Background: an optimization exercise with open tools, aiming at small area. Do not read the settings as production practice. The RTL was checked by simulation tests, not by an equivalence proof against the original design. The series may have gaps, and a smaller design here may also do less where the tests do not look.

==> run_1/class_map.png <==
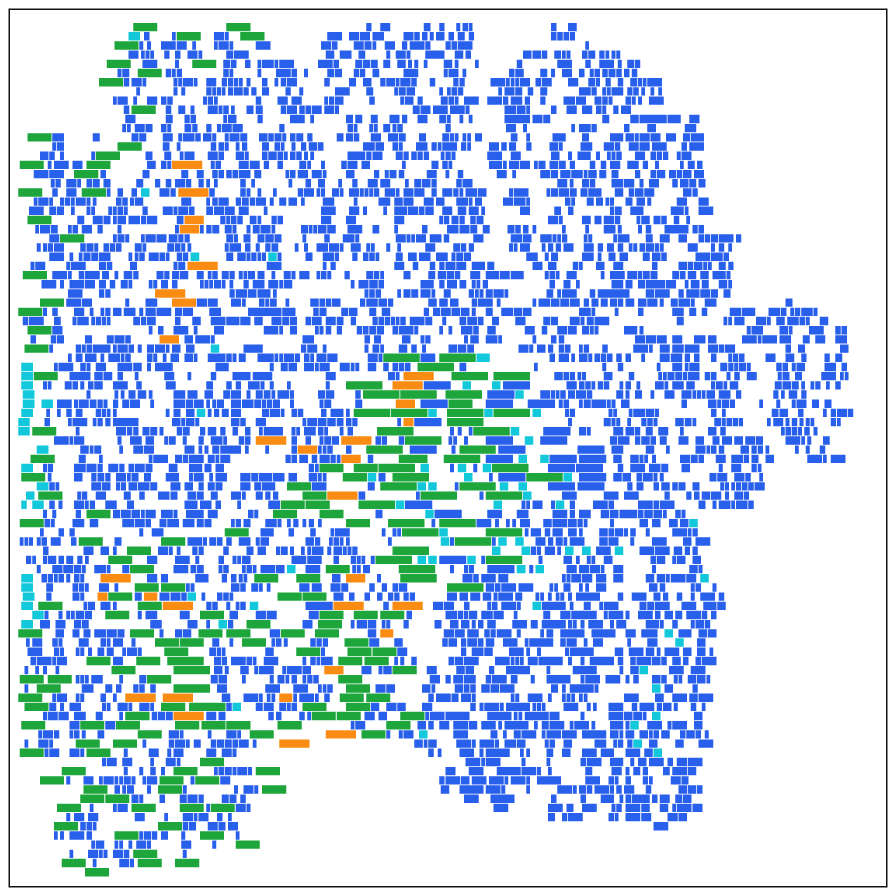
==> run_1/gates.png <==
The bar under the picture is 100 µm long.
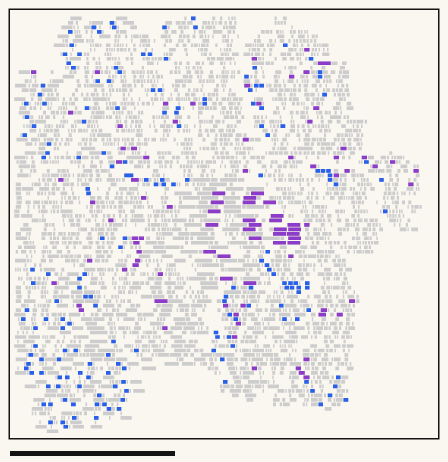
==> run_1/placed.png <==
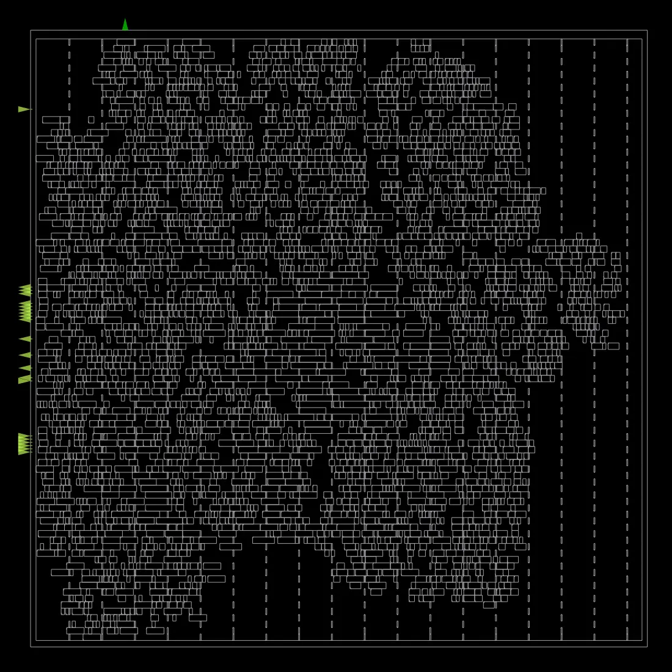
==> run_1/blocks.png <==
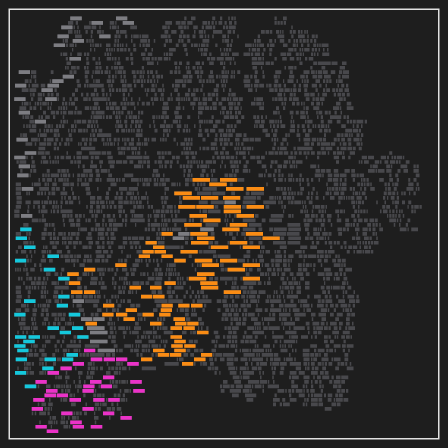
--- flow/config.mk ---
export PLATFORM = sky130hd
export DESIGN_NAME = Num24
export DESIGN_NICKNAME = Num24
export VERILOG_FILES = /design/flow/design.v
export SDC_FILE = /design/flow/constraint.sdc
export NUM_CORES = 4
export LEC_CHECK = 0
export CAP_MARGIN = 20
export CORE_MARGIN = 2
export CORE_UTILIZATION = 40
export SLEW_MARGIN = 20
--- flow/constraint.sdc ---
create_clock -name core_clock -period 18.0 [get_ports {clk}]
set_input_delay 3.6000 -clock core_clock [delete_from_list [all_inputs] [get_ports {clk}]]
set_output_delay 3.6000 -clock core_clock [all_outputs]
set_load 0.01 [all_outputs]
--- flow/design.v ---
`timescale 1ns / 1ps
module clock_gen(
        clk_in,
        rst,
        clk_debounce
    );
    input clk_in;
    input rst;
    output clk_debounce;  
    reg clk_div;
    localparam debounce = 32'd99_999;
    reg [31:0] counter_debounce;
    assign clk_debounce = (counter_debounce == debounce) && !clk_div;
    always @(posedge clk_in) begin
        if (rst) begin
            counter_debounce <= 0;
            clk_div <= 1'b0;
        end
        else if (counter_debounce == debounce) begin
            counter_debounce <= 0;
            clk_div <= ~clk_div;
        end
        else
            counter_debounce <= counter_debounce + 1'b1;
    end
endmodule
module clock_gen_display(clk, rst, clk_pix);
    input clk;
    input rst;
    output clk_pix;  
    reg clk_display;
    reg [1:0] counter;
    always @(posedge clk) begin
        if (rst) begin
            counter <= 0;
            clk_display <= 1'b0;
        end else begin
            counter <= counter + 1;
            if (counter == 1) begin
                counter <= 0;
                clk_display <= ~clk_display;
            end
        end
    end
    assign clk_pix = (counter == 1) && !clk_display;
endmodule
module debouncer(clk_in, rst, en, but, but_out);
    input wire clk_in;
    input wire rst;
    input wire en;
    input wire but;
    output wire but_out;
    reg but_ff;
    always @ (posedge clk_in) begin
        if (rst)
            but_ff <= 0;
        else if (!en) begin
        end
        else if (but == 0)
            but_ff <= 0;
        else
            but_ff <= 1;
    end
    assign but_out = but_ff;
endmodule
`timescale 1ns / 1ps
module Decoder(
        clk,
        rst,
        Row,
        Col,
        DecodeOut
    );
    input clk;						 
    input rst;
    input [3:0] Row;				 
    output [3:0] Col;			 
    output [3:0] DecodeOut;	 
    reg [3:0] Col;
    reg [3:0] DecodeOut;
    reg [19:0] sclk;
    always @(posedge clk) begin
        if (rst) begin
            Col <= 4'b1111;
            DecodeOut <= 4'b0000;
            sclk <= 20'b00000000000000000000;
        end
        else if (sclk == 20'b00011000011010100000) begin
            Col <= 4'b0111;
            sclk <= sclk + 1'b1;
        end
        else if(sclk == 20'b00011000011010101000) begin
            if (Row == 4'b0111) begin
                DecodeOut <= 4'b0001;		 
            end
            else if(Row == 4'b1011) begin
                DecodeOut <= 4'b0100; 		 
            end
            else if(Row == 4'b1101) begin
                DecodeOut <= 4'b0111; 		 
            end
            else if(Row == 4'b1110) begin
                DecodeOut <= 4'b0000; 		 
            end
            sclk <= sclk + 1'b1;
        end
        else if(sclk == 20'b00110000110101000000) begin
            Col<= 4'b1011;
            sclk <= sclk + 1'b1;
        end
        else if(sclk == 20'b00110000110101001000) begin
            if (Row == 4'b0111) begin
                DecodeOut <= 4'b0010; 		 
            end
            else if(Row == 4'b1011) begin
                DecodeOut <= 4'b0101; 		 
            end
            else if(Row == 4'b1101) begin
                DecodeOut <= 4'b1000; 		 
            end
            else if(Row == 4'b1110) begin
                DecodeOut <= 4'b1111; 		 
            end
            sclk <= sclk + 1'b1;
        end
        else if(sclk == 20'b01001001001111100000) begin
            Col<= 4'b1101;
            sclk <= sclk + 1'b1;
        end
        else if(sclk == 20'b01001001001111101000) begin
            if(Row == 4'b0111) begin
                DecodeOut <= 4'b0011; 		 
            end
            else if(Row == 4'b1011) begin
                DecodeOut <= 4'b0110; 		 
            end
            else if(Row == 4'b1101) begin
                DecodeOut <= 4'b1001; 		 
            end
            else if(Row == 4'b1110) begin
                DecodeOut <= 4'b1110; 		 
            end
            sclk <= sclk + 1'b1;
        end
        else if(sclk == 20'b01100001101010000000) begin
            Col<= 4'b1110;
            sclk <= sclk + 1'b1;
        end
        else if(sclk == 20'b01100001101010001000) begin
            if(Row == 4'b0111) begin
                DecodeOut <= 4'b1010;  
            end
            else if(Row == 4'b1011) begin
                DecodeOut <= 4'b1011;  
            end
            else if(Row == 4'b1101) begin
                DecodeOut <= 4'b1100;  
            end
            else if(Row == 4'b1110) begin
                DecodeOut <= 4'b1101;  
            end
            sclk <= 20'b00000000000000000000;
        end
        else begin
            sclk <= sclk + 1'b1;
        end
    end
endmodule
`timescale 1ns / 1ps
module PmodKYPD( clk, rst, JA_row, JA_col, Decode);
    input clk;					 
    input rst;
    input [3:0] JA_row;			 
    output [3:0] JA_col;		 
    output wire [3:0] Decode;
    Decoder C0(
                .clk(clk),
                .rst(rst),
                .Row(JA_row),
                .Col(JA_col),
                .DecodeOut(Decode)
            );
endmodule
`timescale 1ns / 1ps
module psuedo_rand(clk, rst, enable, out);
    input clk, rst;
    input enable;
    output [3:0] out;
    reg enabled;
    reg [3:0] register;
    assign out=register;
    always @(posedge clk) begin
        if (rst) begin
            register <= 4'b1010;
            enabled <= 1'b0;
        end
        if (enable && !enabled) begin  
            register <= {register[2:0], ~(register[3] ^ register[2])};
            enabled <= 1'b1;
        end else if (enable == 0) begin
            enabled <= 1'b0;
        end else begin
        end
    end
endmodule
`timescale 1ns / 1ps
module valid_sets(index, num1, num2, num3, num4);
    input wire [3:0] index;
    output reg [9:0] num1;
    output reg [9:0]	num2;
    output reg [9:0] num3;
    output reg [9:0] num4;
    always @(index) begin
        case(index)
            4'b0000: begin
                num1 = 2; num2 = 4; num3 = 8; num4 = 10;
            end
            4'b0001: begin
                num1 = 2; num2 = 6; num3 = 12; num4 = 13;
            end
            4'b0010: begin
                num1 = 3; num2 = 5; num3 = 7; num4 = 13;
            end
            4'b0011: begin
                num1 = 3; num2 = 6; num3 = 6; num4 = 11;
            end
            4'b0100: begin
                num1 = 1; num2 = 3; num3 = 7; num4 = 12;
            end
            4'b0101: begin
                num1 = 7; num2 = 8; num3 = 9; num4 = 10;
            end
            4'b0110: begin
                num1 = 2; num2 = 6; num3 = 11; num4 = 12;
            end
            4'b0111: begin
                num1 = 3; num2 = 4; num3 = 8; num4 = 13;
            end
            4'b1000: begin
                num1 = 3; num2 = 6; num3 = 10; num4 = 10;
            end
            4'b1001: begin
                num1 = 4; num2 = 4; num3 = 9; num4 = 12;
            end
            4'b1010: begin
                num1 = 4; num2 = 6; num3 = 7; num4 = 9;
            end
            4'b1011: begin
                num1 = 5; num2 = 6; num3 = 11; num4 = 13;
            end
            4'b1100: begin
                num1 = 8; num2 = 8; num3 = 11; num4 = 12;
            end
            4'b1101: begin
                num1 = 11; num2 = 12; num3 = 12; num4 = 13;
            end
            4'b1111: begin
                num1 = 7; num2 = 8; num3 = 10; num4 = 13;
            end
            default: begin  
                num1 = 7; num2 = 8; num3 = 10; num4 = 13;
            end
        endcase
    end
endmodule
module FSM(clk, rst, START, RESTART, decode, m1, m2, m3, m4, num1, num2, num3, num4, valid_output, s1, s2, win, lose);
    input clk, START, RESTART;  
    input rst;	 
    input [3:0] decode;
    input [9:0] m1, m2, m3, m4;
    output [9:0] num1, num2, num3, num4;
    output [3:0] valid_output;
    output [2:0] s1, s2;
    assign s1 = {valid[select_1] && state[2] == 1, select_1};
    assign s2 = {valid[select_2] && state[1] == 1, select_2};
    wire [3:0] index;
    reg [9:0] num[0:3];
    reg [3:0] valid;
    reg [9:0] num1_old, num2_old, num3_old, num4_old;
    wire [5:0] signal;
    reg [5:0] last_signal;
    reg [2:0] state;
    reg [3:0] last_state;
    reg [1:0] select_1;  
    reg [1:0] select_2;
    wire [1:0] select_smaller;
    wire [1:0] select_larger;
    reg [1:0] op;
    wire [9:0] cal_num1, cal_num2;
    wire [9:0] result_add, result_sub, result_mul, result_div;
    wire [9:0] result;
    output wire win;
    output wire lose;
    assign win = (valid == 4'b0001 && num[0] == 24) ? 1 : 0;
    assign lose = (valid == 4'b0001 && num[0] != 24) ? 1 : 0;
    assign num1=num[0];
    assign num2=num[1];
    assign num3=num[2];
    assign num4=num[3];
    assign valid_output=valid;
    assign signal={START, RESTART, decode};
    assign select_smaller = select_1 < select_2 ? select_1 : select_2;
    assign select_larger = select_1 > select_2 ? select_1 : select_2;
    assign cal_num1 = num[select_1];
    assign cal_num2 = num[select_2];
    assign result_add=cal_num1+cal_num2;
    assign result_sub=cal_num1-cal_num2;
    assign result_mul=cal_num1*cal_num2;
    assign result_div=(cal_num2 == 10'd0) ? 10'h3FF : cal_num1/cal_num2;
    assign result=(op==2'b00 ? result_add : (op==2'b01 ? result_sub : (op==2'b10 ? result_mul : result_div)));
    always @(posedge clk) begin
        last_signal<=signal;
        if(rst) begin
            state <= 3'b000;
            num[0] <= 10'd0;
            num[1] <= 10'd0;
            num[2] <= 10'd0;
            num[3] <= 10'd0;
            num1_old <= 10'd0;
            num2_old <= 10'd0;
            num3_old <= 10'd0;
            num4_old <= 10'd0;
            valid <= 4'b1111;
            select_1 <= 2'b00;
            select_2 <= 2'b00;
            op <= 2'b00;
            last_signal <= 6'd0;
        end else
        if(last_signal==signal) begin
        end else
        begin
            if(START==1) begin
                state <= 3'b000;
                num[0] <= m1;
                num[1] <= m2;
                num[2] <= m3;
                num[3] <= m4;
                num1_old[9:0] <= m1[9:0];
                num2_old[9:0] <= m2[9:0];
                num3_old[9:0] <= m3[9:0];
                num4_old[9:0] <= m4[9:0];
                valid <= 4'b1111;
            end else
            begin
                if(RESTART==1) begin  
                    state <= 3'b000;
                    num[0][9:0] <= num1_old[9:0];
                    num[1][9:0] <= num2_old[9:0];
                    num[2][9:0] <= num3_old[9:0];
                    num[3][9:0] <= num4_old[9:0];
                    valid <= 4'b1111;
                end else begin
                    case(state)  
                        3'b000: begin
                            if (decode>=4'b0001 && decode<=4'b0100 && (valid[decode - 1] == 1'b1)) begin
                                select_1 <= decode - 1;
                                state<=3'b100;
                            end else begin
                                if(decode >= 4'b1010&& decode <= 4'b1101) begin
                                    op <= decode - 4'b1010;
                                    state<=3'b001;
                                end else begin
                                end
                            end
                        end
                        3'b001: begin
                            if(decode>=4'b0001 && decode<=4'b0100 && (valid[decode - 1] == 1'b1)) begin
                                select_1 <= decode - 1;
                                state<=3'b101;
                            end else begin if(decode>=4'b1010&& decode<=4'b1101) begin
                                    op <= decode - 4'b1010;
                                    state<=3'b001;
                                end else begin
                                end
                            end
                        end
                        3'b100: begin
                            if(decode>=4'b0001 && decode<=4'b0100 && (valid[decode - 1] == 1'b1)) begin
                                select_2 <= decode - 1;
                                state<=3'b110;
                            end else begin if(decode>=4'b1010&& decode<=4'b1101) begin
                                    op <= decode - 4'b1010;
                                    state<=3'b101;
                                end else begin
                                end
                            end
                        end
                        3'b101: begin
                            if(decode>=4'b0001 && decode<=4'b0100 && (valid[decode - 1] == 1'b1)) begin
                                select_2 <= decode - 1;
                                state<=3'b111;
                            end else begin
                                if(decode>=4'b1010&& decode<=4'b1101) begin  
                                    op <= decode - 4'b1010;
                                    state<=3'b101;
                                end else begin
                                end
                            end
                        end
                        3'b110: begin
                            if(decode>=4'b0001 && decode<=4'b0100 && (valid[decode - 1] == 1'b1)) begin  
                                select_1 <= decode - 1;
                                state<=3'b100;
                            end else begin if(decode>=4'b1010&& decode<=4'b1101) begin
                                    op <= decode - 4'b1010;
                                    state<=3'b111;
                                end else begin
                                end
                            end
                        end
                        3'b111: begin  
                            num[select_smaller] <= result;
                            valid[select_larger] <= 1'b0;
                            state <= 3'b000;
                        end
                        default: begin  
                            state <= 3'b000;
                        end
                    endcase
                end
            end
        end
    end
endmodule
`timescale 1ns / 1ps
module number_converter(num1, num2, num3, num4, valid, numbers);
    input [9:0] num1; input [9:0] num2; input [9:0] num3; input [9:0] num4;
    input [3:0] valid;
    output wire [47:0] numbers;
    wire [3:0] num1_d1;		 
    wire [3:0] num1_d2;
    wire [3:0] num1_d3;
    wire [3:0] num1_d4;
    wire [3:0] num2_d1;
    wire [3:0] num2_d2;
    wire [3:0] num2_d3;
    wire [3:0] num2_d4;
    wire [3:0] num3_d1;
    wire [3:0] num3_d2;
    wire [3:0] num3_d3;
    wire [3:0] num3_d4;
    wire [3:0] num4_d1;
    wire [3:0] num4_d2;
    wire [3:0] num4_d3;
    wire [3:0] num4_d4;
    assign num1_d1 = num1/100;	 
    assign num1_d2 = (num1/10)%10;
    assign num1_d3 = (num1)%10;
    assign num2_d1 = num2/100;
    assign num2_d2 = (num2/10)%10;
    assign num2_d3 = (num2)%10;
    assign num3_d1 = num3/100;
    assign num3_d2 = (num3/10)%10;
    assign num3_d3 = (num3)%10;
    assign num4_d1 = num4/100;
    assign num4_d2 = (num4/10)%10;
    assign num4_d3 = (num4)%10;
    assign numbers[47:36] = (valid[0] == 1) ?
           {num1_d1, num1_d2, num1_d3}
           : {12{1'b1}};
    assign numbers[35:24] = (valid[1] == 1) ?
           {num2_d1, num2_d2, num2_d3}
           : {12{1'b1}};
    assign numbers[23:12] = (valid[2] == 1) ?
           {num3_d1, num3_d2, num3_d3}
           : {12{1'b1}};
    assign numbers[11:0] = (valid[3] == 1) ?
           {num4_d1, num4_d2, num4_d3}
           : {12{1'b1}};
endmodule
module seven_segment_sim(sx_offset, sy_offset, number, if_display);
    input [9:0] sx_offset, sy_offset;
    input [3:0] number;
    output if_display;
    wire if_a, if_b, if_c, if_d, if_e, if_f, if_g;
    assign if_a = (sx_offset >= 0 && sx_offset < 80 && sy_offset >= 0 && sy_offset < 20);
    assign if_b = {sx_offset >= 60 && sx_offset < 80 && sy_offset >= 0 && sy_offset < 80};
    assign if_c = {sx_offset >= 60 && sx_offset < 80 && sy_offset >= 60 && sy_offset < 140};
    assign if_d = {sx_offset >= 0 && sx_offset < 80 && sy_offset >= 120 && sy_offset < 140};
    assign if_e = {sx_offset >= 0 && sx_offset < 20 && sy_offset >= 60 && sy_offset < 140};
    assign if_f = {sx_offset >= 0 && sx_offset < 20 && sy_offset >= 0 && sy_offset < 80};
    assign if_g = {sx_offset >= 0 && sx_offset < 80 && sy_offset >= 60 && sy_offset < 80};
    wire if_FAIL, if_SUCCESS;
    wire if_0, if_1, if_2, if_3, if_4, if_5, if_6, if_7, if_8, if_9;
    assign if_0 = if_a || if_b || if_c || if_d || if_e || if_f;
    assign if_1 = if_b || if_c;
    assign if_2 = if_a || if_b || if_g || if_e || if_d;
    assign if_3 = if_a || if_b || if_g || if_c || if_d;
    assign if_4 = if_f || if_g || if_b || if_c;
    assign if_5 = if_a || if_f || if_g || if_c || if_d;
    assign if_6 = if_a || if_f || if_g || if_c || if_d || if_e;
    assign if_7 = if_a || if_b || if_c;
    assign if_8 = if_a || if_b || if_c || if_d || if_e || if_f || if_g;
    assign if_9 = if_a || if_b || if_c || if_d || if_f || if_g;
    assign if_FAIL = if_a || if_f || if_g || if_e;
    assign if_SUCCESS = if_5;
    assign if_display = (number == 0 && if_0) || (number == 1 && if_1) || (number == 2 && if_2)
           || (number == 3 && if_3) || (number == 4 && if_4) || (number == 5 && if_5)
           || (number == 6 && if_6) || (number == 7 && if_7) || (number == 8 && if_8)
           || (number == 9 && if_9)
           || (number == 10 && if_FAIL) || (number == 11 && if_SUCCESS);
endmodule
module screen(sx, sy, numbers_concat, vga_r, vga_g, vga_b, s1, s2, win, lose);  
    input [9:0] sx, sy;
    input [2:0] s1, s2;
    input win , lose;
    input [47:0] numbers_concat;  
    output [2:0] vga_r;   
    output [2:0] vga_g;   
    output [1:0] vga_b;    
    wire [3:0] number;
    wire [1:0] num_pos;  
    wire [9:0] sx_offset, sy_offset;
    number_to_display number_to_display_INS(.numbers_concat(numbers_concat), .sx(sx), .sy(sy), .number(number), .sx_offset(sx_offset), .sy_offset(sy_offset), .num_pos(num_pos)
                                            , .win(win), .lose(lose));
    wire if_display;
    seven_segment_sim seven_segment_sim_INS(.sx_offset(sx_offset), .sy_offset(sy_offset), .number(number), .if_display(if_display));
    assign vga_r = if_display ? (((num_pos == s1[1:0] && s1[2] == 1) || (num_pos==s2[1:0] && s2[2] == 1)) ? 3'b111 :3'b111) : 3'b0;
    assign vga_g = if_display ? (((num_pos == s1[1:0] && s1[2] == 1) || (num_pos==s2[1:0] && s2[2] == 1)) ? 3'b000 :3'b111) : 3'b0;
    assign vga_b = if_display ? (((num_pos == s1[1:0] && s1[2] == 1) || (num_pos==s2[1:0] && s2[2] == 1)) ? 2'b00 : 2'b11) : 2'b0;
endmodule
module number_to_display(numbers_concat, sx, sy, number, sx_offset, sy_offset, num_pos, win, lose);
    input [47:0] numbers_concat;  
    input [9:0] sx, sy;
    input win , lose;
    output [9:0] sx_offset, sy_offset;
    output [3:0] number;
    reg [3:0] the_number;  
    output reg [1:0] num_pos;  
    reg [9:0] sx_offset_reg, sy_offset_reg;
    always @(*) begin
        case (1)
            (sx>=20 && sx<100 && sy>=20 && sy<160) : begin
                the_number[3:0] <= numbers_concat[47:44];
                sx_offset_reg <= sx - 20;
                sy_offset_reg <= sy - 20;
                num_pos <= 3'b000;
            end
            (sx>=120 && sx<200 && sy>=20 && sy<160) : begin
                the_number[3:0] <= numbers_concat[43:40];
                sx_offset_reg <= sx - 120;
                sy_offset_reg <= sy - 20;
                num_pos <= 3'b000;
            end
            (sx>=220 && sx<300 && sy>=20 && sy<160) : begin
                the_number[3:0] <= numbers_concat[39:36];
                sx_offset_reg <= sx - 220;
                sy_offset_reg <= sy - 20;
                num_pos <= 3'b000;
            end
            (sx>=340 && sx<420 && sy>=20 && sy<160) : begin
                the_number[3:0] <= numbers_concat[35:32];
                sx_offset_reg <= sx - 340;
                sy_offset_reg <= sy - 20;
                num_pos <= 3'b001;
            end
            (sx>=440 && sx<520 && sy>=20 && sy<160) : begin
                the_number[3:0] <= numbers_concat[31:28];
                sx_offset_reg <= sx - 440;
                sy_offset_reg <= sy - 20;
                num_pos <= 3'b001;
            end
            (sx>=540 && sx<620 && sy>=20 && sy<160) : begin
                the_number[3:0] <= numbers_concat[27:24];
                sx_offset_reg <= sx - 540;
                sy_offset_reg <= sy - 20;
                num_pos <= 3'b001;
            end
            (sx>=20 && sx<100 && sy>=200 && sy<340) : begin
                the_number[3:0] <= numbers_concat[23:20];
                sx_offset_reg <= sx - 20;
                sy_offset_reg <= sy - 200;
                num_pos <= 3'b010;
            end
            (sx>=120 && sx<200 && sy>=200 && sy<340) : begin
                the_number[3:0] <= numbers_concat[19:16];
                sx_offset_reg <= sx - 120;
                sy_offset_reg <= sy - 200;
                num_pos <= 3'b010;
            end
            (sx>=220 && sx<300 && sy>=200 && sy<340) : begin
                the_number[3:0] <= numbers_concat[15:12];
                sx_offset_reg <= sx - 220;
                sy_offset_reg <= sy - 200;
                num_pos <= 3'b010;
            end
            (sx>=340 && sx<420 && sy>=200 && sy<340) : begin
                the_number[3:0] <= numbers_concat[11:8];
                sx_offset_reg <= sx - 340;
                sy_offset_reg <= sy - 200;
                num_pos <= 3'b011;
            end
            (sx>=440 && sx<520 && sy>=200 && sy<340) : begin
                the_number[3:0] <= numbers_concat[7:4];
                sx_offset_reg <= sx - 440;
                sy_offset_reg <= sy - 200;
                num_pos <= 3'b011;
            end
            (sx>=540 && sx<620 && sy>=200 && sy<340) : begin
                the_number[3:0] <= numbers_concat[3:0];
                sx_offset_reg <= sx - 540;
                sy_offset_reg <= sy - 200;
                num_pos <= 3'b011;
            end
            (sx>=120 && sx<200 && sy >= 340 && sy < 480) : begin
                the_number[3:0] <= (win) ? 11 : ((lose) ? 10 : 15);
                sx_offset_reg <= sx - 120;
                sy_offset_reg <= sy - 340;
                num_pos <= 3'b100;
            end
            default : begin
                the_number[3:0] <= 4'b1111;   
                sx_offset_reg <= 0;
                sy_offset_reg <= 0;
                num_pos <= 3'b000;
            end
        endcase
    end
    assign number = the_number;
    assign sx_offset = sx_offset_reg;
    assign sy_offset = sy_offset_reg;
endmodule
module simple_480p (clk, clk_pix, rst, sx, sy, hsync, vsync, de);
    input  clk;        
    input  clk_pix;    
    input  rst;        
    output [9:0] sx;   
    output [9:0] sy;   
    output hsync;      
    output vsync;      
    output de;          
    reg [9:0] sx_cnt;
    reg [9:0] sy_cnt;
    localparam HA_END = 639;            
    localparam HS_STA = HA_END + 16;    
    localparam HS_END = HS_STA + 96;    
    localparam LINE   = 799;            
    localparam VA_END = 479;            
    localparam VS_STA = VA_END + 10;    
    localparam VS_END = VS_STA + 2;     
    localparam SCREEN = 524;            
    assign hsync = ~(sx >= HS_STA && sx < HS_END);   
    assign vsync = ~(sy >= VS_STA && sy < VS_END);   
    assign de = (sx <= HA_END && sy <= VA_END);
    always @(posedge clk) begin
        if(rst) begin
            sx_cnt <= 10'b0;
            sy_cnt <= 10'b0;
        end else if (clk_pix) begin
            if (sx_cnt == LINE) begin   
                sx_cnt <= 10'b0;
                sy_cnt <= (sy_cnt == SCREEN) ? 10'b0 : sy_cnt + 1'b1;   
            end else begin
                sx_cnt <= sx_cnt + 1'b1;
            end
        end
    end
    assign sx=sx_cnt;
    assign sy=sy_cnt;
endmodule
module vga (clk_100m, rst, numbers_concat, vga_hsync, vga_vsync, vga_r, vga_g, vga_b, s1, s2, win, lose);
    input  clk_100m;      
    input  rst;       
    input [47:0] numbers_concat;
    input [2:0] s1, s2;
    input win, lose;  
    output reg vga_hsync;     
    output reg vga_vsync;     
    output reg [2:0] vga_r;   
    output reg [2:0] vga_g;   
    output reg [1:0] vga_b;   
    wire clk_pix;
    clock_gen_display clock_pix_inst (
                          .clk(clk_100m),
                          .rst(rst),
                          .clk_pix(clk_pix)
                      );
    wire [9:0] sx, sy;
    wire hsync, vsync, de;
    simple_480p display_inst (
                    .clk(clk_100m),
                    .clk_pix(clk_pix),
                    .rst(rst),   
                    .sx(sx),
                    .sy(sy),
                    .hsync(hsync),
                    .vsync(vsync),
                    .de(de)
                );
    wire [2:0] vga_r_wire;
    wire [2:0] vga_g_wire;
    wire [1:0] vga_b_wire;
    screen screen_INS(.sx(sx), .sy(sy), .numbers_concat(numbers_concat), .vga_r(vga_r_wire), .vga_g(vga_g_wire), .vga_b(vga_b_wire), .s1(s1), .s2(s2)
                      , .win(win), .lose(lose));
    always @(posedge clk_100m) begin
        if (rst) begin
            vga_hsync <= 1'b1;
            vga_vsync <= 1'b1;
            vga_r <= 3'b0;
            vga_g <= 3'b0;
            vga_b <= 2'b0;
        end else if (clk_pix) begin
        vga_hsync <= hsync;
        vga_vsync <= vsync;
        vga_r <= vga_r_wire;
        vga_g <= vga_g_wire;
        vga_b <= vga_b_wire;
        end
    end
endmodule
`timescale 1ns / 1ps
module Num24(clk, rst, JA_row, JA_col, START, RESTART, red, green, blue, hsync, vsync);
    input clk;
    input rst;
    input [3:0] JA_row;   
    output [3:0] JA_col;  
    input START, RESTART;
    output [2:0] red;
    output [2:0] green;
    output [1:0] blue;
    output hsync, vsync;
    wire clk_debounce;
    clock_gen clock_gen_INS(
                  .clk_in(clk),
                  .rst(rst),
                  .clk_debounce(clk_debounce)
              );
    wire [3:0] decode;  
    PmodKYPD num_pad(.clk(clk), .rst(rst), .JA_row(JA_row), .JA_col(JA_col), .Decode(decode));
    wire START_d;
    debouncer debounce_START(.clk_in(clk), .rst(rst), .en(clk_debounce), .but(START),
                             .but_out(START_d));
    wire RESTART_d;
    debouncer debounce_RESTART(.clk_in(clk), .rst(rst), .en(clk_debounce), .but(RESTART),
                               .but_out(RESTART_d));
    wire enable;
    assign enable = START_d;
    wire [3:0] index;
    wire [9:0] m1, m2, m3, m4;
    psuedo_rand rand_index(.clk(clk), .rst(rst), .enable(enable), .out(index));
    valid_sets valid_set(.index(index), .num1(m1), .num2(m2), .num3(m3), .num4(m4));
    wire [9:0] num1, num2, num3, num4;
    wire [3:0] valid;
    wire [2:0] sel1;
    wire [2:0] sel2;
    wire w, l;
    FSM FSM_INS(.clk(clk), .rst(rst), .START(START_d), .RESTART(RESTART_d), .decode(decode), .m1(m1), .m2(m2), .m3(m3), .m4(m4), .num1(num1), .num2(num2), .num3(num3), .num4(num4), .valid_output(valid)
                , .s1(sel1), .s2(sel2), .win(w), .lose(l));
    wire [47:0] numbers;
    number_converter number_converter_INS(.num1(num1), .num2(num2), .num3(num3), .num4(num4), .valid(valid), .numbers(numbers));
    vga vga_INS(.clk_100m(clk), .rst(rst), .numbers_concat(numbers), .vga_hsync(hsync), .vga_vsync(vsync), .vga_r(red), .vga_g(green), .vga_b(blue)
                , .s1(sel1), .s2(sel2), .win(w), .lose(l));
endmodule
--- flow/run.sh ---
#!/bin/bash
# synth_recipe.tcl (not shown) runs the flow's synth.tcl, then flattens the netlist and writes it again
# the make line also repeats each setting of config.mk as NAME=value (left out here)
make -C /OpenROAD-flow-scripts/flow DESIGN_CONFIG=/design/flow/config.mk WORK_HOME=/design/flow/orfs CLKGATE_MAP_FILE= SYNTH_SCRIPT=/design/flow/synth_recipe.tcl finish
==> run notes, run 1 <==
The placeable core region is 64500 µm². The run finished with no timing, DRC or antenna violations. The synthesized design contains 189 register bits.

The clock sink total is 189. The commonest register cell after synthesis is sky130_fd_sc_hd__dfxtp_1. The worst clock skew came out at 0.0187 ns. After synthesis, the netlist uses 134 different library cells.

The number of non-clock inverters came out at 185. The combined flip-flop and latch cell area came out at 4230 µm². After clock tree synthesis, the clock-pin slew on the worst setup and hold paths is 0.08 ns. The count of buffer and inverter cells on the critical path is 4. In this design, the largest share of critical-path delay is due to compound AO/OA/AOI/OAI gates. Entering global routing, the biggest net connects 41 pins. Global routing finished with a remaining overflow of 0. The pre-antenna-repair detailed-routing pass consisted of 8 iterations.

The worst setup path is of the reg -> reg kind. The total number of nets in the final design came out at 3683. The critical path capture point type is a register.

The repair_antennas step left the layout with diodes totalling 0. The initial DRC count is 2330. The delay of the slowest cell on the worst path is 0.57 ns. The cell sitting at the root of the clock tree is a sky130_fd_sc_hd__clkbuf_16. The cell depth of the worst flop-to-flop path is 89. The fraction of the mapped netlist area in simple logic gates is 0.264.

Before CTS, the worst setup slack after placement is 0.206 ns. Synthesis produced a netlist whose cell count is 3584. The part of the Yosys area used for sequential elements is 0.162. The number of signal-net buffers in the layout came out at 84.

The sequential portion of the cell area came out at 0.153. The depth of the critical timing path with buffers and inverters included came out at 89. The site row count came out at 93. Among all stages on the critical path, the largest delay is contributed by sky130_fd_sc_hd__mux4_2.

The via count of the routed design came out at 26514. The area growth from synthesis to layout is 5.75%. Of the post-synthesis cell area, the dominant cell type holds 0.111.

The maximum operating frequency came out at 59.6 MHz. The fraction of area in clock buffers and inverters is 0.0236. The top fanout value on the critical path came out at 16. TritonCTS built the clock tree. After synthesis, the most frequently instantiated cells are sky130_fd_sc_hd__nor2_1, sky130_fd_sc_hd__nand2_1, sky130_fd_sc_hd__a21oi_1, sky130_fd_sc_hd__o21ai_0, sky130_fd_sc_hd__ha_1. The layout buffering overhead excluding clock cells is 0.0247. The total global routing track utilization came out at 0.230.

The multi-input logic area is 20300 µm². Among the stages of the critical path, the cell type that occurs most often is sky130_fd_sc_hd__o21a_1. The first global-routing pass estimated 129000 µm of wire. After filler insertion, the fill cell instance count of the layout stands at 6769.

The worst hold path belongs to the class reg -> reg. Summed over all nets, the half-perimeter wirelength after detailed placement is 60400 µm. The number of input and output port buffers inserted came out at 21.

The via count normalized by instance count came out at 6.11. In the layout the tool counted multi-input logic cells amounting to 2995. sky130_fd_sc_hd__dfxtp_1 takes more of the synthesized area than any other cell.

The maximum level of the CTS H-tree is 4. The required time reported for the critical path endpoint is 18.16 ns. The number of hold buffers added after CTS is 0. Dividing the final minimum period by the clock period gives 0.933. The via count of the first global-routing pass came to 23858.
## Picture notes: class_map.png
[blue] remaining logic cells | cells: 3180 | share of their area: 79%
[orange] clock drivers and dummy loads | cells: 32 | share of their area: 2.5%
[cyan] remaining buffers and delay cells | cells: 84 | share of their area: 2.6%
[green] registers | cells: 189 | share of their area: 16%

## Picture notes: gates.png
[purple] mux cells | cells: 95
[blue] xor and xnor cells | cells: 180 | where: spread over the die

## Picture notes: placed.png
non-filler cells in the finished layout: 4340
Post-Route Utilization: 0.428

## Picture notes: blocks.png
[cyan] num_pad | flops: 28 | where: lower left
[orange] FSM_INS | flops: 90
[magenta] clock_gen_INS | flops: 33 | where: lower left
not coloured: 38

==> run 1: final timing paths <==
check | from | end | slack (ns)
setup / recovery | register | FSM_INS.num[3][0] | 1.21
hold reg to reg | vga_INS.clock_pix_inst.counter[0] | vga_INS.clock_pix_inst.counter[0] | 0.44
hold / removal | vga_INS.clock_pix_inst.counter[0] | vga_INS.clock_pix_inst.counter[0] | 0.44
setup reg to reg | register | FSM_INS.num[3][0] | 1.21
==> run 1: cell usage in the layout, fill, tap and decap left out, types with 43 or more instances in the layout <==
master / count
sky130_fd_sc_hd__xnor2_1: 118
sky130_fd_sc_hd__nand3_1: 103
sky130_fd_sc_hd__o211ai_1: 49
sky130_fd_sc_hd__nor2_1: 400
sky130_fd_sc_hd__o21a_1: 51
sky130_fd_sc_hd__nand2_1: 373
sky130_fd_sc_hd__a21oi_1: 231
sky130_fd_sc_hd__edfxtp_1: 44
sky130_fd_sc_hd__ha_1: 179
sky130_fd_sc_hd__o21ai_0: 205
sky130_fd_sc_hd__buf_4: 62
sky130_fd_sc_hd__inv_1: 169
sky130_fd_sc_hd__nor2b_1: 43
sky130_fd_sc_hd__mux2i_1: 46
sky130_fd_sc_hd__a31oi_1: 56
sky130_fd_sc_hd__xor2_1: 61
sky130_fd_sc_hd__dfxtp_1: 144
sky130_fd_sc_hd__nor3_1: 137
sky130_fd_sc_hd__nand2b_1: 46
==> run 1: routing by layer <==
layer | global-route usage | vias to the layer above | share of wire
met4 | 0.0536 | 0 | 0.019
li1 | - | 13005 | -
met3 | 0.0227 | 107 | 0.060
met2 | 0.371 | 928 | 0.45
met1 | 0.330 | 12474 | 0.47
met5 | 0 | - | 0
==> run 1: registers in the layout, indices dropped and copies added (netlist names), 6 cells and up, named ones only <==
| name | flops |
|---|---|
| vga_INS.display_inst.sx_cnt | 10 |
| FSM_INS.num | 40 |
| num_pad.C0.sclk | 20 |
| FSM_INS.last_signal | 6 |
| clock_gen_INS.counter_debounce | 32 |
| vga_INS.display_inst.sy_cnt | 10 |
==> run 1: what timing repair did <==
| item | in CTS | in global routing |
|---|---|---|
| buffers inserted | 0 | 7 |
| resized for setup | 0 | 21 |
| setup endpoints to repair | 0 | 4 |
==> run_1/m2.png <==
The bar under the picture is 100 µm long.
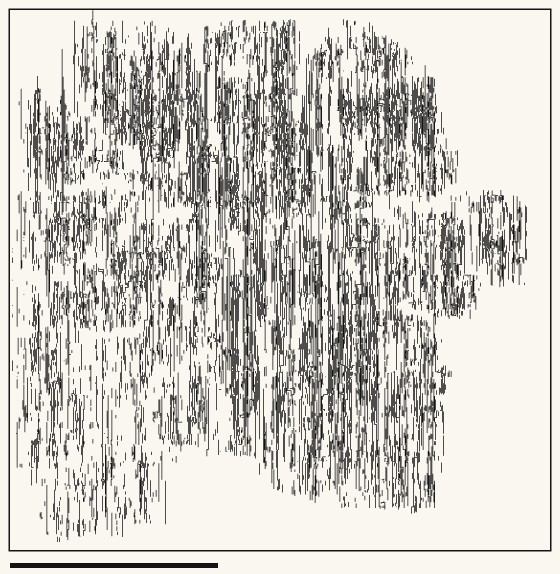

## Run 2: files that changed since run 1, shown whole
==> flow/design.v <==
module Num24(clk, rst, JA_row, JA_col, START, RESTART, red, green, blue, hsync, vsync);
    input clk;
    input rst;
    input [3:0] JA_row;
    output [3:0] JA_col;
    input START, RESTART;
    output [2:0] red;
    output [2:0] green;
    output [1:0] blue;
    output hsync, vsync;
    reg [1:0] ph;
    reg [4:0] rx;
    reg [5:0] cx;
    reg [4:0] ry;
    reg [4:0] cy;
    reg [6:0] ln;
    wire pix = (ph == 2'd1);
    wire rx_end = (rx == 5'd19);
    wire x_end = rx_end && (cx == 6'd39);
    always @(posedge clk) begin
        if (rst) begin
            ph <= 2'd0;
            rx <= 5'd0;
            cx <= 6'd0;
            ry <= 5'd0;
            cy <= 5'd0;
            ln <= 7'd0;
        end else begin
            ph <= ph + 2'd1;
            if (pix) begin
                if (rx_end) begin
                    rx <= 5'd0;
                    cx <= (cx == 6'd39) ? 6'd0 : cx + 6'd1;
                end else
                    rx <= rx + 5'd1;
                if (x_end) begin
                    ln <= (ln == 7'd124) ? 7'd0 : ln + 7'd1;
                    if (cy == 5'd26 && ry == 5'd4) begin
                        ry <= 5'd0;
                        cy <= 5'd0;
                    end else if (ry == 5'd19) begin
                        ry <= 5'd0;
                        cy <= cy + 5'd1;
                    end else
                        ry <= ry + 5'd1;
                end
            end
        end
    end
    wire en = (ph == 2'd3) && (rx == 5'd0) &&
         ((ln == 7'd31 && cx == 6'd10) || (ln == 7'd93 && cx == 6'd30));
    reg [16:0] kr;
    reg [1:0] kc;
    reg kfirst;
    reg [3:0] dk;
    wire kwrap = (kc == 2'd3) ? (kr == 17'd100008) : (kr == 17'd99999);
    wire ksamp = (kr == 17'd7);
    reg khit;
    reg [3:0] kkey;
    always @(*) begin
        khit = 1'b1;
        kkey = 4'd0;
        case (JA_row)
            4'b0111: case (kc) 2'd0: kkey = 4'h1; 2'd1: kkey = 4'h2; 2'd2: kkey = 4'h3; default: kkey = 4'hA; endcase
            4'b1011: case (kc) 2'd0: kkey = 4'h4; 2'd1: kkey = 4'h5; 2'd2: kkey = 4'h6; default: kkey = 4'hB; endcase
            4'b1101: case (kc) 2'd0: kkey = 4'h7; 2'd1: kkey = 4'h8; 2'd2: kkey = 4'h9; default: kkey = 4'hC; endcase
            4'b1110: case (kc) 2'd0: kkey = 4'h0; 2'd1: kkey = 4'hF; 2'd2: kkey = 4'hE; default: kkey = 4'hD; endcase
            default: khit = 1'b0;
        endcase
    end
    wire [3:0] dk_next = (ksamp && khit) ? kkey : dk;
    always @(posedge clk) begin
        if (rst) begin
            kr <= 17'd8;
            kc <= 2'd3;
            kfirst <= 1'b1;
            dk <= 4'd0;
        end else begin
            if (kwrap) begin
                kr <= 17'd0;
                kc <= kc + 2'd1;
                kfirst <= 1'b0;
            end else
                kr <= kr + 17'd1;
            dk <= dk_next;
        end
    end
    assign JA_col = kfirst ? 4'b1111 : ~(4'b1000 >> kc);
    reg sd, rd;
    always @(posedge clk) begin
        if (rst) begin
            sd <= 1'b0;
            rd <= 1'b0;
        end else if (en) begin
            sd <= START;
            rd <= RESTART;
        end
    end
    reg enabled;
    reg [3:0] lfsr;
    always @(posedge clk) begin
        if (sd && !enabled) begin
            lfsr <= {lfsr[2:0], ~(lfsr[3] ^ lfsr[2])};
            enabled <= 1'b1;
        end else if (rst) begin
            lfsr <= 4'b1010;
            enabled <= 1'b0;
        end else if (!sd)
            enabled <= 1'b0;
    end
    reg chg;
    always @(posedge clk)
        chg <= !rst && ((en && ((START ^ sd) || (RESTART ^ rd))) || (dk_next != dk));
    reg [9:0] n0, n1, n2, n3;
    reg [3:0] valid;
    reg [2:0] st;
    reg [1:0] s1r, s2r, op;
    reg [3:0] oidx;    
    wire [3:0] ri = sd ? lfsr : oidx;
    reg [15:0] rom;
    always @(*) begin
        case (ri)
            4'd0:  rom = {4'd2, 4'd4, 4'd8, 4'd10};
            4'd1:  rom = {4'd2, 4'd6, 4'd12, 4'd13};
            4'd2:  rom = {4'd3, 4'd5, 4'd7, 4'd13};
            4'd3:  rom = {4'd3, 4'd6, 4'd6, 4'd11};
            4'd4:  rom = {4'd1, 4'd3, 4'd7, 4'd12};
            4'd5:  rom = {4'd7, 4'd8, 4'd9, 4'd10};
            4'd6:  rom = {4'd2, 4'd6, 4'd11, 4'd12};
            4'd7:  rom = {4'd3, 4'd4, 4'd8, 4'd13};
            4'd8:  rom = {4'd3, 4'd6, 4'd10, 4'd10};
            4'd9:  rom = {4'd4, 4'd4, 4'd9, 4'd12};
            4'd10: rom = {4'd4, 4'd6, 4'd7, 4'd9};
            4'd11: rom = {4'd5, 4'd6, 4'd11, 4'd13};
            4'd12: rom = {4'd8, 4'd8, 4'd11, 4'd12};
            4'd13: rom = {4'd11, 4'd12, 4'd12, 4'd13};
            4'd14: rom = {4'd7, 4'd8, 4'd10, 4'd13};
            default: rom = sd ? {4'd7, 4'd8, 4'd10, 4'd13} : 16'd0;
        endcase
    end
    wire dnum = (dk >= 4'd1) && (dk <= 4'd4);
    wire [1:0] dsel = dk[1:0] - 2'd1;
    wire isnum = dnum && valid[dsel];
    wire isop = (dk >= 4'd10) && (dk <= 4'd13);
    wire [1:0] dop = dk[1:0] - 2'd2;
    reg [9:0] a, b;
    always @(*) begin
        case (s1r) 2'd0: a = n0; 2'd1: a = n1; 2'd2: a = n2; default: a = n3; endcase
        case (s2r) 2'd0: b = n0; 2'd1: b = n1; 2'd2: b = n2; default: b = n3; endcase
    end
    wire [9:0] r_add = a + b;
    wire [9:0] r_sub = a - b;
    wire [9:0] r_mul = a * b;
    wire [9:0] r_div = (b == 10'd0) ? 10'h3FF : a / b;
    reg [9:0] res;
    always @(*) begin
        case (op) 2'd0: res = r_add; 2'd1: res = r_sub; 2'd2: res = r_mul; default: res = r_div; endcase
    end
    wire [1:0] ssm = (s1r < s2r) ? s1r : s2r;
    wire [1:0] slg = (s1r > s2r) ? s1r : s2r;
    always @(posedge clk) begin
        if (rst) begin
            st <= 3'd0;
            n0 <= 10'd0;
            n1 <= 10'd0;
            n2 <= 10'd0;
            n3 <= 10'd0;
            valid <= 4'hF;
            oidx <= 4'hF;
        end else if (chg) begin
            if (sd || rd) begin
                st <= 3'd0;
                n0 <= {6'd0, rom[15:12]};
                n1 <= {6'd0, rom[11:8]};
                n2 <= {6'd0, rom[7:4]};
                n3 <= {6'd0, rom[3:0]};
                valid <= 4'hF;
                if (sd)
                    oidx <= (lfsr == 4'hF) ? 4'hE : lfsr;
            end else begin
                case (st)
                    3'b000, 3'b001: begin
                        if (isnum) begin
                            s1r <= dsel;
                            st <= {1'b1, 1'b0, st[0]};
                        end else if (isop) begin
                            op <= dop;
                            st <= 3'b001;
                        end
                    end
                    3'b100, 3'b101: begin
                        if (isnum) begin
                            s2r <= dsel;
                            st <= {2'b11, st[0]};
                        end else if (isop) begin
                            op <= dop;
                            st <= 3'b101;
                        end
                    end
                    3'b110: begin
                        if (isnum) begin
                            s1r <= dsel;
                            st <= 3'b100;
                        end else if (isop) begin
                            op <= dop;
                            st <= 3'b111;
                        end
                    end
                    3'b111: begin
                        case (ssm)
                            2'd0: n0 <= res;
                            2'd1: n1 <= res;
                            2'd2: n2 <= res;
                            default: n3 <= res;
                        endcase
                        valid[slg] <= 1'b0;
                        st <= 3'b000;
                    end
                    default: st <= 3'b000;
                endcase
            end
        end
    end
    wire one_left = (valid == 4'b0001);
    wire is24 = (n0 == 10'd24);
    wire win = one_left && is24;
    wire lose = one_left && !is24;
    wire hl1 = valid[s1r] && st[2];
    wire hl2 = valid[s2r] && st[1];
    reg xin;           
    reg xright;        
    reg [1:0] xdig;    
    reg [1:0] ix;
    always @(*) begin
        xin = 1'b1;
        xright = 1'b0;
        xdig = 2'd0;
        ix = 2'd0;
        if (cx >= 6'd1 && cx <= 6'd4) begin xdig = 2'd0; ix = cx - 6'd1; end
        else if (cx >= 6'd6 && cx <= 6'd9) begin xdig = 2'd1; ix = cx - 6'd6; end
        else if (cx >= 6'd11 && cx <= 6'd14) begin xdig = 2'd2; ix = cx - 6'd11; end
        else if (cx >= 6'd17 && cx <= 6'd20) begin xright = 1'b1; xdig = 2'd0; ix = cx - 6'd17; end
        else if (cx >= 6'd22 && cx <= 6'd25) begin xright = 1'b1; xdig = 2'd1; ix = cx - 6'd22; end
        else if (cx >= 6'd27 && cx <= 6'd30) begin xright = 1'b1; xdig = 2'd2; ix = cx - 6'd27; end
        else xin = 1'b0;
    end
    reg yrow0, yrow1, ybox;
    reg [2:0] iy;
    always @(*) begin
        yrow0 = 1'b0;
        yrow1 = 1'b0;
        ybox = 1'b0;
        iy = 3'd0;
        if (cy >= 5'd1 && cy <= 5'd7) begin yrow0 = 1'b1; iy = cy - 5'd1; end
        else if (cy >= 5'd10 && cy <= 5'd16) begin yrow1 = 1'b1; iy = cy - 5'd10; end
        else if (cy >= 5'd17 && cy <= 5'd23) begin ybox = 1'b1; iy = cy - 5'd17; end
    end
    wire innum = xin && (yrow0 || yrow1);
    wire inbox = ybox && (cx >= 6'd6) && (cx <= 6'd9);
    wire [1:0] pos = innum ? {yrow1, xright} : 2'd0;
    reg [9:0] nsel;
    always @(*) begin
        case (pos) 2'd0: nsel = n0; 2'd1: nsel = n1; 2'd2: nsel = n2; default: nsel = n3; endcase
    end
    wire [3:0] d_h = nsel / 10'd100;
    wire [3:0] d_t = (nsel / 10'd10) % 10'd10;
    wire [3:0] d_o = nsel % 10'd10;
    reg [3:0] code;
    always @(*) begin
        code = 4'hF;
        if (innum) begin
            if (valid[pos])
                case (xdig) 2'd0: code = d_h; 2'd1: code = d_t; default: code = d_o; endcase
        end else if (inbox)
            code = win ? 4'd11 : (lose ? 4'd10 : 4'd15);
    end
    wire ix0 = (ix == 2'd0);
    wire ix3 = (ix == 2'd3);
    wire sa = (iy == 3'd0);
    wire sb = ix3 && (iy <= 3'd3);
    wire sc = ix3 && (iy >= 3'd3);
    wire sd_ = (iy == 3'd6);
    wire se = ix0 && (iy >= 3'd3);
    wire sf = ix0 && (iy <= 3'd3);
    wire sg = (iy == 3'd3);
    reg disp;
    always @(*) begin
        case (code)
            4'd0: disp = sa | sb | sc | sd_ | se | sf;
            4'd1: disp = sb | sc;
            4'd2: disp = sa | sb | sg | se | sd_;
            4'd3: disp = sa | sb | sg | sc | sd_;
            4'd4: disp = sf | sg | sb | sc;
            4'd5, 4'd11: disp = sa | sf | sg | sc | sd_;
            4'd6: disp = sa | sf | sg | sc | sd_ | se;
            4'd7: disp = sa | sb | sc;
            4'd8: disp = sa | sb | sc | sd_ | se | sf | sg;
            4'd9: disp = sa | sb | sc | sd_ | sf | sg;
            4'd10: disp = sa | sf | sg | se;
            default: disp = 1'b0;
        endcase
    end
    wire hl = (hl1 && pos == s1r) || (hl2 && pos == s2r);
    reg px_r, px_gb;
    always @(posedge clk) begin
        if (rst) begin
            px_r <= 1'b0;
            px_gb <= 1'b0;
        end else if (pix) begin
            px_r <= disp;
            px_gb <= disp && !hl;
        end
    end
    assign red = {3{px_r}};
    assign green = {3{px_gb}};
    assign blue = {2{px_gb}};
    assign hsync = !((cx == 6'd32 && rx >= 5'd16) || (cx >= 6'd33 && cx <= 6'd36) ||
                     (cx == 6'd37 && rx <= 5'd11));
    wire sx0 = (cx == 6'd0) && (rx == 5'd0);
    assign vsync = !((cy == 5'd24) && (sx0 ? (ry == 5'd10 || ry == 5'd11) : (ry == 5'd9 || ry == 5'd10)));
endmodule
==> flow/config.mk <==
export PLATFORM = sky130hd
export DESIGN_NAME = Num24
export DESIGN_NICKNAME = Num24
export VERILOG_FILES = /design/flow/design.v
export SDC_FILE = /design/flow/constraint.sdc
export NUM_CORES = 4
export LEC_CHECK = 0
export ABC_AREA = 1
export CAP_MARGIN = 20
export CORE_MARGIN = 2
export CORE_UTILIZATION = 40
export SLEW_MARGIN = 20
==> run_2/m2.png <==
The bar under the picture is 50 µm long.
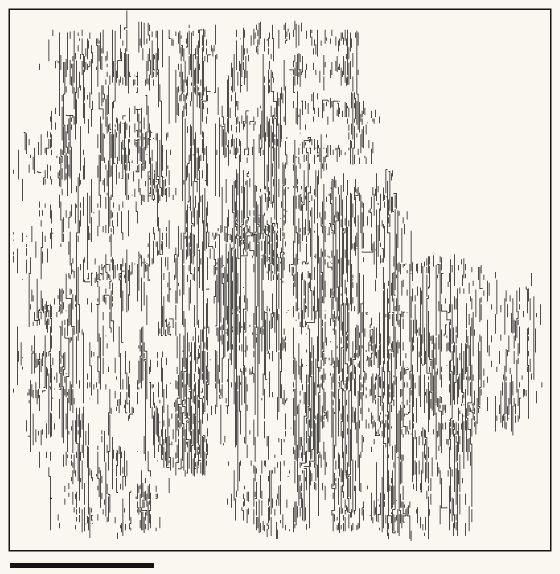
main direction: vertical
longest straight run: 65.3 µm

==> run_2/layers.png <==
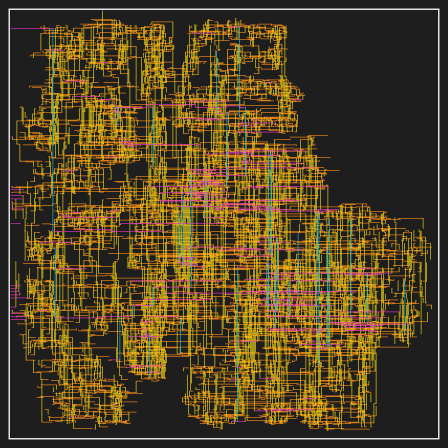
[cyan] M4 | wire length: 1070 µm
[magenta] M3 | wire length: 2240 µm
[orange] M1 | wire length: 18000 µm
[yellow] M2 | wire length: 17800 µm

==> run_2/class_map.png <==
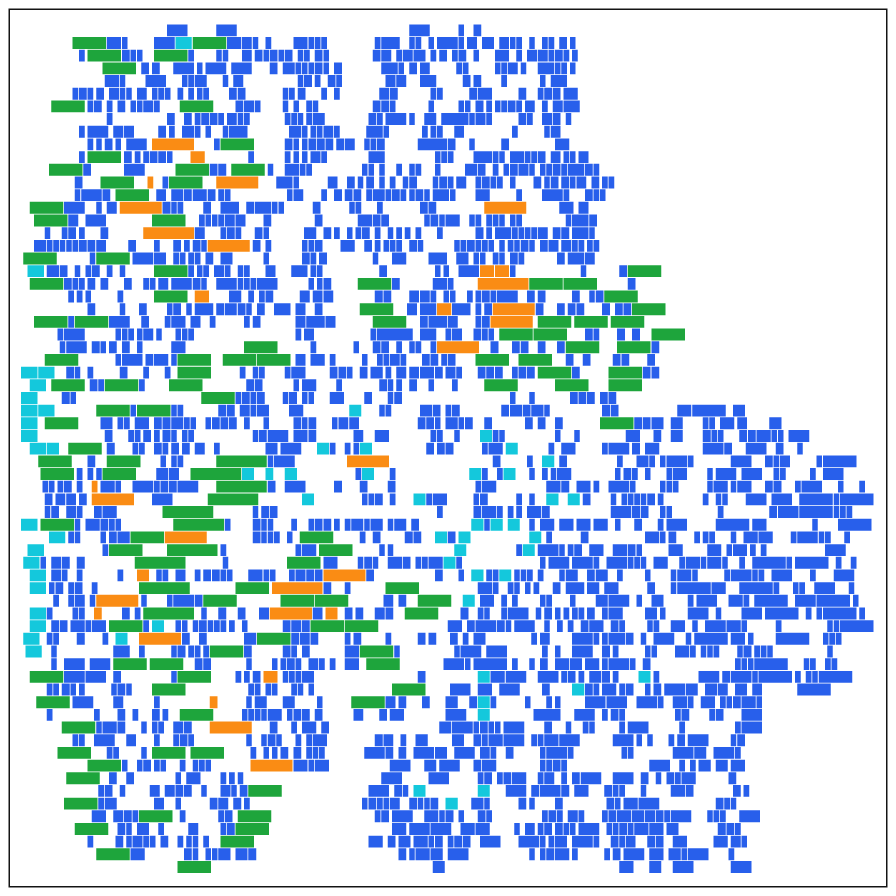
final instance area: 15000 µm²
sequential portion of the cell area: 0.168
core area: 33400 µm²

==> run 2 against run 1 <==
Against the previous run: still clean; non-clock buffer count fell by 24; hold slack got worse by 0.0090 ns; sequential cell count fell by 68; register-to-register slack improved by 0.27 ns; setup slack improved by 0.27 ns; routed wire length fell by 51%; highest routed layer unchanged.
==> run notes, run 2 <==
The run finished with no timing, DRC or antenna violations. Ranked by instance count, the synthesized netlist is headed by sky130_fd_sc_hd__nand2_1, sky130_fd_sc_hd__inv_1, sky130_fd_sc_hd__nor2_1, sky130_fd_sc_hd__o21ai_0, sky130_fd_sc_hd__ha_1. Summed over all instances, the cell type with the most area after synthesis is sky130_fd_sc_hd__dfxtp_1.

The total congestion overflow after global routing is 0 (unchanged). The via count normalized by instance count was 5.35 (-12%). The register name with the most flops is kr. The first-pass iteration count of the detailed router came to 8 (unchanged). The HPWL reported at the end of detailed placement came to 30700 µm (-49%). The worst setup path is captured at a register.

The antenna diode count came out at 0 (unchanged). The total number of nets in the final design came to 2288 (-38%). The top fanout value on the critical path is 12 (-4).

The largest net degree at the start of global routing was 56 (+37%). The delay of the slowest cell on the worst path came out at 0.50 ns (-0.07 ns). The first-pass GRT wire length is 65000 µm (-50%).

The type of the worst setup path is reg -> reg. The cell count after synthesis came out at 2083 (-42%). The clock sink total came to 121 (-36%). TritonCTS built the clock tree. The reg-to-reg setup timing slack came out at 1.49 ns (+0.27 ns). The site row count is 67 (-28%). The via count of the first global-routing pass is 13070 (-45%).

The min-delay analysis places its worst path in the category reg -> reg. The via count of the routed design came out at 13841 (-48%). The unique cell type count in the Yosys netlist is 63 (-53%).

The required time reported for the critical path endpoint came to 18.29 ns (+0.13 ns). The worst clock skew came out at 0.00823 ns (-0.0105 ns). The most common library cell in the layout ignoring fill and taps is sky130_fd_sc_hd__nand2_1. The register bit count reported by yosys is 121 (-36%). The post-synthesis to final-layout area growth is 11.1%.
run 2: cell count changes after synthesis, sizes merged, moves of 48 or more:
cell    delta
a21oi    -106
inv      +153
nor2     -164
mux2i     -48
buf       -48
clkbuf   -129
xnor2     -88
nor3     -109
run 2: worst max-delay path, delay by kind of cell (launching register included):
| family | cells | cell delay [ns] |
|---|---|---|
| compound gates | 52 | 7.69 |
| mux | 1 | 0.36 |
| buf+inv | 17 | 1.69 |
| fa+ha+maj | 9 | 2.58 |
| simple gates | 27 | 3.52 |
| flops | 1 | 0.50 |
run 2: repair_timing:
action / in CTS / in global routing
setup endpoints to repair: 4 / 8
buffers inserted: 0 / 12
hold buffers: 0 / 0
gates resized for setup: 3 / 15
endpoints found under the hold margin: 0 / 0
pin swaps: 0 / 1
run 2: area by class of cell:
type / instances / area (µm²)
fill: 3507 / 18400
multi-input combinational: 1587 / 9590
sequential: 121 / 2520
inverter: 337 / 1270
tap: 448 / 561
timing repair buffer: 60 / 500
clock buffer: 18 / 429
clock inverter: 14 / 171
run 2: path summary, 6_finish.rpt:
path / start / endpoint / cells after the start
max: s2r[1] / n1[0] / 106
min: enabled / enabled / 1
max reg2reg: s2r[1] / n1[0] / 106
min reg2reg: enabled / enabled / 1
run 2: routing by layer:
metal,routed length (µm),GRT usage,vias up
met1,18000,0.297,6365
met3,2240,0.0331,73
met2,17800,0.375,395
met5,0,0,-
li1,-,-,7008
met4,1070,0.0751,0
run 2: cells by family (layout without fill, tap and decap cells):
kind of cell               count (synthesis)  in the layout  share of synthesized area
AOI/OAI and AO/OA                        477            477                      0.205
xor gates and xnor gates                  83             83                     0.0543
adders and majority gates                156            156                      0.157
buffers and inverters                    375            429                      0.108
DFF                                      121            121                      0.186
muxes                                      2              2                    0.00157
and+or+nand+nor                          869            869                      0.288
run 2: metrics by stage:
step	utilization	setup slack [ns]	hold WS (ns)	instances	TNS, ns
2_1_floorplan	-	0.825	0.409	2083	0
3_3_place_gp	0.428	0.449	0.418	2541	0
3_5_place_dp	0.428	-0.220	0.424	2541	-0.857
4_1_cts	0.446	0.133	0.431	2573	0
5_1_grt	0.450	-0.0739	0.469	2585	-0.208
6_report	0.450	1.49	0.429	2585	0
==> run_2/gates.png <==
The bar under the picture is 50 µm long.
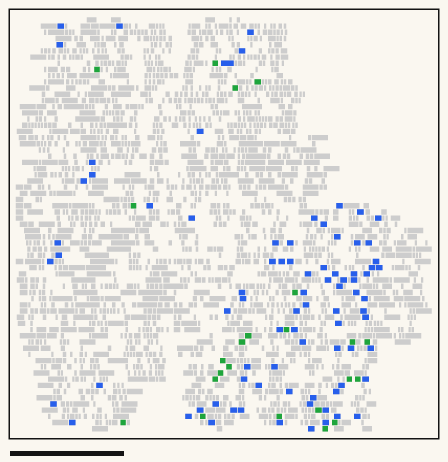

==> run 3: a larger rewrite; changed files in full <==
==> flow/design.v <==
module timebase(clk, rst, pix, en, rx, cx, ry, cy, hsync, vsync);
    input clk, rst;
    output pix, en;
    output reg [4:0] rx;
    output reg [5:0] cx;
    output reg [4:0] ry;
    output reg [4:0] cy;
    output hsync, vsync;
    localparam [5:0] CX_0 = 6'b000100;
    localparam [5:0] CX_10 = 6'b010100;
    localparam [5:0] CX_30 = 6'b110011;
    localparam [5:0] CX_32 = 6'b111001;
    localparam [5:0] CX_37 = 6'b111110;
    localparam [5:0] CX_39 = 6'b011000;
    localparam [4:0] CY_0 = 5'b11011;
    localparam [4:0] CY_24 = 5'b11000;
    localparam [4:0] CY_26 = 5'b11010;
    localparam [6:0] L_0 = 7'h01;
    localparam [6:0] L_31 = 7'h0B;
    localparam [6:0] L_93 = 7'h69;
    localparam [6:0] L_124 = 7'h70;
    reg [1:0] ph;
    reg [6:0] ln;
    function [4:0] inc5;
        input [4:0] x;
        integer i;
        reg c;
        begin
            c = 1'b1;
            for (i = 0; i < 5; i = i + 1) begin
                inc5[i] = x[i] ^ c;
                c = c & x[i];
            end
        end
    endfunction
    wire [1:0] cxd = cx[4:3];
    wire [1:0] cxk = cx[1:0];
    wire [1:0] cxk_inc = {cxk[1] ^ cxk[0], ~cxk[0]};
    wire [1:0] cxd_inc = {cxd[0], ~cxd[1] & ~cxd[0]};    
    reg [5:0] cx_inc;
    always @(*) begin
        if (cxd == 2'd3) begin
            if (!cx[5])
                cx_inc = CX_0;
            else if (cx[2:0] == 3'd7)
                cx_inc = CX_39;
            else
                cx_inc = {3'b111, cx[2] ^ (cx[1] & cx[0]), cxk_inc};
        end else if (!cx[2]) begin
            if (cxk != 2'd3)
                cx_inc = {cx[5:2], cxk_inc};
            else if (cxd == 2'd2)
                cx_inc = cx[5] ? {3'b111, 3'b000} : 6'b100100;
            else
                cx_inc = {cx[5], cxd_inc, 3'b100};
        end else begin
            if (cx[5] && cxd == 2'd0 && cxk == 2'd0)
                cx_inc = 6'b100101;
            else
                cx_inc = {cx[5:3], 3'b000};
        end
    end
    wire [2:0] cyi = cy[2:0];
    wire [2:0] cyi_inc = {cyi[2] ^ (cyi[1] & cyi[0]), cyi[1] ^ cyi[0], ~cyi[0]};
    reg [4:0] cy_inc;
    always @(*) begin
        if (cy[4:3] == 2'd3) begin
            if (cyi == 3'd3)
                cy_inc = 5'b00000;
            else if (cyi == 3'd5)
                cy_inc = 5'b01000;
            else
                cy_inc = {2'b11, cyi_inc};
        end else if (cyi == 3'd6) begin
            case (cy[4:3])
                2'd0: cy_inc = 5'b11100;
                2'd1: cy_inc = 5'b10000;
                default: cy_inc = 5'b11000;
            endcase
        end else
            cy_inc = {cy[4:3], cyi_inc};
    end
    assign pix = (ph == 2'd1);
    wire rx_end = (rx == 5'd19);
    wire x_end = rx_end && (cx == CX_39);
    wire y_step = (ry == 5'd19) || (cy == CY_26 && ry == 5'd4);
    always @(posedge clk) begin
        if (rst) begin
            ph <= 2'd0;
            rx <= 5'd0;
            cx <= CX_0;
            ry <= 5'd0;
            cy <= CY_0;
            ln <= L_0;
        end else begin
            ph <= {ph[1] ^ ph[0], ~ph[0]};
            if (pix) begin
                if (rx_end) begin
                    rx <= 5'd0;
                    cx <= cx_inc;
                end else
                    rx <= inc5(rx);
                if (x_end) begin
                    ln <= (ln == L_124) ? L_0 : {ln[5:0], ln[6] ^ ln[5]};
                    if (y_step) begin
                        ry <= 5'd0;
                        cy <= cy_inc;
                    end else
                        ry <= inc5(ry);
                end
            end
        end
    end
    assign en = (ph == 2'd3) && (rx == 5'd0) &&
         ((ln == L_31 && cx == CX_10) || (ln == L_93 && cx == CX_30));
    wire hs_lo = (cx == CX_32 && rx[4]) ||                           
                 (cx[5:3] == 3'b111 && (cx[2] ^ cx[1])) ||            
                 (cx == CX_37 && !(rx[4] || (rx[3] && rx[2])));       
    assign hsync = !hs_lo;
    wire sx0 = (cx == CX_0) && (rx == 5'd0);
    assign vsync = !((cy == CY_24) && (sx0 ? (ry == 5'd10 || ry == 5'd11) : (ry == 5'd9 || ry == 5'd10)));
endmodule
module keypad(clk, rst, JA_row, JA_col, dk, dk_chg);
    input clk, rst;
    input [3:0] JA_row;
    output [3:0] JA_col;
    output reg [3:0] dk;
    output dk_chg;       
    reg [16:0] kr;
    reg [1:0] kc;
    reg kfirst;
    localparam [16:0] S_0 = 17'h00001;
    localparam [16:0] S_7 = 17'h00080;
    localparam [16:0] S_8 = 17'h00100;
    localparam [16:0] S_99999 = 17'h0FCBC;
    localparam [16:0] S_100008 = 17'h17919;
    wire kwrap = (kc == 2'd3) ? (kr == S_100008) : (kr == S_99999);
    wire ksamp = (kr == S_7);
    reg khit;
    reg [3:0] kkey;
    always @(*) begin
        khit = 1'b1;
        kkey = 4'd0;
        case (JA_row)
            4'b0111: case (kc) 2'd0: kkey = 4'h1; 2'd1: kkey = 4'h2; 2'd2: kkey = 4'h3; default: kkey = 4'hA; endcase
            4'b1011: case (kc) 2'd0: kkey = 4'h4; 2'd1: kkey = 4'h5; 2'd2: kkey = 4'h6; default: kkey = 4'hB; endcase
            4'b1101: case (kc) 2'd0: kkey = 4'h7; 2'd1: kkey = 4'h8; 2'd2: kkey = 4'h9; default: kkey = 4'hC; endcase
            4'b1110: case (kc) 2'd0: kkey = 4'h0; 2'd1: kkey = 4'hF; 2'd2: kkey = 4'hE; default: kkey = 4'hD; endcase
            default: khit = 1'b0;
        endcase
    end
    wire load = ksamp && khit;
    assign dk_chg = load && (kkey != dk);
    always @(posedge clk) begin
        if (rst) begin
            kr <= S_8;
            kc <= 2'd3;
            kfirst <= 1'b1;
            dk <= 4'd0;
        end else begin
            if (kwrap) begin
                kr <= S_0;
                kc <= {kc[1] ^ kc[0], ~kc[0]};
                kfirst <= 1'b0;
            end else
                kr <= {kr[15:0], kr[16] ^ kr[13]};
            if (load)
                dk <= kkey;
        end
    end
    assign JA_col = kfirst ? 4'b1111 : ~(4'b1000 >> kc);
endmodule
module game(clk, rst, en, START, RESTART, dk, dk_chg, n0, n1, n2, n3, valid, st, s1r, s2r);
    input clk, rst, en, START, RESTART;
    input [3:0] dk;
    input dk_chg;
    output reg [9:0] n0, n1, n2, n3;
    output reg [3:0] valid;
    output reg [2:0] st;
    output reg [1:0] s1r, s2r;
    reg sd, rd;
    always @(posedge clk) begin
        if (rst) begin
            sd <= 1'b0;
            rd <= 1'b0;
        end else if (en) begin
            sd <= START;
            rd <= RESTART;
        end
    end
    reg enabled;
    reg [3:0] lfsr;
    always @(posedge clk) begin
        if (sd && !enabled) begin
            lfsr <= {lfsr[2:0], ~(lfsr[3] ^ lfsr[2])};
            enabled <= 1'b1;
        end else if (rst) begin
            lfsr <= 4'b1010;
            enabled <= 1'b0;
        end else if (!sd)
            enabled <= 1'b0;
    end
    reg chg;
    always @(posedge clk)
        chg <= !rst && ((en && ((START ^ sd) || (RESTART ^ rd))) || dk_chg);
    reg [1:0] op;
    reg [3:0] oidx;    
    wire [3:0] ri = sd ? lfsr : oidx;
    reg [15:0] rom;
    always @(*) begin
        case (ri)
            4'd0:  rom = {4'd2, 4'd4, 4'd8, 4'd10};
            4'd1:  rom = {4'd2, 4'd6, 4'd12, 4'd13};
            4'd2:  rom = {4'd3, 4'd5, 4'd7, 4'd13};
            4'd3:  rom = {4'd3, 4'd6, 4'd6, 4'd11};
            4'd4:  rom = {4'd1, 4'd3, 4'd7, 4'd12};
            4'd5:  rom = {4'd7, 4'd8, 4'd9, 4'd10};
            4'd6:  rom = {4'd2, 4'd6, 4'd11, 4'd12};
            4'd7:  rom = {4'd3, 4'd4, 4'd8, 4'd13};
            4'd8:  rom = {4'd3, 4'd6, 4'd10, 4'd10};
            4'd9:  rom = {4'd4, 4'd4, 4'd9, 4'd12};
            4'd10: rom = {4'd4, 4'd6, 4'd7, 4'd9};
            4'd11: rom = {4'd5, 4'd6, 4'd11, 4'd13};
            4'd12: rom = {4'd8, 4'd8, 4'd11, 4'd12};
            4'd13: rom = {4'd11, 4'd12, 4'd12, 4'd13};
            4'd14: rom = {4'd7, 4'd8, 4'd10, 4'd13};
            default: rom = sd ? {4'd7, 4'd8, 4'd10, 4'd13} : 16'd0;
        endcase
    end
    wire dnum = (dk >= 4'd1) && (dk <= 4'd4);
    wire [1:0] dsel = dk[1:0] - 2'd1;
    wire isnum = dnum && valid[dsel];
    wire isop = (dk >= 4'd10) && (dk <= 4'd13);
    wire [1:0] dop = dk[1:0] - 2'd2;
    reg [9:0] a, b;
    always @(*) begin
        case (s1r) 2'd0: a = n0; 2'd1: a = n1; 2'd2: a = n2; default: a = n3; endcase
        case (s2r) 2'd0: b = n0; 2'd1: b = n1; 2'd2: b = n2; default: b = n3; endcase
    end
    wire [9:0] res;
    alu alu_i(.a(a), .b(b), .op(op), .y(res));
    wire [1:0] ssm = (s1r < s2r) ? s1r : s2r;
    wire [1:0] slg = (s1r > s2r) ? s1r : s2r;
    always @(posedge clk) begin
        if (rst) begin
            st <= 3'd0;
            n0 <= 10'd0;
            n1 <= 10'd0;
            n2 <= 10'd0;
            n3 <= 10'd0;
            valid <= 4'hF;
            oidx <= 4'hF;
        end else if (chg) begin
            if (sd || rd) begin
                st <= 3'd0;
                n0 <= {6'd0, rom[15:12]};
                n1 <= {6'd0, rom[11:8]};
                n2 <= {6'd0, rom[7:4]};
                n3 <= {6'd0, rom[3:0]};
                valid <= 4'hF;
                if (sd)
                    oidx <= (lfsr == 4'hF) ? 4'hE : lfsr;
            end else begin
                case (st)
                    3'b000, 3'b001: begin
                        if (isnum) begin
                            s1r <= dsel;
                            st <= {1'b1, 1'b0, st[0]};
                        end else if (isop) begin
                            op <= dop;
                            st <= 3'b001;
                        end
                    end
                    3'b100, 3'b101: begin
                        if (isnum) begin
                            s2r <= dsel;
                            st <= {2'b11, st[0]};
                        end else if (isop) begin
                            op <= dop;
                            st <= 3'b101;
                        end
                    end
                    3'b110: begin
                        if (isnum) begin
                            s1r <= dsel;
                            st <= 3'b100;
                        end else if (isop) begin
                            op <= dop;
                            st <= 3'b111;
                        end
                    end
                    3'b111: begin
                        case (ssm)
                            2'd0: n0 <= res;
                            2'd1: n1 <= res;
                            2'd2: n2 <= res;
                            default: n3 <= res;
                        endcase
                        valid[slg] <= 1'b0;
                        st <= 3'b000;
                    end
                    default: st <= 3'b000;
                endcase
            end
        end
    end
endmodule
module alu(a, b, op, y);
    input [9:0] a, b;
    input [1:0] op;
    output reg [9:0] y;
    wire sub = op[0];
    wire [10:0] ac;
    wire [9:0] as;
    assign ac[0] = sub;
    genvar i, j, k;
    generate
        for (j = 0; j < 10; j = j + 1) begin : g_add
            wire bb = b[j] ^ sub;
            assign as[j] = a[j] ^ bb ^ ac[j];
            assign ac[j+1] = (a[j] & bb) | (a[j] & ac[j]) | (bb & ac[j]);
        end
    endgenerate
    wire [9:0] ms [0:9];
    wire [9:0] mc [0:9];
    wire [9:0] mp;
    generate
        for (j = 0; j < 10; j = j + 1) begin : g_m0
            assign ms[0][j] = a[j] & b[0];
            assign mc[0][j] = 1'b0;
        end
        for (i = 1; i < 10; i = i + 1) begin : g_mr
            for (j = 0; j < 10; j = j + 1) begin : g_mc
                if (j < i) begin : g_pass
                    assign ms[i][j] = ms[i-1][j];
                    assign mc[i][j] = 1'b0;
                end else begin : g_fa
                    wire pp = a[j-i] & b[i];
                    wire x = ms[i-1][j];
                    wire ci = (j > 0) ? mc[i-1][j-1] : 1'b0;
                    assign ms[i][j] = x ^ pp ^ ci;
                    assign mc[i][j] = (x & pp) | (x & ci) | (pp & ci);
                end
            end
        end
    endgenerate
    wire [10:0] mr;
    assign mr[0] = 1'b0;
    generate
        for (j = 0; j < 10; j = j + 1) begin : g_mf
            wire cc = (j > 0) ? mc[9][j-1] : 1'b0;
            assign mp[j] = ms[9][j] ^ cc ^ mr[j];
            assign mr[j+1] = (ms[9][j] & cc) | (ms[9][j] & mr[j]) | (cc & mr[j]);
        end
    endgenerate
    wire [9:0] dq = (b == 10'd0) ? 10'h3FF : a / b;
    always @(*) begin
        case (op)
            2'd0, 2'd1: y = as;
            2'd2: y = mp;
            default: y = dq;
        endcase
    end
endmodule
module bin2dec(n, h, t, o);
    input [9:0] n;
    output [3:0] h, t, o;
    function [3:0] a3;
        input [3:0] x;
        case (x)
            4'd0: a3 = 4'd0;
            4'd1: a3 = 4'd1;
            4'd2: a3 = 4'd2;
            4'd3: a3 = 4'd3;
            4'd4: a3 = 4'd4;
            4'd5: a3 = 4'd8;
            4'd6: a3 = 4'd9;
            4'd7: a3 = 4'd10;
            4'd8: a3 = 4'd11;
            4'd9: a3 = 4'd12;
            default: a3 = 4'bxxxx;
        endcase
    endfunction
    integer i;
    reg [25:0] s;
    always @(*) begin
        s = {16'd0, n};
        for (i = 0; i < 10; i = i + 1) begin
            s[13:10] = a3(s[13:10]);
            s[17:14] = a3(s[17:14]);
            s[21:18] = a3(s[21:18]);
            s = s << 1;
        end
    end
    assign h = s[22] ? 4'd10 : s[21:18];
    assign t = s[17:14];
    assign o = s[13:10];
endmodule
module display(clk, rst, pix, cx, cy, n0, n1, n2, n3, valid, st, s1r, s2r, px_r, px_gb);
    input clk, rst, pix;
    input [5:0] cx;
    input [4:0] cy;
    input [9:0] n0, n1, n2, n3;
    input [3:0] valid;
    input [2:0] st;
    input [1:0] s1r, s2r;
    output reg px_r, px_gb;
    wire one_left = (valid == 4'b0001);
    wire is24 = (n0 == 10'd24);
    wire win = one_left && is24;
    wire lose = one_left && !is24;
    wire hl1 = valid[s1r] && st[2];
    wire hl2 = valid[s2r] && st[1];
    wire xin = !cx[2] && (cx[4:3] != 2'd3);    
    wire xright = cx[5];                       
    wire [1:0] xdig = cx[4:3];                 
    wire [1:0] ix = cx[1:0];
    wire yrow0 = (cy[4:3] == 2'd0);
    wire yrow1 = (cy[4:3] == 2'd1);
    wire ybox = (cy[4:3] == 2'd2);
    wire [2:0] iy = cy[2:0];
    wire innum = xin && (yrow0 || yrow1);
    wire inbox = ybox && (cx[5:2] == 4'b0010);    
    wire [1:0] pos = innum ? {yrow1, xright} : 2'd0;
    reg [9:0] nsel;
    always @(*) begin
        case (pos) 2'd0: nsel = n0; 2'd1: nsel = n1; 2'd2: nsel = n2; default: nsel = n3; endcase
    end
    wire [3:0] d_h, d_t, d_o;
    bin2dec bin2dec_i(.n(nsel), .h(d_h), .t(d_t), .o(d_o));
    reg [3:0] code;
    always @(*) begin
        code = 4'hF;
        if (innum) begin
            if (valid[pos])
                case (xdig) 2'd0: code = d_h; 2'd1: code = d_t; default: code = d_o; endcase
        end else if (inbox)
            code = win ? 4'd11 : (lose ? 4'd10 : 4'd15);
    end
    wire ix0 = (ix == 2'd0);
    wire ix3 = (ix == 2'd3);
    wire sa = (iy == 3'd0);
    wire iy_le3 = !iy[2];
    wire iy_ge3 = iy[2] || (iy[1] && iy[0]);
    wire sb = ix3 && iy_le3;
    wire sc = ix3 && iy_ge3;
    wire sd_ = (iy == 3'd6);
    wire se = ix0 && iy_ge3;
    wire sf = ix0 && iy_le3;
    wire sg = (iy == 3'd3);
    reg disp;
    always @(*) begin
        case (code)
            4'd0: disp = sa | sb | sc | sd_ | se | sf;
            4'd1: disp = sb | sc;
            4'd2: disp = sa | sb | sg | se | sd_;
            4'd3: disp = sa | sb | sg | sc | sd_;
            4'd4: disp = sf | sg | sb | sc;
            4'd5, 4'd11: disp = sa | sf | sg | sc | sd_;
            4'd6: disp = sa | sf | sg | sc | sd_ | se;
            4'd7: disp = sa | sb | sc;
            4'd8: disp = sa | sb | sc | sd_ | se | sf | sg;
            4'd9: disp = sa | sb | sc | sd_ | sf | sg;
            4'd10: disp = sa | sf | sg | se;
            default: disp = 1'b0;
        endcase
    end
    wire hl = (hl1 && pos == s1r) || (hl2 && pos == s2r);
    always @(posedge clk) begin
        if (rst) begin
            px_r <= 1'b0;
            px_gb <= 1'b0;
        end else if (pix) begin
            px_r <= disp;
            px_gb <= disp && !hl;
        end
    end
endmodule
module Num24(clk, rst, JA_row, JA_col, START, RESTART, red, green, blue, hsync, vsync);
    input clk;
    input rst;
    input [3:0] JA_row;   
    output [3:0] JA_col;  
    input START, RESTART;
    output [2:0] red;
    output [2:0] green;
    output [1:0] blue;
    output hsync, vsync;
    wire pix, en;
    wire [4:0] rx, ry, cy;
    wire [5:0] cx;
    timebase timebase_i(.clk(clk), .rst(rst), .pix(pix), .en(en), .rx(rx), .cx(cx), .ry(ry), .cy(cy),
                        .hsync(hsync), .vsync(vsync));
    wire [3:0] dk;
    wire dk_chg;
    keypad keypad_i(.clk(clk), .rst(rst), .JA_row(JA_row), .JA_col(JA_col), .dk(dk), .dk_chg(dk_chg));
    wire [9:0] n0, n1, n2, n3;
    wire [3:0] valid;
    wire [2:0] st;
    wire [1:0] s1r, s2r;
    game game_i(.clk(clk), .rst(rst), .en(en), .START(START), .RESTART(RESTART), .dk(dk), .dk_chg(dk_chg),
                .n0(n0), .n1(n1), .n2(n2), .n3(n3), .valid(valid), .st(st), .s1r(s1r), .s2r(s2r));
    wire px_r, px_gb;
    display display_i(.clk(clk), .rst(rst), .pix(pix), .cx(cx), .cy(cy), .n0(n0), .n1(n1), .n2(n2), .n3(n3),
                      .valid(valid), .st(st), .s1r(s1r), .s2r(s2r), .px_r(px_r), .px_gb(px_gb));
    assign red = {3{px_r}};
    assign green = {3{px_gb}};
    assign blue = {2{px_gb}};
endmodule
==> flow/config.mk <==
export PLATFORM = sky130hd
export DESIGN_NAME = Num24
export DESIGN_NICKNAME = Num24
export VERILOG_FILES = /design/flow/design.v
export SDC_FILE = /design/flow/constraint.sdc
export NUM_CORES = 4
export LEC_CHECK = 0
export ABC_AREA = 1
export CAP_MARGIN = 20
export CORE_MARGIN = 2
export CORE_UTILIZATION = 70
export CTS_BUF_LIST = sky130_fd_sc_hd__clkbuf_8
export CTS_CLUSTER_DIAMETER = 100
export CTS_CLUSTER_SIZE = 30
export SLEW_MARGIN = 20
==> run_3/gates.png <==
The bar under the picture is 50 µm long.
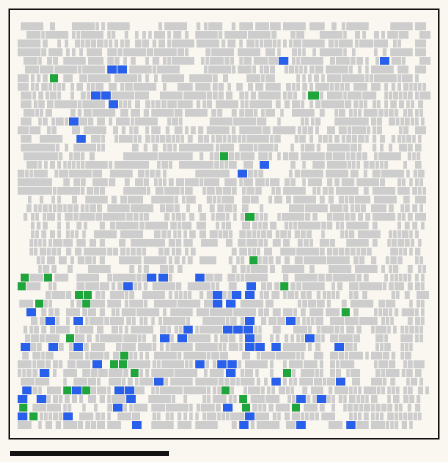
[green] non-inverting ao/oa cells | cells: 28
[blue] xor and xnor cells | cells: 68

==> run_3/m2.png <==
The bar under the picture is 50 µm long.
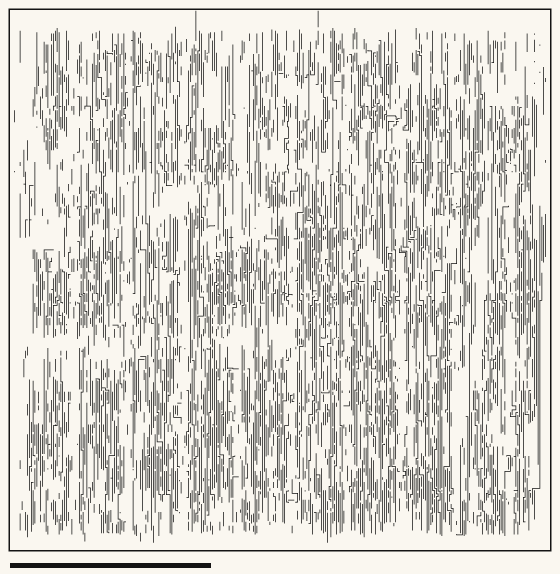
main direction: vertical
nets with wire on the layer: 1562
share of all routed wire: 45%
wire length on this layer: 14700 µm
longest straight run: 46.8 µm
Total Wirelength: 32300 µm
GR Layer Usage met2: 0.562

==> run 3 against run 2 <==
Against the previous run: die area decreased by 49%; via count decreased by 13%; critical path type unchanged; still clean; fmax decreased by 2.4%; sequential cell count unchanged; utilization increased by 33 points; critical path depth decreased by 1; highest routed layer unchanged; cell area decreased by 14%; synthesized cell count decreased by 17%; cell count decreased by 23%; hold slack improved by 0.022 ns.
==> run notes, run 3 <==
The run finished with no timing, DRC or antenna violations. The HPWL reported at the end of detailed placement came out at 24300 µm (-21%). The antenna diode count is 0 (unchanged). The top fanout value on the critical path came out at 14 (+2). The via count of the routed design is 12056 (-13%). The fill cell instance count of the final layout came out at 1299 (-63%). The commonest cells after synthesis are sky130_fd_sc_hd__nand2_1, sky130_fd_sc_hd__inv_1, sky130_fd_sc_hd__nor2_1, sky130_fd_sc_hd__o21ai_0, sky130_fd_sc_hd__dfxtp_1. The number of placed cells counting well taps came out at 1941 (-24%). The total non-filler cell area in the finished layout came to 12900 µm² (-14%). The worst setup path is of the reg -> reg kind.

The worst hold slack came out at 0.452 ns (+0.0225 ns). The placeable core region came to 16600 µm² (-50%). Setup violations remaining at the end of the flow were counted as 0. Summed over all instances, the cell type with the most area after synthesis is sky130_fd_sc_hd__dfxtp_1. The via count normalized by instance count came out at 6.05 (+13%). The first-pass iteration count of the detailed router is 7 (-1). The largest net degree at the start of global routing is 59 (+5.4%). The final worst setup slack came out at 1.08 ns (-0.405 ns). The register name with the most flops is keypad_i.kr. The post-synthesis to final-layout area growth is 8.67%. The delay of the slowest cell on the worst path is 0.50 ns (about the same). The number of hold buffers added after CTS was 0 (unchanged). For this run, the total global-route usage over all layers was measured as 0.353. The clock sink total is 121 (unchanged). The post-route setup TNS is 0 ns (unchanged). The worst hold path belongs to the class reg -> reg. The post-place setup slack is -0.152 ns (+0.0687 ns).

The pin slew with the least headroom to its limit came out at 1.10 ns. The worst slew slack as a fraction of its limit is 0.263. The site row count came to 47 (-30%). The total congestion overflow after global routing is 0 (unchanged). The via count of the first global-routing pass came to 10932 (-16%).

The clock tree from TritonCTS is yes. The first-pass GRT wire length is 51700 µm (-20%). The unique cell type count in the Yosys netlist came to 62 (-1.6%). The register bit count reported by yosys was 121 (unchanged). The worst setup path is captured at a register. The worst clock skew is 0.0146 ns (+0.00634 ns). The cell count after synthesis was 1733 (-17%). The final core area utilization is 0.779 (+0.329). The maximum operating frequency came out at 59.1 MHz. The total number of nets in the final design came to 1905 (-17%).
==> run_3/blocks.png <==
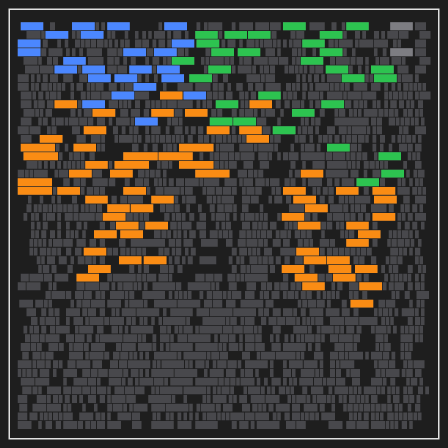
[orange] game_i | flops: 65
[green] timebase_i | flops: 30
[blue] keypad_i | flops: 24
non-filler cells in the finished layout: 1994
total die area: 18000 µm²

run 3: final cells by class:
| cell class | count | area (µm²) | share of cell area |
|---|---|---|---|
| multi-input combinational | 1307 | 8250 | 0.639 |
| sequential | 121 | 2520 | 0.195 |
| inverter | 255 | 966 | 0.0748 |
| timing repair buffer | 60 | 515 | 0.0399 |
| tap | 220 | 275 | 0.0213 |
| clock buffer | 18 | 248 | 0.0192 |
| clock inverter | 13 | 130 | 0.0101 |
run 3: cell families after synthesis:
| logic type | share of synthesized area |
|---|---|
| multiplexers | 0.000948 |
| AO/OA/AOI/OAI | 0.217 |
| buffers and inverters | 0.101 |
| adder cells (fa/ha/maj) | 0.165 |
| flip-flops | 0.212 |
| XOR/XNOR | 0.0501 |
| AND/OR/NAND/NOR | 0.255 |
run 3: path summary, 6_finish.rpt:
kind,startpoint,slack (ns),to,depth (start not counted)
setup / recovery,game_i.s2r[0],1.08,game_i.n3[0],105
hold / removal,keypad_i.kr[14],0.45,keypad_i.kr[15],2
setup reg to reg,game_i.s2r[0],1.08,game_i.n3[0],105
hold reg to reg,keypad_i.kr[14],0.45,keypad_i.kr[15],2
run 3: critical path, delay by kind of cell, from the launching register on:
kind / cells / cell delay [ns]
compound gates: 53 / 8.02
fa+ha+maj: 9 / 2.77
buf+inv: 12 / 1.24
flops: 1 / 0.50
mux: 1 / 0.34
simple gates: 30 / 3.92
run 3: routing by layer:
layer / vias to the layer above / global-route usage / wire length, µm
met2: 551 / 0.562 / 14700
li1: 5871 / - / -
met5: - / 0 / 0
met3: 62 / 0.0835 / 3070
met1: 5572 / 0.479 / 13900
met4: 0 / 0.101 / 593
run 3: repair_timing:
action	CTS	global route
gates cloned	0	0
setup buffers	0	22
setup endpoints to repair	4	8
pin swaps	0	6
resized for setup	2	27
==> run 4: changes to the inputs <==
--- a/flow/config.mk
+++ b/flow/config.mk
@@ -10,6 +10,4 @@
 export CORE_MARGIN = 2
 export CORE_UTILIZATION = 70
 export CTS_BUF_LIST = sky130_fd_sc_hd__clkbuf_8
-export CTS_CLUSTER_DIAMETER = 100
-export CTS_CLUSTER_SIZE = 30
 export SLEW_MARGIN = 20
==> run_4/class_map.png <==
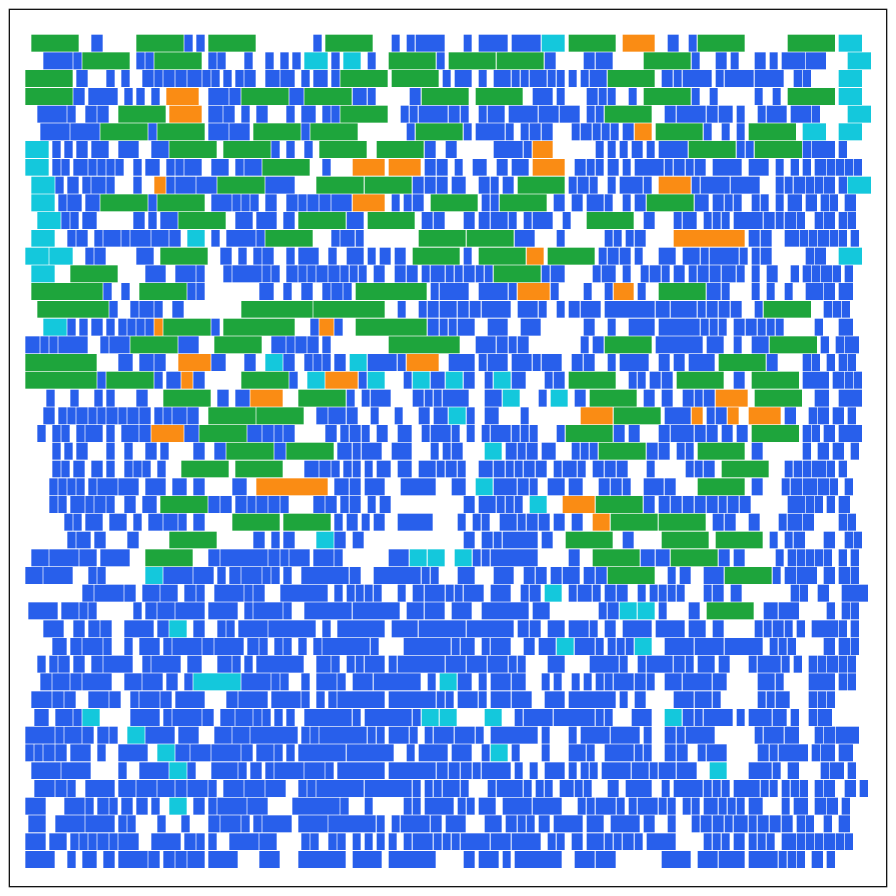
# rows: 47
Post-Route Utilization: 0.779
final instance area: 12900 µm²
core area: 16600 µm²
sequential portion of the cell area: 0.195

==> run 4 against run 3 <==
Against the previous run: still clean on timing, DRC and antenna; fmax unchanged; via count unchanged; first-iteration DRC count unchanged; largest cell class unchanged.
==> run notes, run 4 <==
The number of setup violations in the final report is 0 (unchanged). The top fanout value on the critical path is 14 (unchanged). The total congestion overflow after global routing came out at 0 (unchanged).

The worst reg2reg path endpoint is game_i.n3[0]. The worst clock skew came out at 0.0146 ns (unchanged). The worst hold-check path type is reg -> reg.

The delay of the slowest cell on the worst path came out at 0.50 ns (about the same). The cell depth of the worst flop-to-flop path is 105 (unchanged). The startpoint identified for the worst hold timing path is keypad_i.kr[14].

The total global routing track utilization came out at 0.353 (unchanged). Sorting the synthesized cells by how often they occur yields sky130_fd_sc_hd__nand2_1, sky130_fd_sc_hd__inv_1, sky130_fd_sc_hd__nor2_1, sky130_fd_sc_hd__o21ai_0, sky130_fd_sc_hd__dfxtp_1. STA classifies the critical path startpoint as a register.

By startpoint and endpoint, the worst setup path is classified as reg -> reg. The maximum number of buffers from clock root to sink is 2. keypad_i.kr holds more flip-flops than any other register.

The first-pass GRT wire length is 51700 µm (unchanged). The fraction of the mapped netlist area in adder cells is 0.165 (unchanged). The depth of the worst hold-timing path is 2 (unchanged). In this run the critical register-to-register path is launched from game_i.s2r[0]. In this run the count of I/O pins placed on the die edge is 22. The post-synthesis xor/xnor area fraction came out at 0.0501 (unchanged).

The clock sink total came out at 121 (unchanged). The via count normalized by instance count came out at 6.05 (unchanged). The routed wire length is 32300 µm (unchanged).

The largest net degree at the start of global routing was 59 (unchanged). The library cells used most frequently in the layout, excluding fill and tap cells, are sky130_fd_sc_hd__nand2_1, sky130_fd_sc_hd__inv_1, sky130_fd_sc_hd__nor2_1. TritonCTS built the clock tree. The run finished with no timing, DRC or antenna violations. The multiplexer area fraction after synthesis is 0.000948 (unchanged). The die outline area is 18000 µm² (unchanged). The worst slew slack as a fraction of its limit came out at 0.263 (unchanged). After synthesis, the largest family of logic cells by area is simple AND/OR/NAND/NOR gates. The post-route setup TNS came out at 0 ns (unchanged). The fraction of the mapped netlist area in simple logic gates is 0.255 (unchanged).

The register bit count reported by yosys came to 121 (unchanged). STA classifies the critical path endpoint as a register. The number of antenna violations at the first check in global routing came out at 0.

The reg-to-reg setup timing slack came out at 1.08 ns (about the same). The total number of yosys warnings came out at 6. The post-synthesis compound-gate area fraction was 0.217 (unchanged).

The first-pass iteration count of the detailed router came out at 7 (unchanged). The maximum operating frequency is 59.1 MHz (unchanged). The post-synthesis to final-layout area growth is 8.67% (unchanged). The HPWL reported at the end of detailed placement came out at 24300 µm (unchanged). The cell count after synthesis came out at 1733 (unchanged). The antenna diode count came out at 0 (unchanged). The post-place setup slack came to -0.152 ns (unchanged).

The total number of nets in the final design is 1905 (unchanged). The placed standard-cell area is 12300 µm². The final worst setup slack is 1.08 ns (unchanged).

The pin slew with the least headroom to its limit is 1.10 ns (unchanged). The biggest area consumer among synthesized cells is sky130_fd_sc_hd__dfxtp_1. The unique cell type count in the Yosys netlist is 62 (unchanged).
==> run_4/placed.png <==
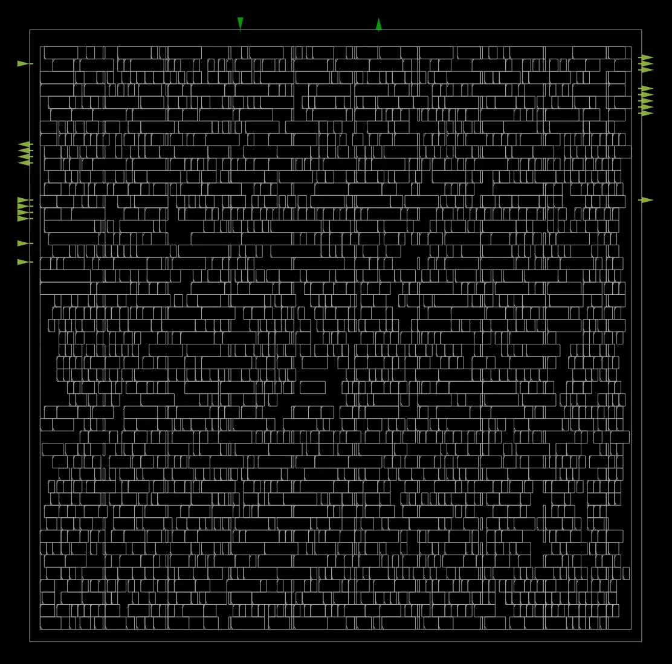
count of filler cells inserted in the layout: 1299
well-tap cell count: 220
seq_cells: 121

## run 4: cell counts in the layout (fill, tap and decap cells not counted)
No cell type changed its count.
## run 4: per-stage QoR
step / cells / utilization
CTS: 1972 / 0.763
global placement: 1941 / 0.740
floorplan: 1733 / -
detailed placement: 1941 / 0.740
finish: 1994 / 0.779
global route: 1994 / 0.779
## run 4: worst max-delay path by stage
stage             startpoint            to  slack, ns  depth (start not counted)
6_report       game_i.s2r[0]  game_i.n3[0]       1.08                        105
5_1_grt        game_i.s2r[0]  game_i.n0[0]      -0.24                        106
4_1_cts        game_i.s2r[1]  game_i.n3[0]       0.06                        104
3_5_place_dp   game_i.s2r[1]  game_i.n3[0]      -0.15                        104
3_3_place_gp   game_i.s2r[1]  game_i.n3[0]       0.86                        104
2_1_floorplan  game_i.s2r[0]  game_i.n3[0]       1.34                        102
## run 4: cell type report
class	instances	area, µm²
multi-input cells	1307	8250
fillers	1299	3670
flip-flops and latches	121	2520
inverters	255	966
repair buffers	60	515
well taps	220	275
clock buffers	18	248
clock inverters	13	130
## run 4: timing repair
| item | 4_1_cts | 5_1_grt |
|---|---|---|
| resized for setup | 2 | 27 |
| pin swaps | 0 | 6 |
| setup buffers | 0 | 22 |
| setup endpoints to repair | 4 | 8 |
## run 4: kinds of logic after synthesis
logic type                 count (synthesis)
buffers and inverters                    305
DFF                                      121
xor gates and xnor gates                  68
and+or+nand+nor                          673
adders and majority gates                135
muxes                                      1
AOI/OAI and AO/OA                        430
## run 4: per-layer routing
layer  global-route usage  up-vias  routed length, µm  part of all wire
met3               0.0835       62               3070             0.095
met4                0.101        0                593             0.018
met2                0.562      551              14700              0.45
met1                0.479     5572              13900              0.43
met5                    0        -                  0                 0
li1                     -     5871                  -                 -
## run 4: critical path, delay by kind of cell (launching register included)
kind | cells | cell delay, ns
and+or+nand+nor | 30 | 3.92
adders and majority gates | 9 | 2.77
DFF | 1 | 0.50
AOI/OAI and AO/OA | 53 | 8.02
muxes | 1 | 0.34
buffers and inverters | 12 | 1.24
==> run 5: too many edits to list; what changed since run 4 <==
flow/design.v: 509 -> 4658 lines; modules unchanged: 0
  Num24: edited, 31 -> 4658 lines
  removed: timebase, keypad, game, alu, bin2dec, display
==> run_5/class_map.png <==
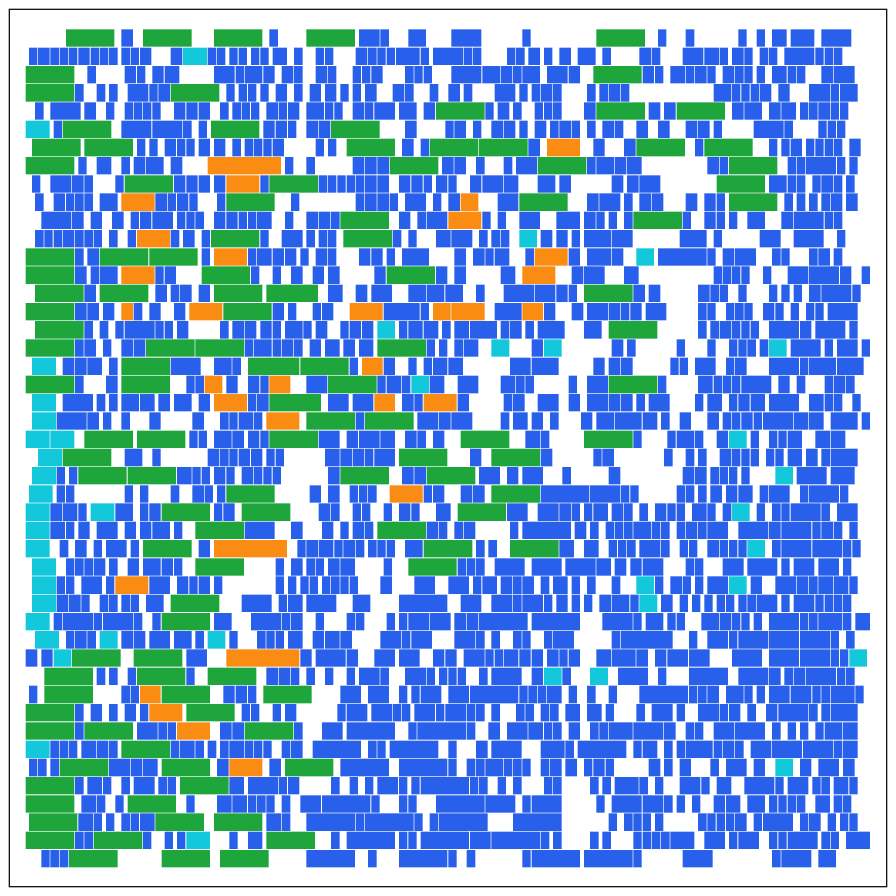
[cyan] remaining buffers and delay cells | cells: 42 | share of their area: 3.1%
[orange] clock drivers and dummy loads | cells: 32 | share of their area: 3.7%
[blue] remaining logic cells | cells: 1543 | share of their area: 73%
[green] registers | cells: 121 | share of their area: 21%
core area: 15800 µm²
# rows: 46
final instance area: 12100 µm²
sequential portion of the cell area: 0.201

==> run_5/gates.png <==
The bar under the picture is 50 µm long.
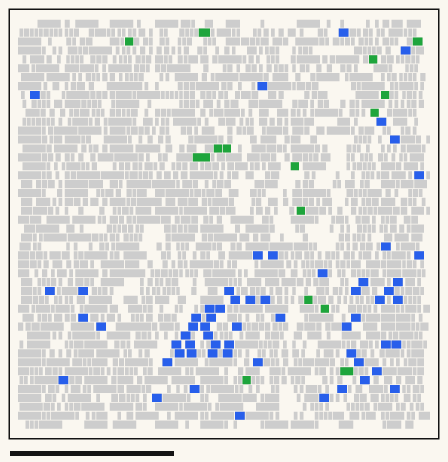
[green] non-inverting ao/oa cells | cells: 15
[blue] xor and xnor cells | cells: 61
leading cell type in the layout, fill and taps excluded: sky130_fd_sc_hd__inv_1
multi-input combinational area share: 0.609

==> run 5 against run 4 <==
Against the previous run: critical path type unchanged; critical endpoint is now display_i_n3[0]; still clean on timing, DRC and antenna; die area decreased by 5.3%; cell count decreased by 2.0%; synthesized cell count decreased by 1.0%.
==> run notes, run 5 <==
The flow ran to the end and the layout has no timing, DRC or antenna violations. The total global routing track utilization is 0.392 (+0.0389). The placed standard-cell area came out at 11500 µm² (-6.3%). The count of buffer and inverter cells on the critical path was 26 (+14). The antenna diode count was 0 (unchanged).

The largest net degree at the start of global routing is 54 (-8.5%). The first-pass GRT wire length came out at 52800 µm (+2.1%). In this run the worst hold path is classified as reg -> reg. The cell depth of the worst flop-to-flop path is 122 (+16%). The worst setup path is captured at a register. The type of the worst setup path is reg -> reg. The routed wire length is 33500 µm (+3.7%). The multi-input logic area is 7350 µm² (-11%). The number of setup violations in the final report is 0 (unchanged). The maximum number of buffers from clock root to sink came out at 2 (unchanged). The worst clock skew is 0.0221 ns (+0.00754 ns). Grouping stages by cell kind, the critical path spends the most delay in compound AO/OA/AOI/OAI gates. The first-pass iteration count of the detailed router came to 7 (unchanged).

The commonest cells after synthesis are sky130_fd_sc_hd__inv_1, sky130_fd_sc_hd__nand2_1, sky130_fd_sc_hd__nor2_1, sky130_fd_sc_hd__o21ai_0, sky130_fd_sc_hd__dfxtp_1. The total congestion overflow after global routing was 0 (unchanged). The unique cell type count in the Yosys netlist came out at 66 (+6.5%). The delay of the slowest cell on the worst path is 0.61 ns (+0.11 ns).

The worst slew slack as a fraction of its limit came to 0.338 (+0.0748). The residual antenna-violating net count after detailed routing is 0. The total number of yosys warnings was 1 (-5). The die outline area came to 17100 µm² (-5.3%).

The depth of the critical timing path with buffers and inverters included came out at 122 (+16%). The top fanout value on the critical path is 18 (+4). Leaving out fill and tap cells, the most frequent cells in the layout are sky130_fd_sc_hd__inv_1, sky130_fd_sc_hd__nand2_1, sky130_fd_sc_hd__nor2_1.

The HPWL reported at the end of detailed placement is 25000 µm (+2.9%). The I/O pin count came out at 22 (unchanged).

The cell count after synthesis was 1715 (-1.0%). The clock tree from TritonCTS is yes. The launching element type of the critical path is a register. Counting flops per register, the top entry is keypad_i_kr.
==> run_5/placed.png <==
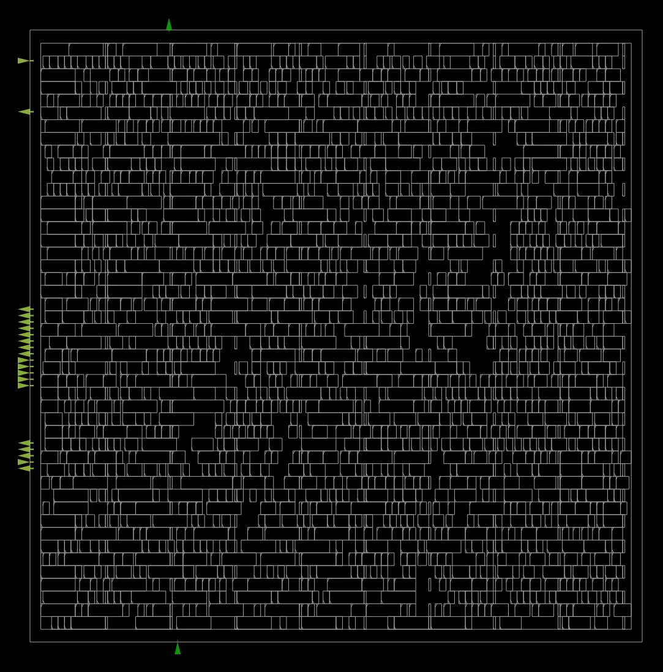
well-tap cell count: 216
count of filler cells inserted in the layout: 1315
Post-Route Utilization: 0.765
non-filler cells in the finished layout: 1954

## run 5: metal layers
layer | vias to the layer above | GRT usage | share of wire
met5 | - | 0 | 0
met4 | 0 | 0.225 | 0.057
met3 | 173 | 0.0847 | 0.11
met2 | 723 | 0.636 | 0.44
met1 | 5320 | 0.483 | 0.39
li1 | 5623 | - | -
## run 5: repair_timing
item | 4_1_cts | 5_1_grt
hold endpoints to repair | 0 | 0
endpoints found under the setup margin | 0 | 8
buffers inserted | 0 | 14
gates resized for setup | 0 | 12
## run 5: final timing paths
check	slack, ns	to	start
min reg2reg	0.43	keypad_i_kr[7]	keypad_i_kr[6]
max reg2reg	1.63	display_i_n3[0]	display_i_s2r[0]
max	1.63	display_i_n3[0]	display_i_s2r[0]
min	0.43	keypad_i_kr[7]	keypad_i_kr[6]
## run 5: metrics by stage
stage | worst slack, ns | utilization | std cells | TNS (ns)
global route | -0.0578 | 0.765 | 1954 | -0.147
global placement | 1.95 | 0.729 | 1908 | 0
floorplan | 4.11 | - | 1715 | 0
CTS | 1.07 | 0.757 | 1940 | 0
detailed placement | 1.13 | 0.729 | 1908 | 0
finish | 1.63 | 0.765 | 1954 | 0
## run 5: cells by family (layout without fill, tap and decap cells)
| family | Yosys count | after routing | synth area share |
|---|---|---|---|
| AO/OA/AOI/OAI | 387 | 387 | 0.205 |
| XOR/XNOR | 61 | 61 | 0.0476 |
| adder cells (fa/ha/maj) | 99 | 99 | 0.129 |
| buffers and inverters | 374 | 397 | 0.132 |
| flip-flops | 121 | 121 | 0.216 |
| multiplexers | 1 | 1 | 0.000891 |
| AND/OR/NAND/NOR | 672 | 672 | 0.270 |
## run 5: cell type report
type / count / share of cell area
Clock buffer: 20 / 0.0228
Clock inverter: 12 / 0.0134
Inverter: 323 / 0.101
Multi-Input combinational cell: 1220 / 0.609
Sequential cell: 121 / 0.201
Tap cell: 216 / 0.0224
Timing Repair Buffer: 42 / 0.0305
==> run_5/m2.png <==
The bar under the picture is 50 µm long.
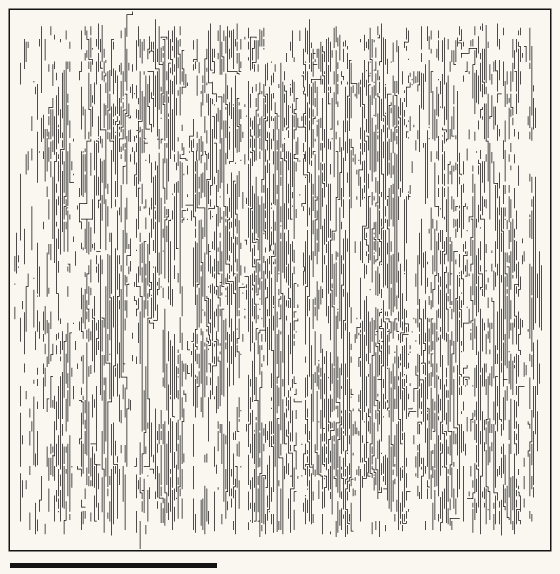

==> run 6: changes to the inputs <==
==> flow/flow/run.sh (new file) <==
#!/bin/bash
# The standard layout (standard.sh: standard synthesis, floorplan, place,
# CTS, route), with one change: clock tree synthesis inserts no dummy loads
# (the H-tree balancing cells that drive nothing). Output of the ORFS run goes
# to standard_flow.log; ORFS's per-step logs stay under orfs/logs/.
set -euo pipefail
export CTS_ARGS="-sink_clustering_enable -repair_clock_nets -buf_list sky130_fd_sc_hd__clkbuf_8 -dont_use_dummy_load"
bash standard.sh finish > standard_flow.log 2>&1
==> flow/standard.sh (new file) <==
#!/bin/bash
# synth_recipe.tcl (not shown) runs the flow's synth.tcl, then flattens the netlist and writes it again
# the make line also repeats each setting of config.mk as NAME=value (left out here)
make -C /OpenROAD-flow-scripts/flow DESIGN_CONFIG=/design/flow/config.mk WORK_HOME=/design/flow/orfs CLKGATE_MAP_FILE= SYNTH_SCRIPT=/design/flow/synth_recipe.tcl "${@:-finish}"
removed: flow/run.sh
==> run_6/m2.png <==
The bar under the picture is 50 µm long.
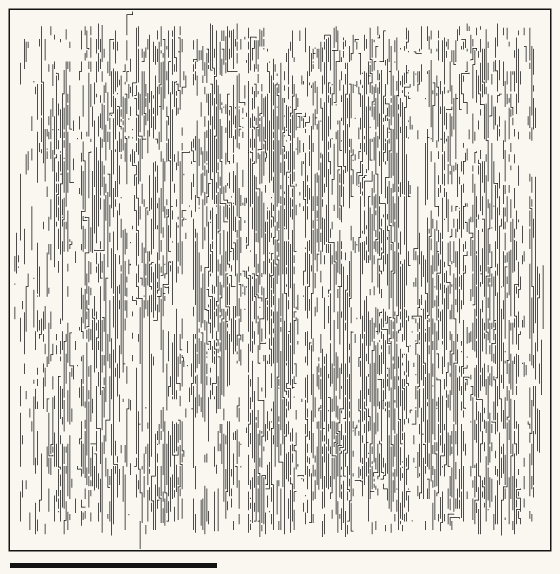
wire length on this layer: 15000 µm
main direction: vertical
share of all routed wire: 45%
nets with wire on the layer: 1491
longest straight run: 52.2 µm

==> run_6/class_map.png <==
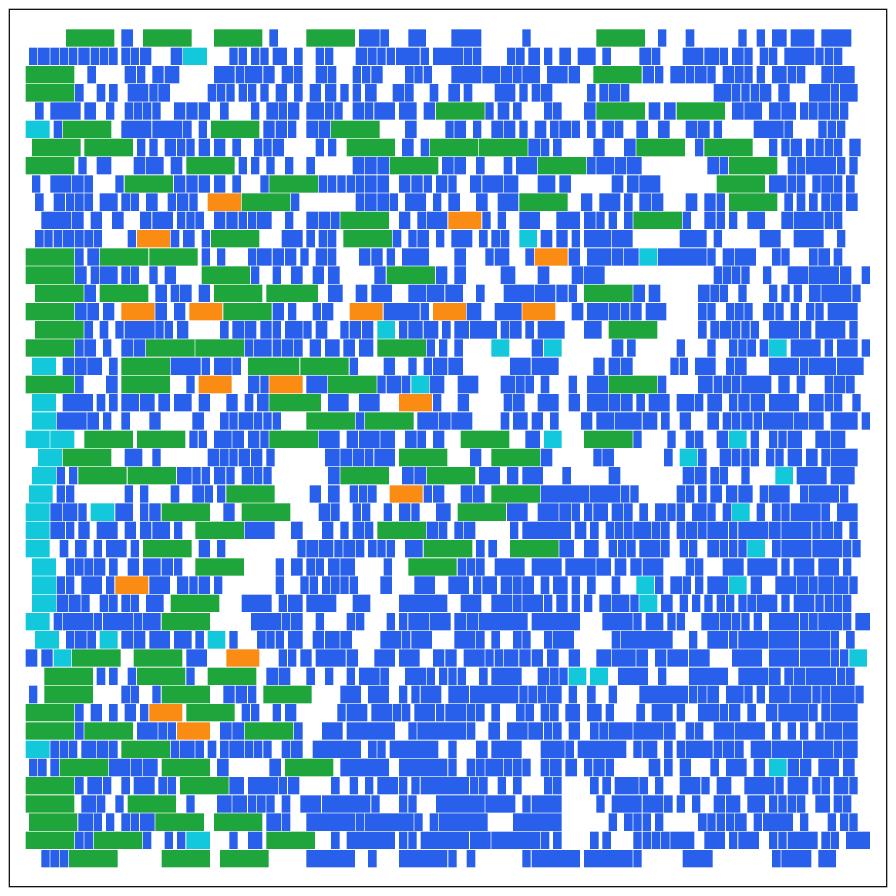
[blue] remaining logic cells | cells: 1543 | share of their area: 74%
[cyan] remaining buffers and delay cells | cells: 44 | share of their area: 3.3%
[orange] clock-net drivers | cells: 17 | share of their area: 2.0%
[green] registers | cells: 121 | share of their area: 21%
Post-Route Utilization: 0.753
sequential portion of the cell area: 0.204

==> run 6 against run 5 <==
Against the previous run: sequential cell count is the same; first-iteration DRC count down 16%; synthesized cell count is the same.
==> run notes, run 6 <==
The run finished with no timing, DRC or antenna violations. Counting flops per register, the top entry is keypad_i_kr. STA classifies the critical path startpoint as a register. The final worst setup slack was 1.63 ns (+0.00117 ns). The delay of the slowest cell on the worst path came to 0.75 ns (+0.14 ns).

The maximum number of buffers from clock root to sink came out at 2 (unchanged). The cell count after synthesis was 1715 (unchanged). By count the netlist is led by sky130_fd_sc_hd__inv_1, sky130_fd_sc_hd__nand2_1, sky130_fd_sc_hd__nor2_1, sky130_fd_sc_hd__o21ai_0, sky130_fd_sc_hd__dfxtp_1.

The unique cell type count in the Yosys netlist was 66 (unchanged). The largest net degree at the start of global routing is 54 (unchanged). The post-synthesis xor/xnor area fraction is 0.0476 (unchanged). The count of buffer and inverter cells on the critical path came out at 27 (+3.8%).

The critical path capture point type is a register. The worst hold-check path type is reg -> reg. The routed wire length is 33300 µm (-0.51%). The total congestion overflow after global routing is 0 (unchanged). The main combinational cell family by area after synthesis is simple AND/OR/NAND/NOR gates. The worst register-to-register path ends at display_i_n3[0]. The most common library cell in the layout ignoring fill and taps is sky130_fd_sc_hd__inv_1. The worst hold endpoint is keypad_i_kr[15]. The post-place setup slack was 1.13 ns (unchanged). The placeable core region came out at 15800 µm² (unchanged). The post-synthesis compound-gate area fraction was 0.205 (unchanged). The first-pass iteration count of the detailed router came out at 7 (unchanged).

The site row count came to 46 (unchanged). The critical path is of the reg -> reg type. The fraction of the mapped netlist area in adder cells is 0.129 (unchanged).
==> run_6/placed.png <==
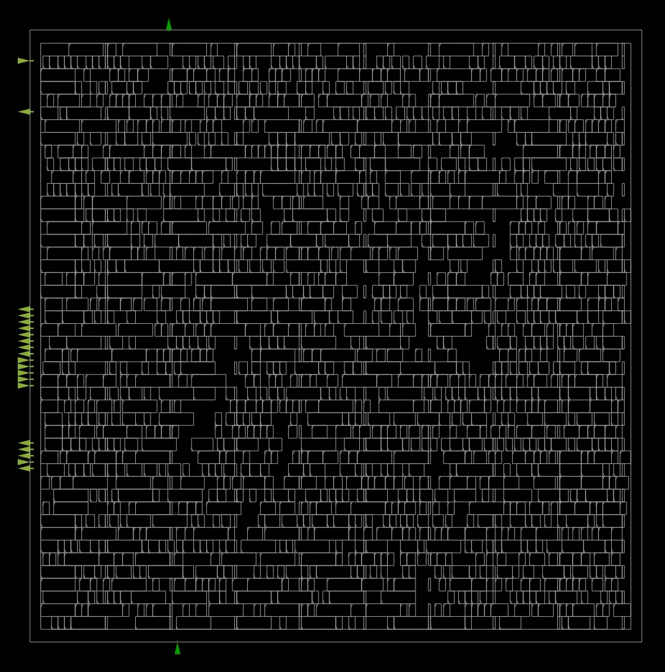
non-filler cells in the finished layout: 1941
count of filler cells inserted in the layout: 1357

run 6: cells by family after synthesis:
logic type                 Yosys count
and+or+nand+nor                    672
xor gates and xnor gates            61
AOI/OAI and AO/OA                  387
buffers and inverters              374
muxes                                1
DFF                                121
adders and majority gates           99
run 6: timing repair:
action | CTS | global route
buffers inserted | 0 | 16
setup endpoints to repair | 0 | 8
resized for setup | 0 | 11
run 6: cell type report:
| class | instances | area [µm²] | area share |
|---|---|---|---|
| well taps | 216 | 270 | 0.0227 |
| clock buffers | 17 | 234 | 0.0197 |
| inverters | 323 | 1220 | 0.103 |
| flip-flops and latches | 121 | 2430 | 0.204 |
| repair buffers | 44 | 383 | 0.0322 |
| multi-input cells | 1220 | 7350 | 0.619 |
run 6: layer usage:
layer  vias to the layer above  GRT usage  wire [µm]
li1                       5605          -          -
met4                         0      0.215       1720
met1                      5324      0.485      13300
met3                       145     0.0827       3310
met5                         -          0          0
met2                       683      0.638      15000
run 6: how the worst max path moves through the flow:
stage | start | end | slack, ns
4_1_cts | display_i_s2r[0] | display_i_n3[0] | 1.06
2_1_floorplan | display_i_s2r[1] | display_i_n2[0] | 4.11
5_1_grt | display_i_s1r[0] | display_i_n3[0] | -0.13
6_report | display_i_s1r[0] | display_i_n3[0] | 1.63
3_5_place_dp | display_i_s2r[0] | display_i_n3[0] | 1.13
3_3_place_gp | display_i_s2r[0] | display_i_n2[0] | 1.95
run 6: through the flow:
| step | utilization | cells |
|---|---|---|
| 2_1_floorplan | - | 1715 |
| 3_3_place_gp | 0.729 | 1908 |
| 3_5_place_dp | 0.729 | 1908 |
| 4_1_cts | 0.744 | 1925 |
| 5_1_grt | 0.753 | 1941 |
| 6_report | 0.753 | 1941 |
run 6: worst register-to-register path: cells and delay by family, from the launching register on:
kind | cells | cell delay [ns]
AOI/OAI and AO/OA | 27 | 4.91
xor gates and xnor gates | 6 | 1.19
adders and majority gates | 19 | 3.49
buffers and inverters | 27 | 1.83
DFF | 1 | 0.75
and+or+nand+nor | 39 | 4.13
==> run_6/gates.png <==
The bar under the picture is 50 µm long.
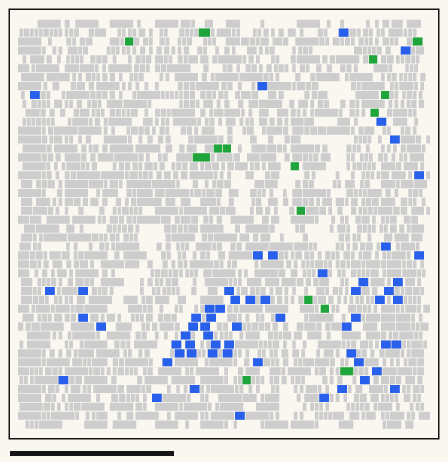

==> run 7: changes to the inputs <==
==> flow/flow/run.sh (replaced) <==
#!/bin/bash
# The standard layout (standard.sh: standard synthesis, floorplan, place,
# CTS, route), with two changes:
# - every input and output port still gets a buffer, but a
#   sky130_fd_sc_hd__buf_1 rather than the default delay buffer;
# - clock tree synthesis inserts no dummy loads (the H-tree balancing cells
#   that drive nothing).
# Output of the ORFS run goes to standard_flow.log; ORFS's per-step logs stay
# under orfs/logs/.
set -euo pipefail
export BUFFER_PORTS_ARGS="-buffer_cell sky130_fd_sc_hd__buf_1"
export CTS_ARGS="-sink_clustering_enable -repair_clock_nets -buf_list sky130_fd_sc_hd__clkbuf_8 -dont_use_dummy_load"
bash standard.sh finish > standard_flow.log 2>&1
==> run_7/gates.png <==
The bar under the picture is 50 µm long.
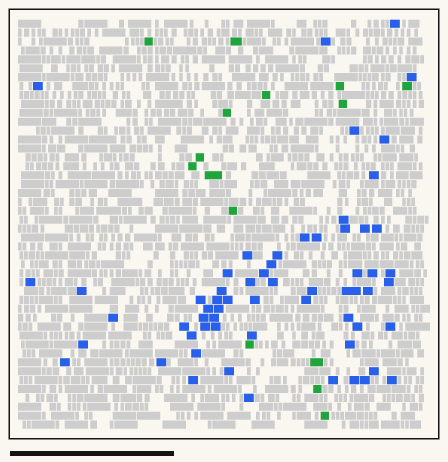
[green] non-inverting ao/oa cells | cells: 15
[blue] xor and xnor cells | cells: 61

==> run_7/class_map.png <==
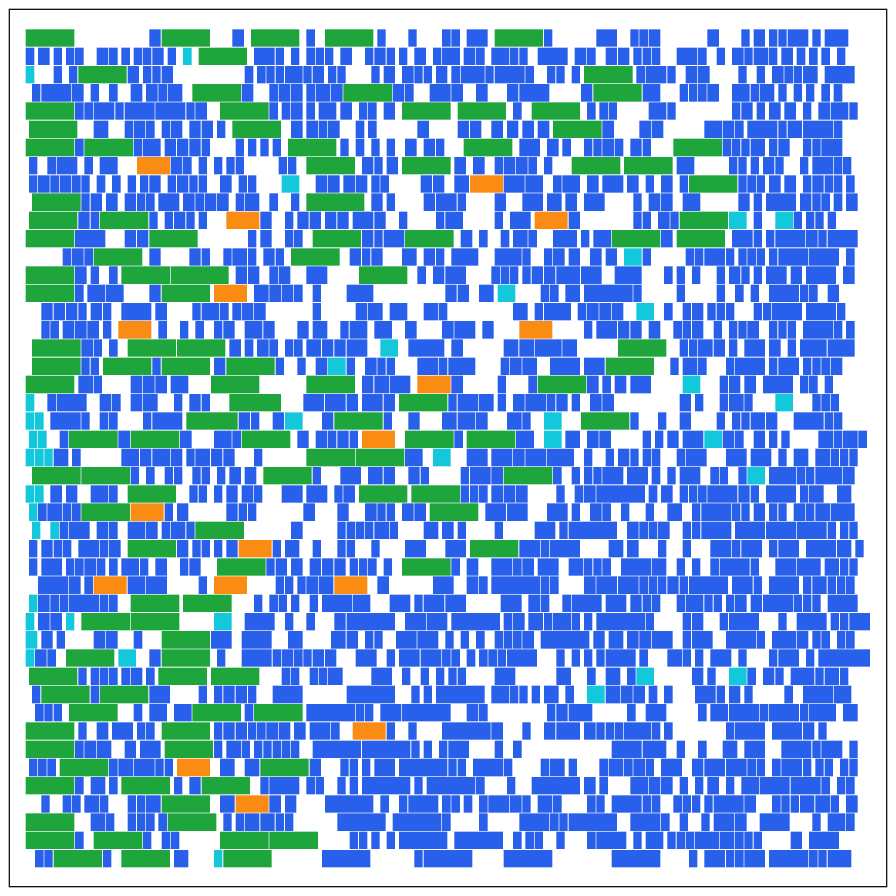
[cyan] remaining buffers and delay cells | cells: 42 | share of their area: 2.1%
[orange] clock-net drivers | cells: 17 | share of their area: 2.0%
[blue] remaining logic cells | cells: 1543 | share of their area: 75%
[green] registers | cells: 121 | share of their area: 21%
Post-Route Utilization: 0.745
sequential portion of the cell area: 0.207
final instance area: 11800 µm²

==> run_7/m2.png <==
The bar under the picture is 50 µm long.
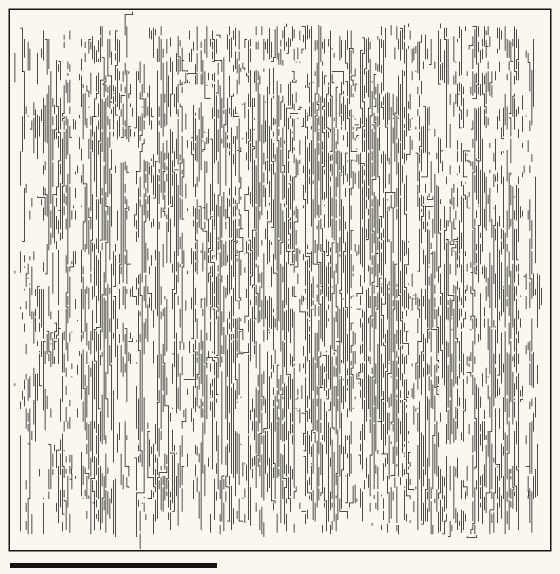
longest straight run: 53.7 µm
main direction: vertical
nets with wire on the layer: 1489
wire length on this layer: 15000 µm
share of all routed wire: 46%

==> run 7 against run 6 <==
Against the previous run: clock-buffer cell count did not move; non-clock buffer count fell by 2; hold slack gained 0.011 ns; synthesized cell count unchanged; fmax rose by 2.0%; via count decreased by 0.90%; die area unchanged; critical path type unchanged.
==> run notes, run 7 <==
The worst reg2reg path endpoint is display_i_n2[0]. The number of hold buffers added after CTS is 0. The detailed router finished its first iteration with 1115 violations. The unique cell type count in the Yosys netlist is 66 (unchanged). The maximum number of buffers from clock root to sink came out at 2 (unchanged).

Synthesis produced a netlist with a net count of 1822. The delay of the slowest cell on the worst path came to 0.49 ns (-0.26 ns). The launching element type of the critical path is a register. The total global routing track utilization is 0.388. The cell depth of the worst flop-to-flop path came out at 124. The final worst setup slack was 1.95 ns (+0.321 ns). In the layout the commonest cells are sky130_fd_sc_hd__inv_1, sky130_fd_sc_hd__nand2_1, sky130_fd_sc_hd__nor2_1. The routed wire length is 33000 µm (-0.96%).

The number of failing hold endpoints at the final stage came out at 0. The first-pass iteration count of the detailed router is 6 (-1). The critical path ends at display_i_n2[0]. Across the routed clock network, the largest skew measured is 0.0244 ns. For this run, the register share of the synthesized area comes to 0.216. The later-pin clock latency in the skew report came out at 0.45 ns. The number of flip-flops in the largest register came out at 17.

Using the TritonRoute via totals, the vias-per-cell ratio works out to 6.01. Along the worst path, the maximum fanout reaches 18.

By count the netlist is led by sky130_fd_sc_hd__inv_1, sky130_fd_sc_hd__nand2_1, sky130_fd_sc_hd__nor2_1, sky130_fd_sc_hd__o21ai_0, sky130_fd_sc_hd__dfxtp_1. The run finished with no timing, DRC or antenna violations. The critical path capture point type is a register. Ranked by flip-flop count, first place goes to keypad_i_kr. The commonest register cell after synthesis is sky130_fd_sc_hd__dfxtp_1. In the finished design, the share of the clock period the worst path needs comes to 0.891. The critical path starts at display_i_s2r[0].

The critical path is of the reg -> reg type. The post-place setup slack came out at 1.33 ns (+0.204 ns). The cell count after synthesis came out at 1715 (unchanged). The number of placed cells counting well taps is 1911 (+0.16%). The placeable core region came out at 15800 µm² (unchanged). The final period demand of the worst path came out at 16.05 ns. The total congestion overflow after global routing is 0 (unchanged). The number of setup violations in the final report is 0. The count of buffer and inverter cells on the critical path came out at 27 (unchanged). The via count of the first global-routing pass is 10623. Across all register-to-register paths, the minimum setup slack is 1.95 ns. Leaving out fill and tap cells, the most frequent cell in the layout is sky130_fd_sc_hd__inv_1. The HPWL reported at the end of detailed placement is 24900 µm. The site row count was 46 (unchanged). The path class of the tightest hold or removal check is reg -> reg.

The residual antenna-violating net count after detailed routing is 0. The critical path crosses 124 cells after its start point. The average cell area after synthesis came out at 6.55 µm². The final instance count without filler cells came out at 1939 (-0.10%). Setup repair after global routing left no endpoint under its margin. The largest net degree at the start of global routing is 56 (+3.7%). In this run the number of H-tree levels came out at 4. The die width is 131 µm.
[run 7: layout make-up]
class / count / area (µm²)
inverters: 323 / 1220
flip-flops and latches: 121 / 2430
repair buffers: 42 / 238
well taps: 216 / 270
multi-input cells: 1220 / 7360
fillers: 1364 / 4010
clock buffers: 17 / 234
[run 7: cells by family (layout without fill, tap and decap cells)]
kind of cell,count (synthesis),in the layout,share of synthesized area
AND/OR/NAND/NOR,672,672,0.270
AO/OA/AOI/OAI,387,387,0.205
buffers and inverters,374,382,0.132
flip-flops,121,121,0.216
adder cells (fa/ha/maj),99,99,0.129
XOR/XNOR,61,61,0.0476
multiplexers,1,1,0.000891
[run 7: worst register-to-register path: cells and delay by family, from the launching register on]
kind                     cells  cell delay (ns)
AO/OA/AOI/OAI               28             4.65
XOR/XNOR                     4             0.68
adder cells (fa/ha/maj)     19             3.62
buffers and inverters       27             2.09
flip-flops                   1             0.49
AND/OR/NAND/NOR             46             4.45
[run 7: metal layers]
layer,global-route usage,routed length (µm)
met3,0.0977,3100
met2,0.631,15000
met5,0,0
met1,0.471,13100
met4,0.223,1750
[run 7: through the flow]
step / hold WS [ns] / util
final: 0.433 / 0.745
after global routing: 0.449 / 0.745
after CTS: 0.434 / 0.737
after detailed placement: 0.421 / 0.722
after global placement: 0.418 / 0.722
after floorplan: 0.406 / -
[run 7: worst min-delay path by stage]
stage | from | end | slack [ns] | cells after the start
3_5_place_dp | keypad_i_kr[9] | keypad_i_kr[10] | 0.42 | 2
2_1_floorplan | timebase_i_ph[0] | timebase_i_ph[0] | 0.41 | 1
4_1_cts | keypad_i_kr[9] | keypad_i_kr[10] | 0.43 | 2
6_report | keypad_i_kr[9] | keypad_i_kr[10] | 0.43 | 2
3_3_place_gp | keypad_i_kr[6] | keypad_i_kr[7] | 0.42 | 2
5_1_grt | keypad_i_kr[9] | keypad_i_kr[10] | 0.45 | 2
[run 7: timing repair]
item,in CTS,in global routing
resized for setup,0,18
endpoints found under the setup margin,0,8
endpoints found under the hold margin,0,0
buffers inserted,0,11

static timing again, ports no longer ideal:
No port has a modelled driver above. Below, the same layouts with a new extraction and two added sets of constraints.
Step 1 sets driving cells, clkbuf_16 on the clock port and buf_2 on the other inputs (assumed; they add their load-dependent delay and slew).
Step 2 also shifts input and output timing later by t, the mid clock arrival at the registers, as if the neighbouring blocks saw the same clock.
Three values: ideal, step 1, step 2; two values: the first two.
run	t, ns	setup slack, ns	worst hold slack (ns)	worst setup path after step 2	clock arrival spread, ns
run 1	0.507	1.215 / 1.215 / 1.215	0.438 / 0.438 / 0.438	register to register	0.020 / 0.020
run 2	0.479	1.486 / 1.486 / 1.486	0.429 / 0.429 / 0.429	register to register	0.010 / 0.010
run 3	0.477	1.081 / 1.081 / 1.081	0.452 / 0.452 / 0.452	register to register	0.015 / 0.016
run 4	0.477	1.081 / 1.081 / 1.081	0.452 / 0.452 / 0.452	register to register	0.015 / 0.016
run 5	0.482	1.632 / 1.632 / 1.632	0.433 / 0.433 / 0.433	register to register	0.022 / 0.022
run 6	0.463	1.633 / 1.633 / 1.633	0.422 / 0.422 / 0.422	register to register	0.034 / 0.033
run 7	0.482	1.954 / 1.954 / 1.954	0.433 / 0.433 / 0.433	register to register	0.029 / 0.030
After both steps every run listed still meets setup and hold.
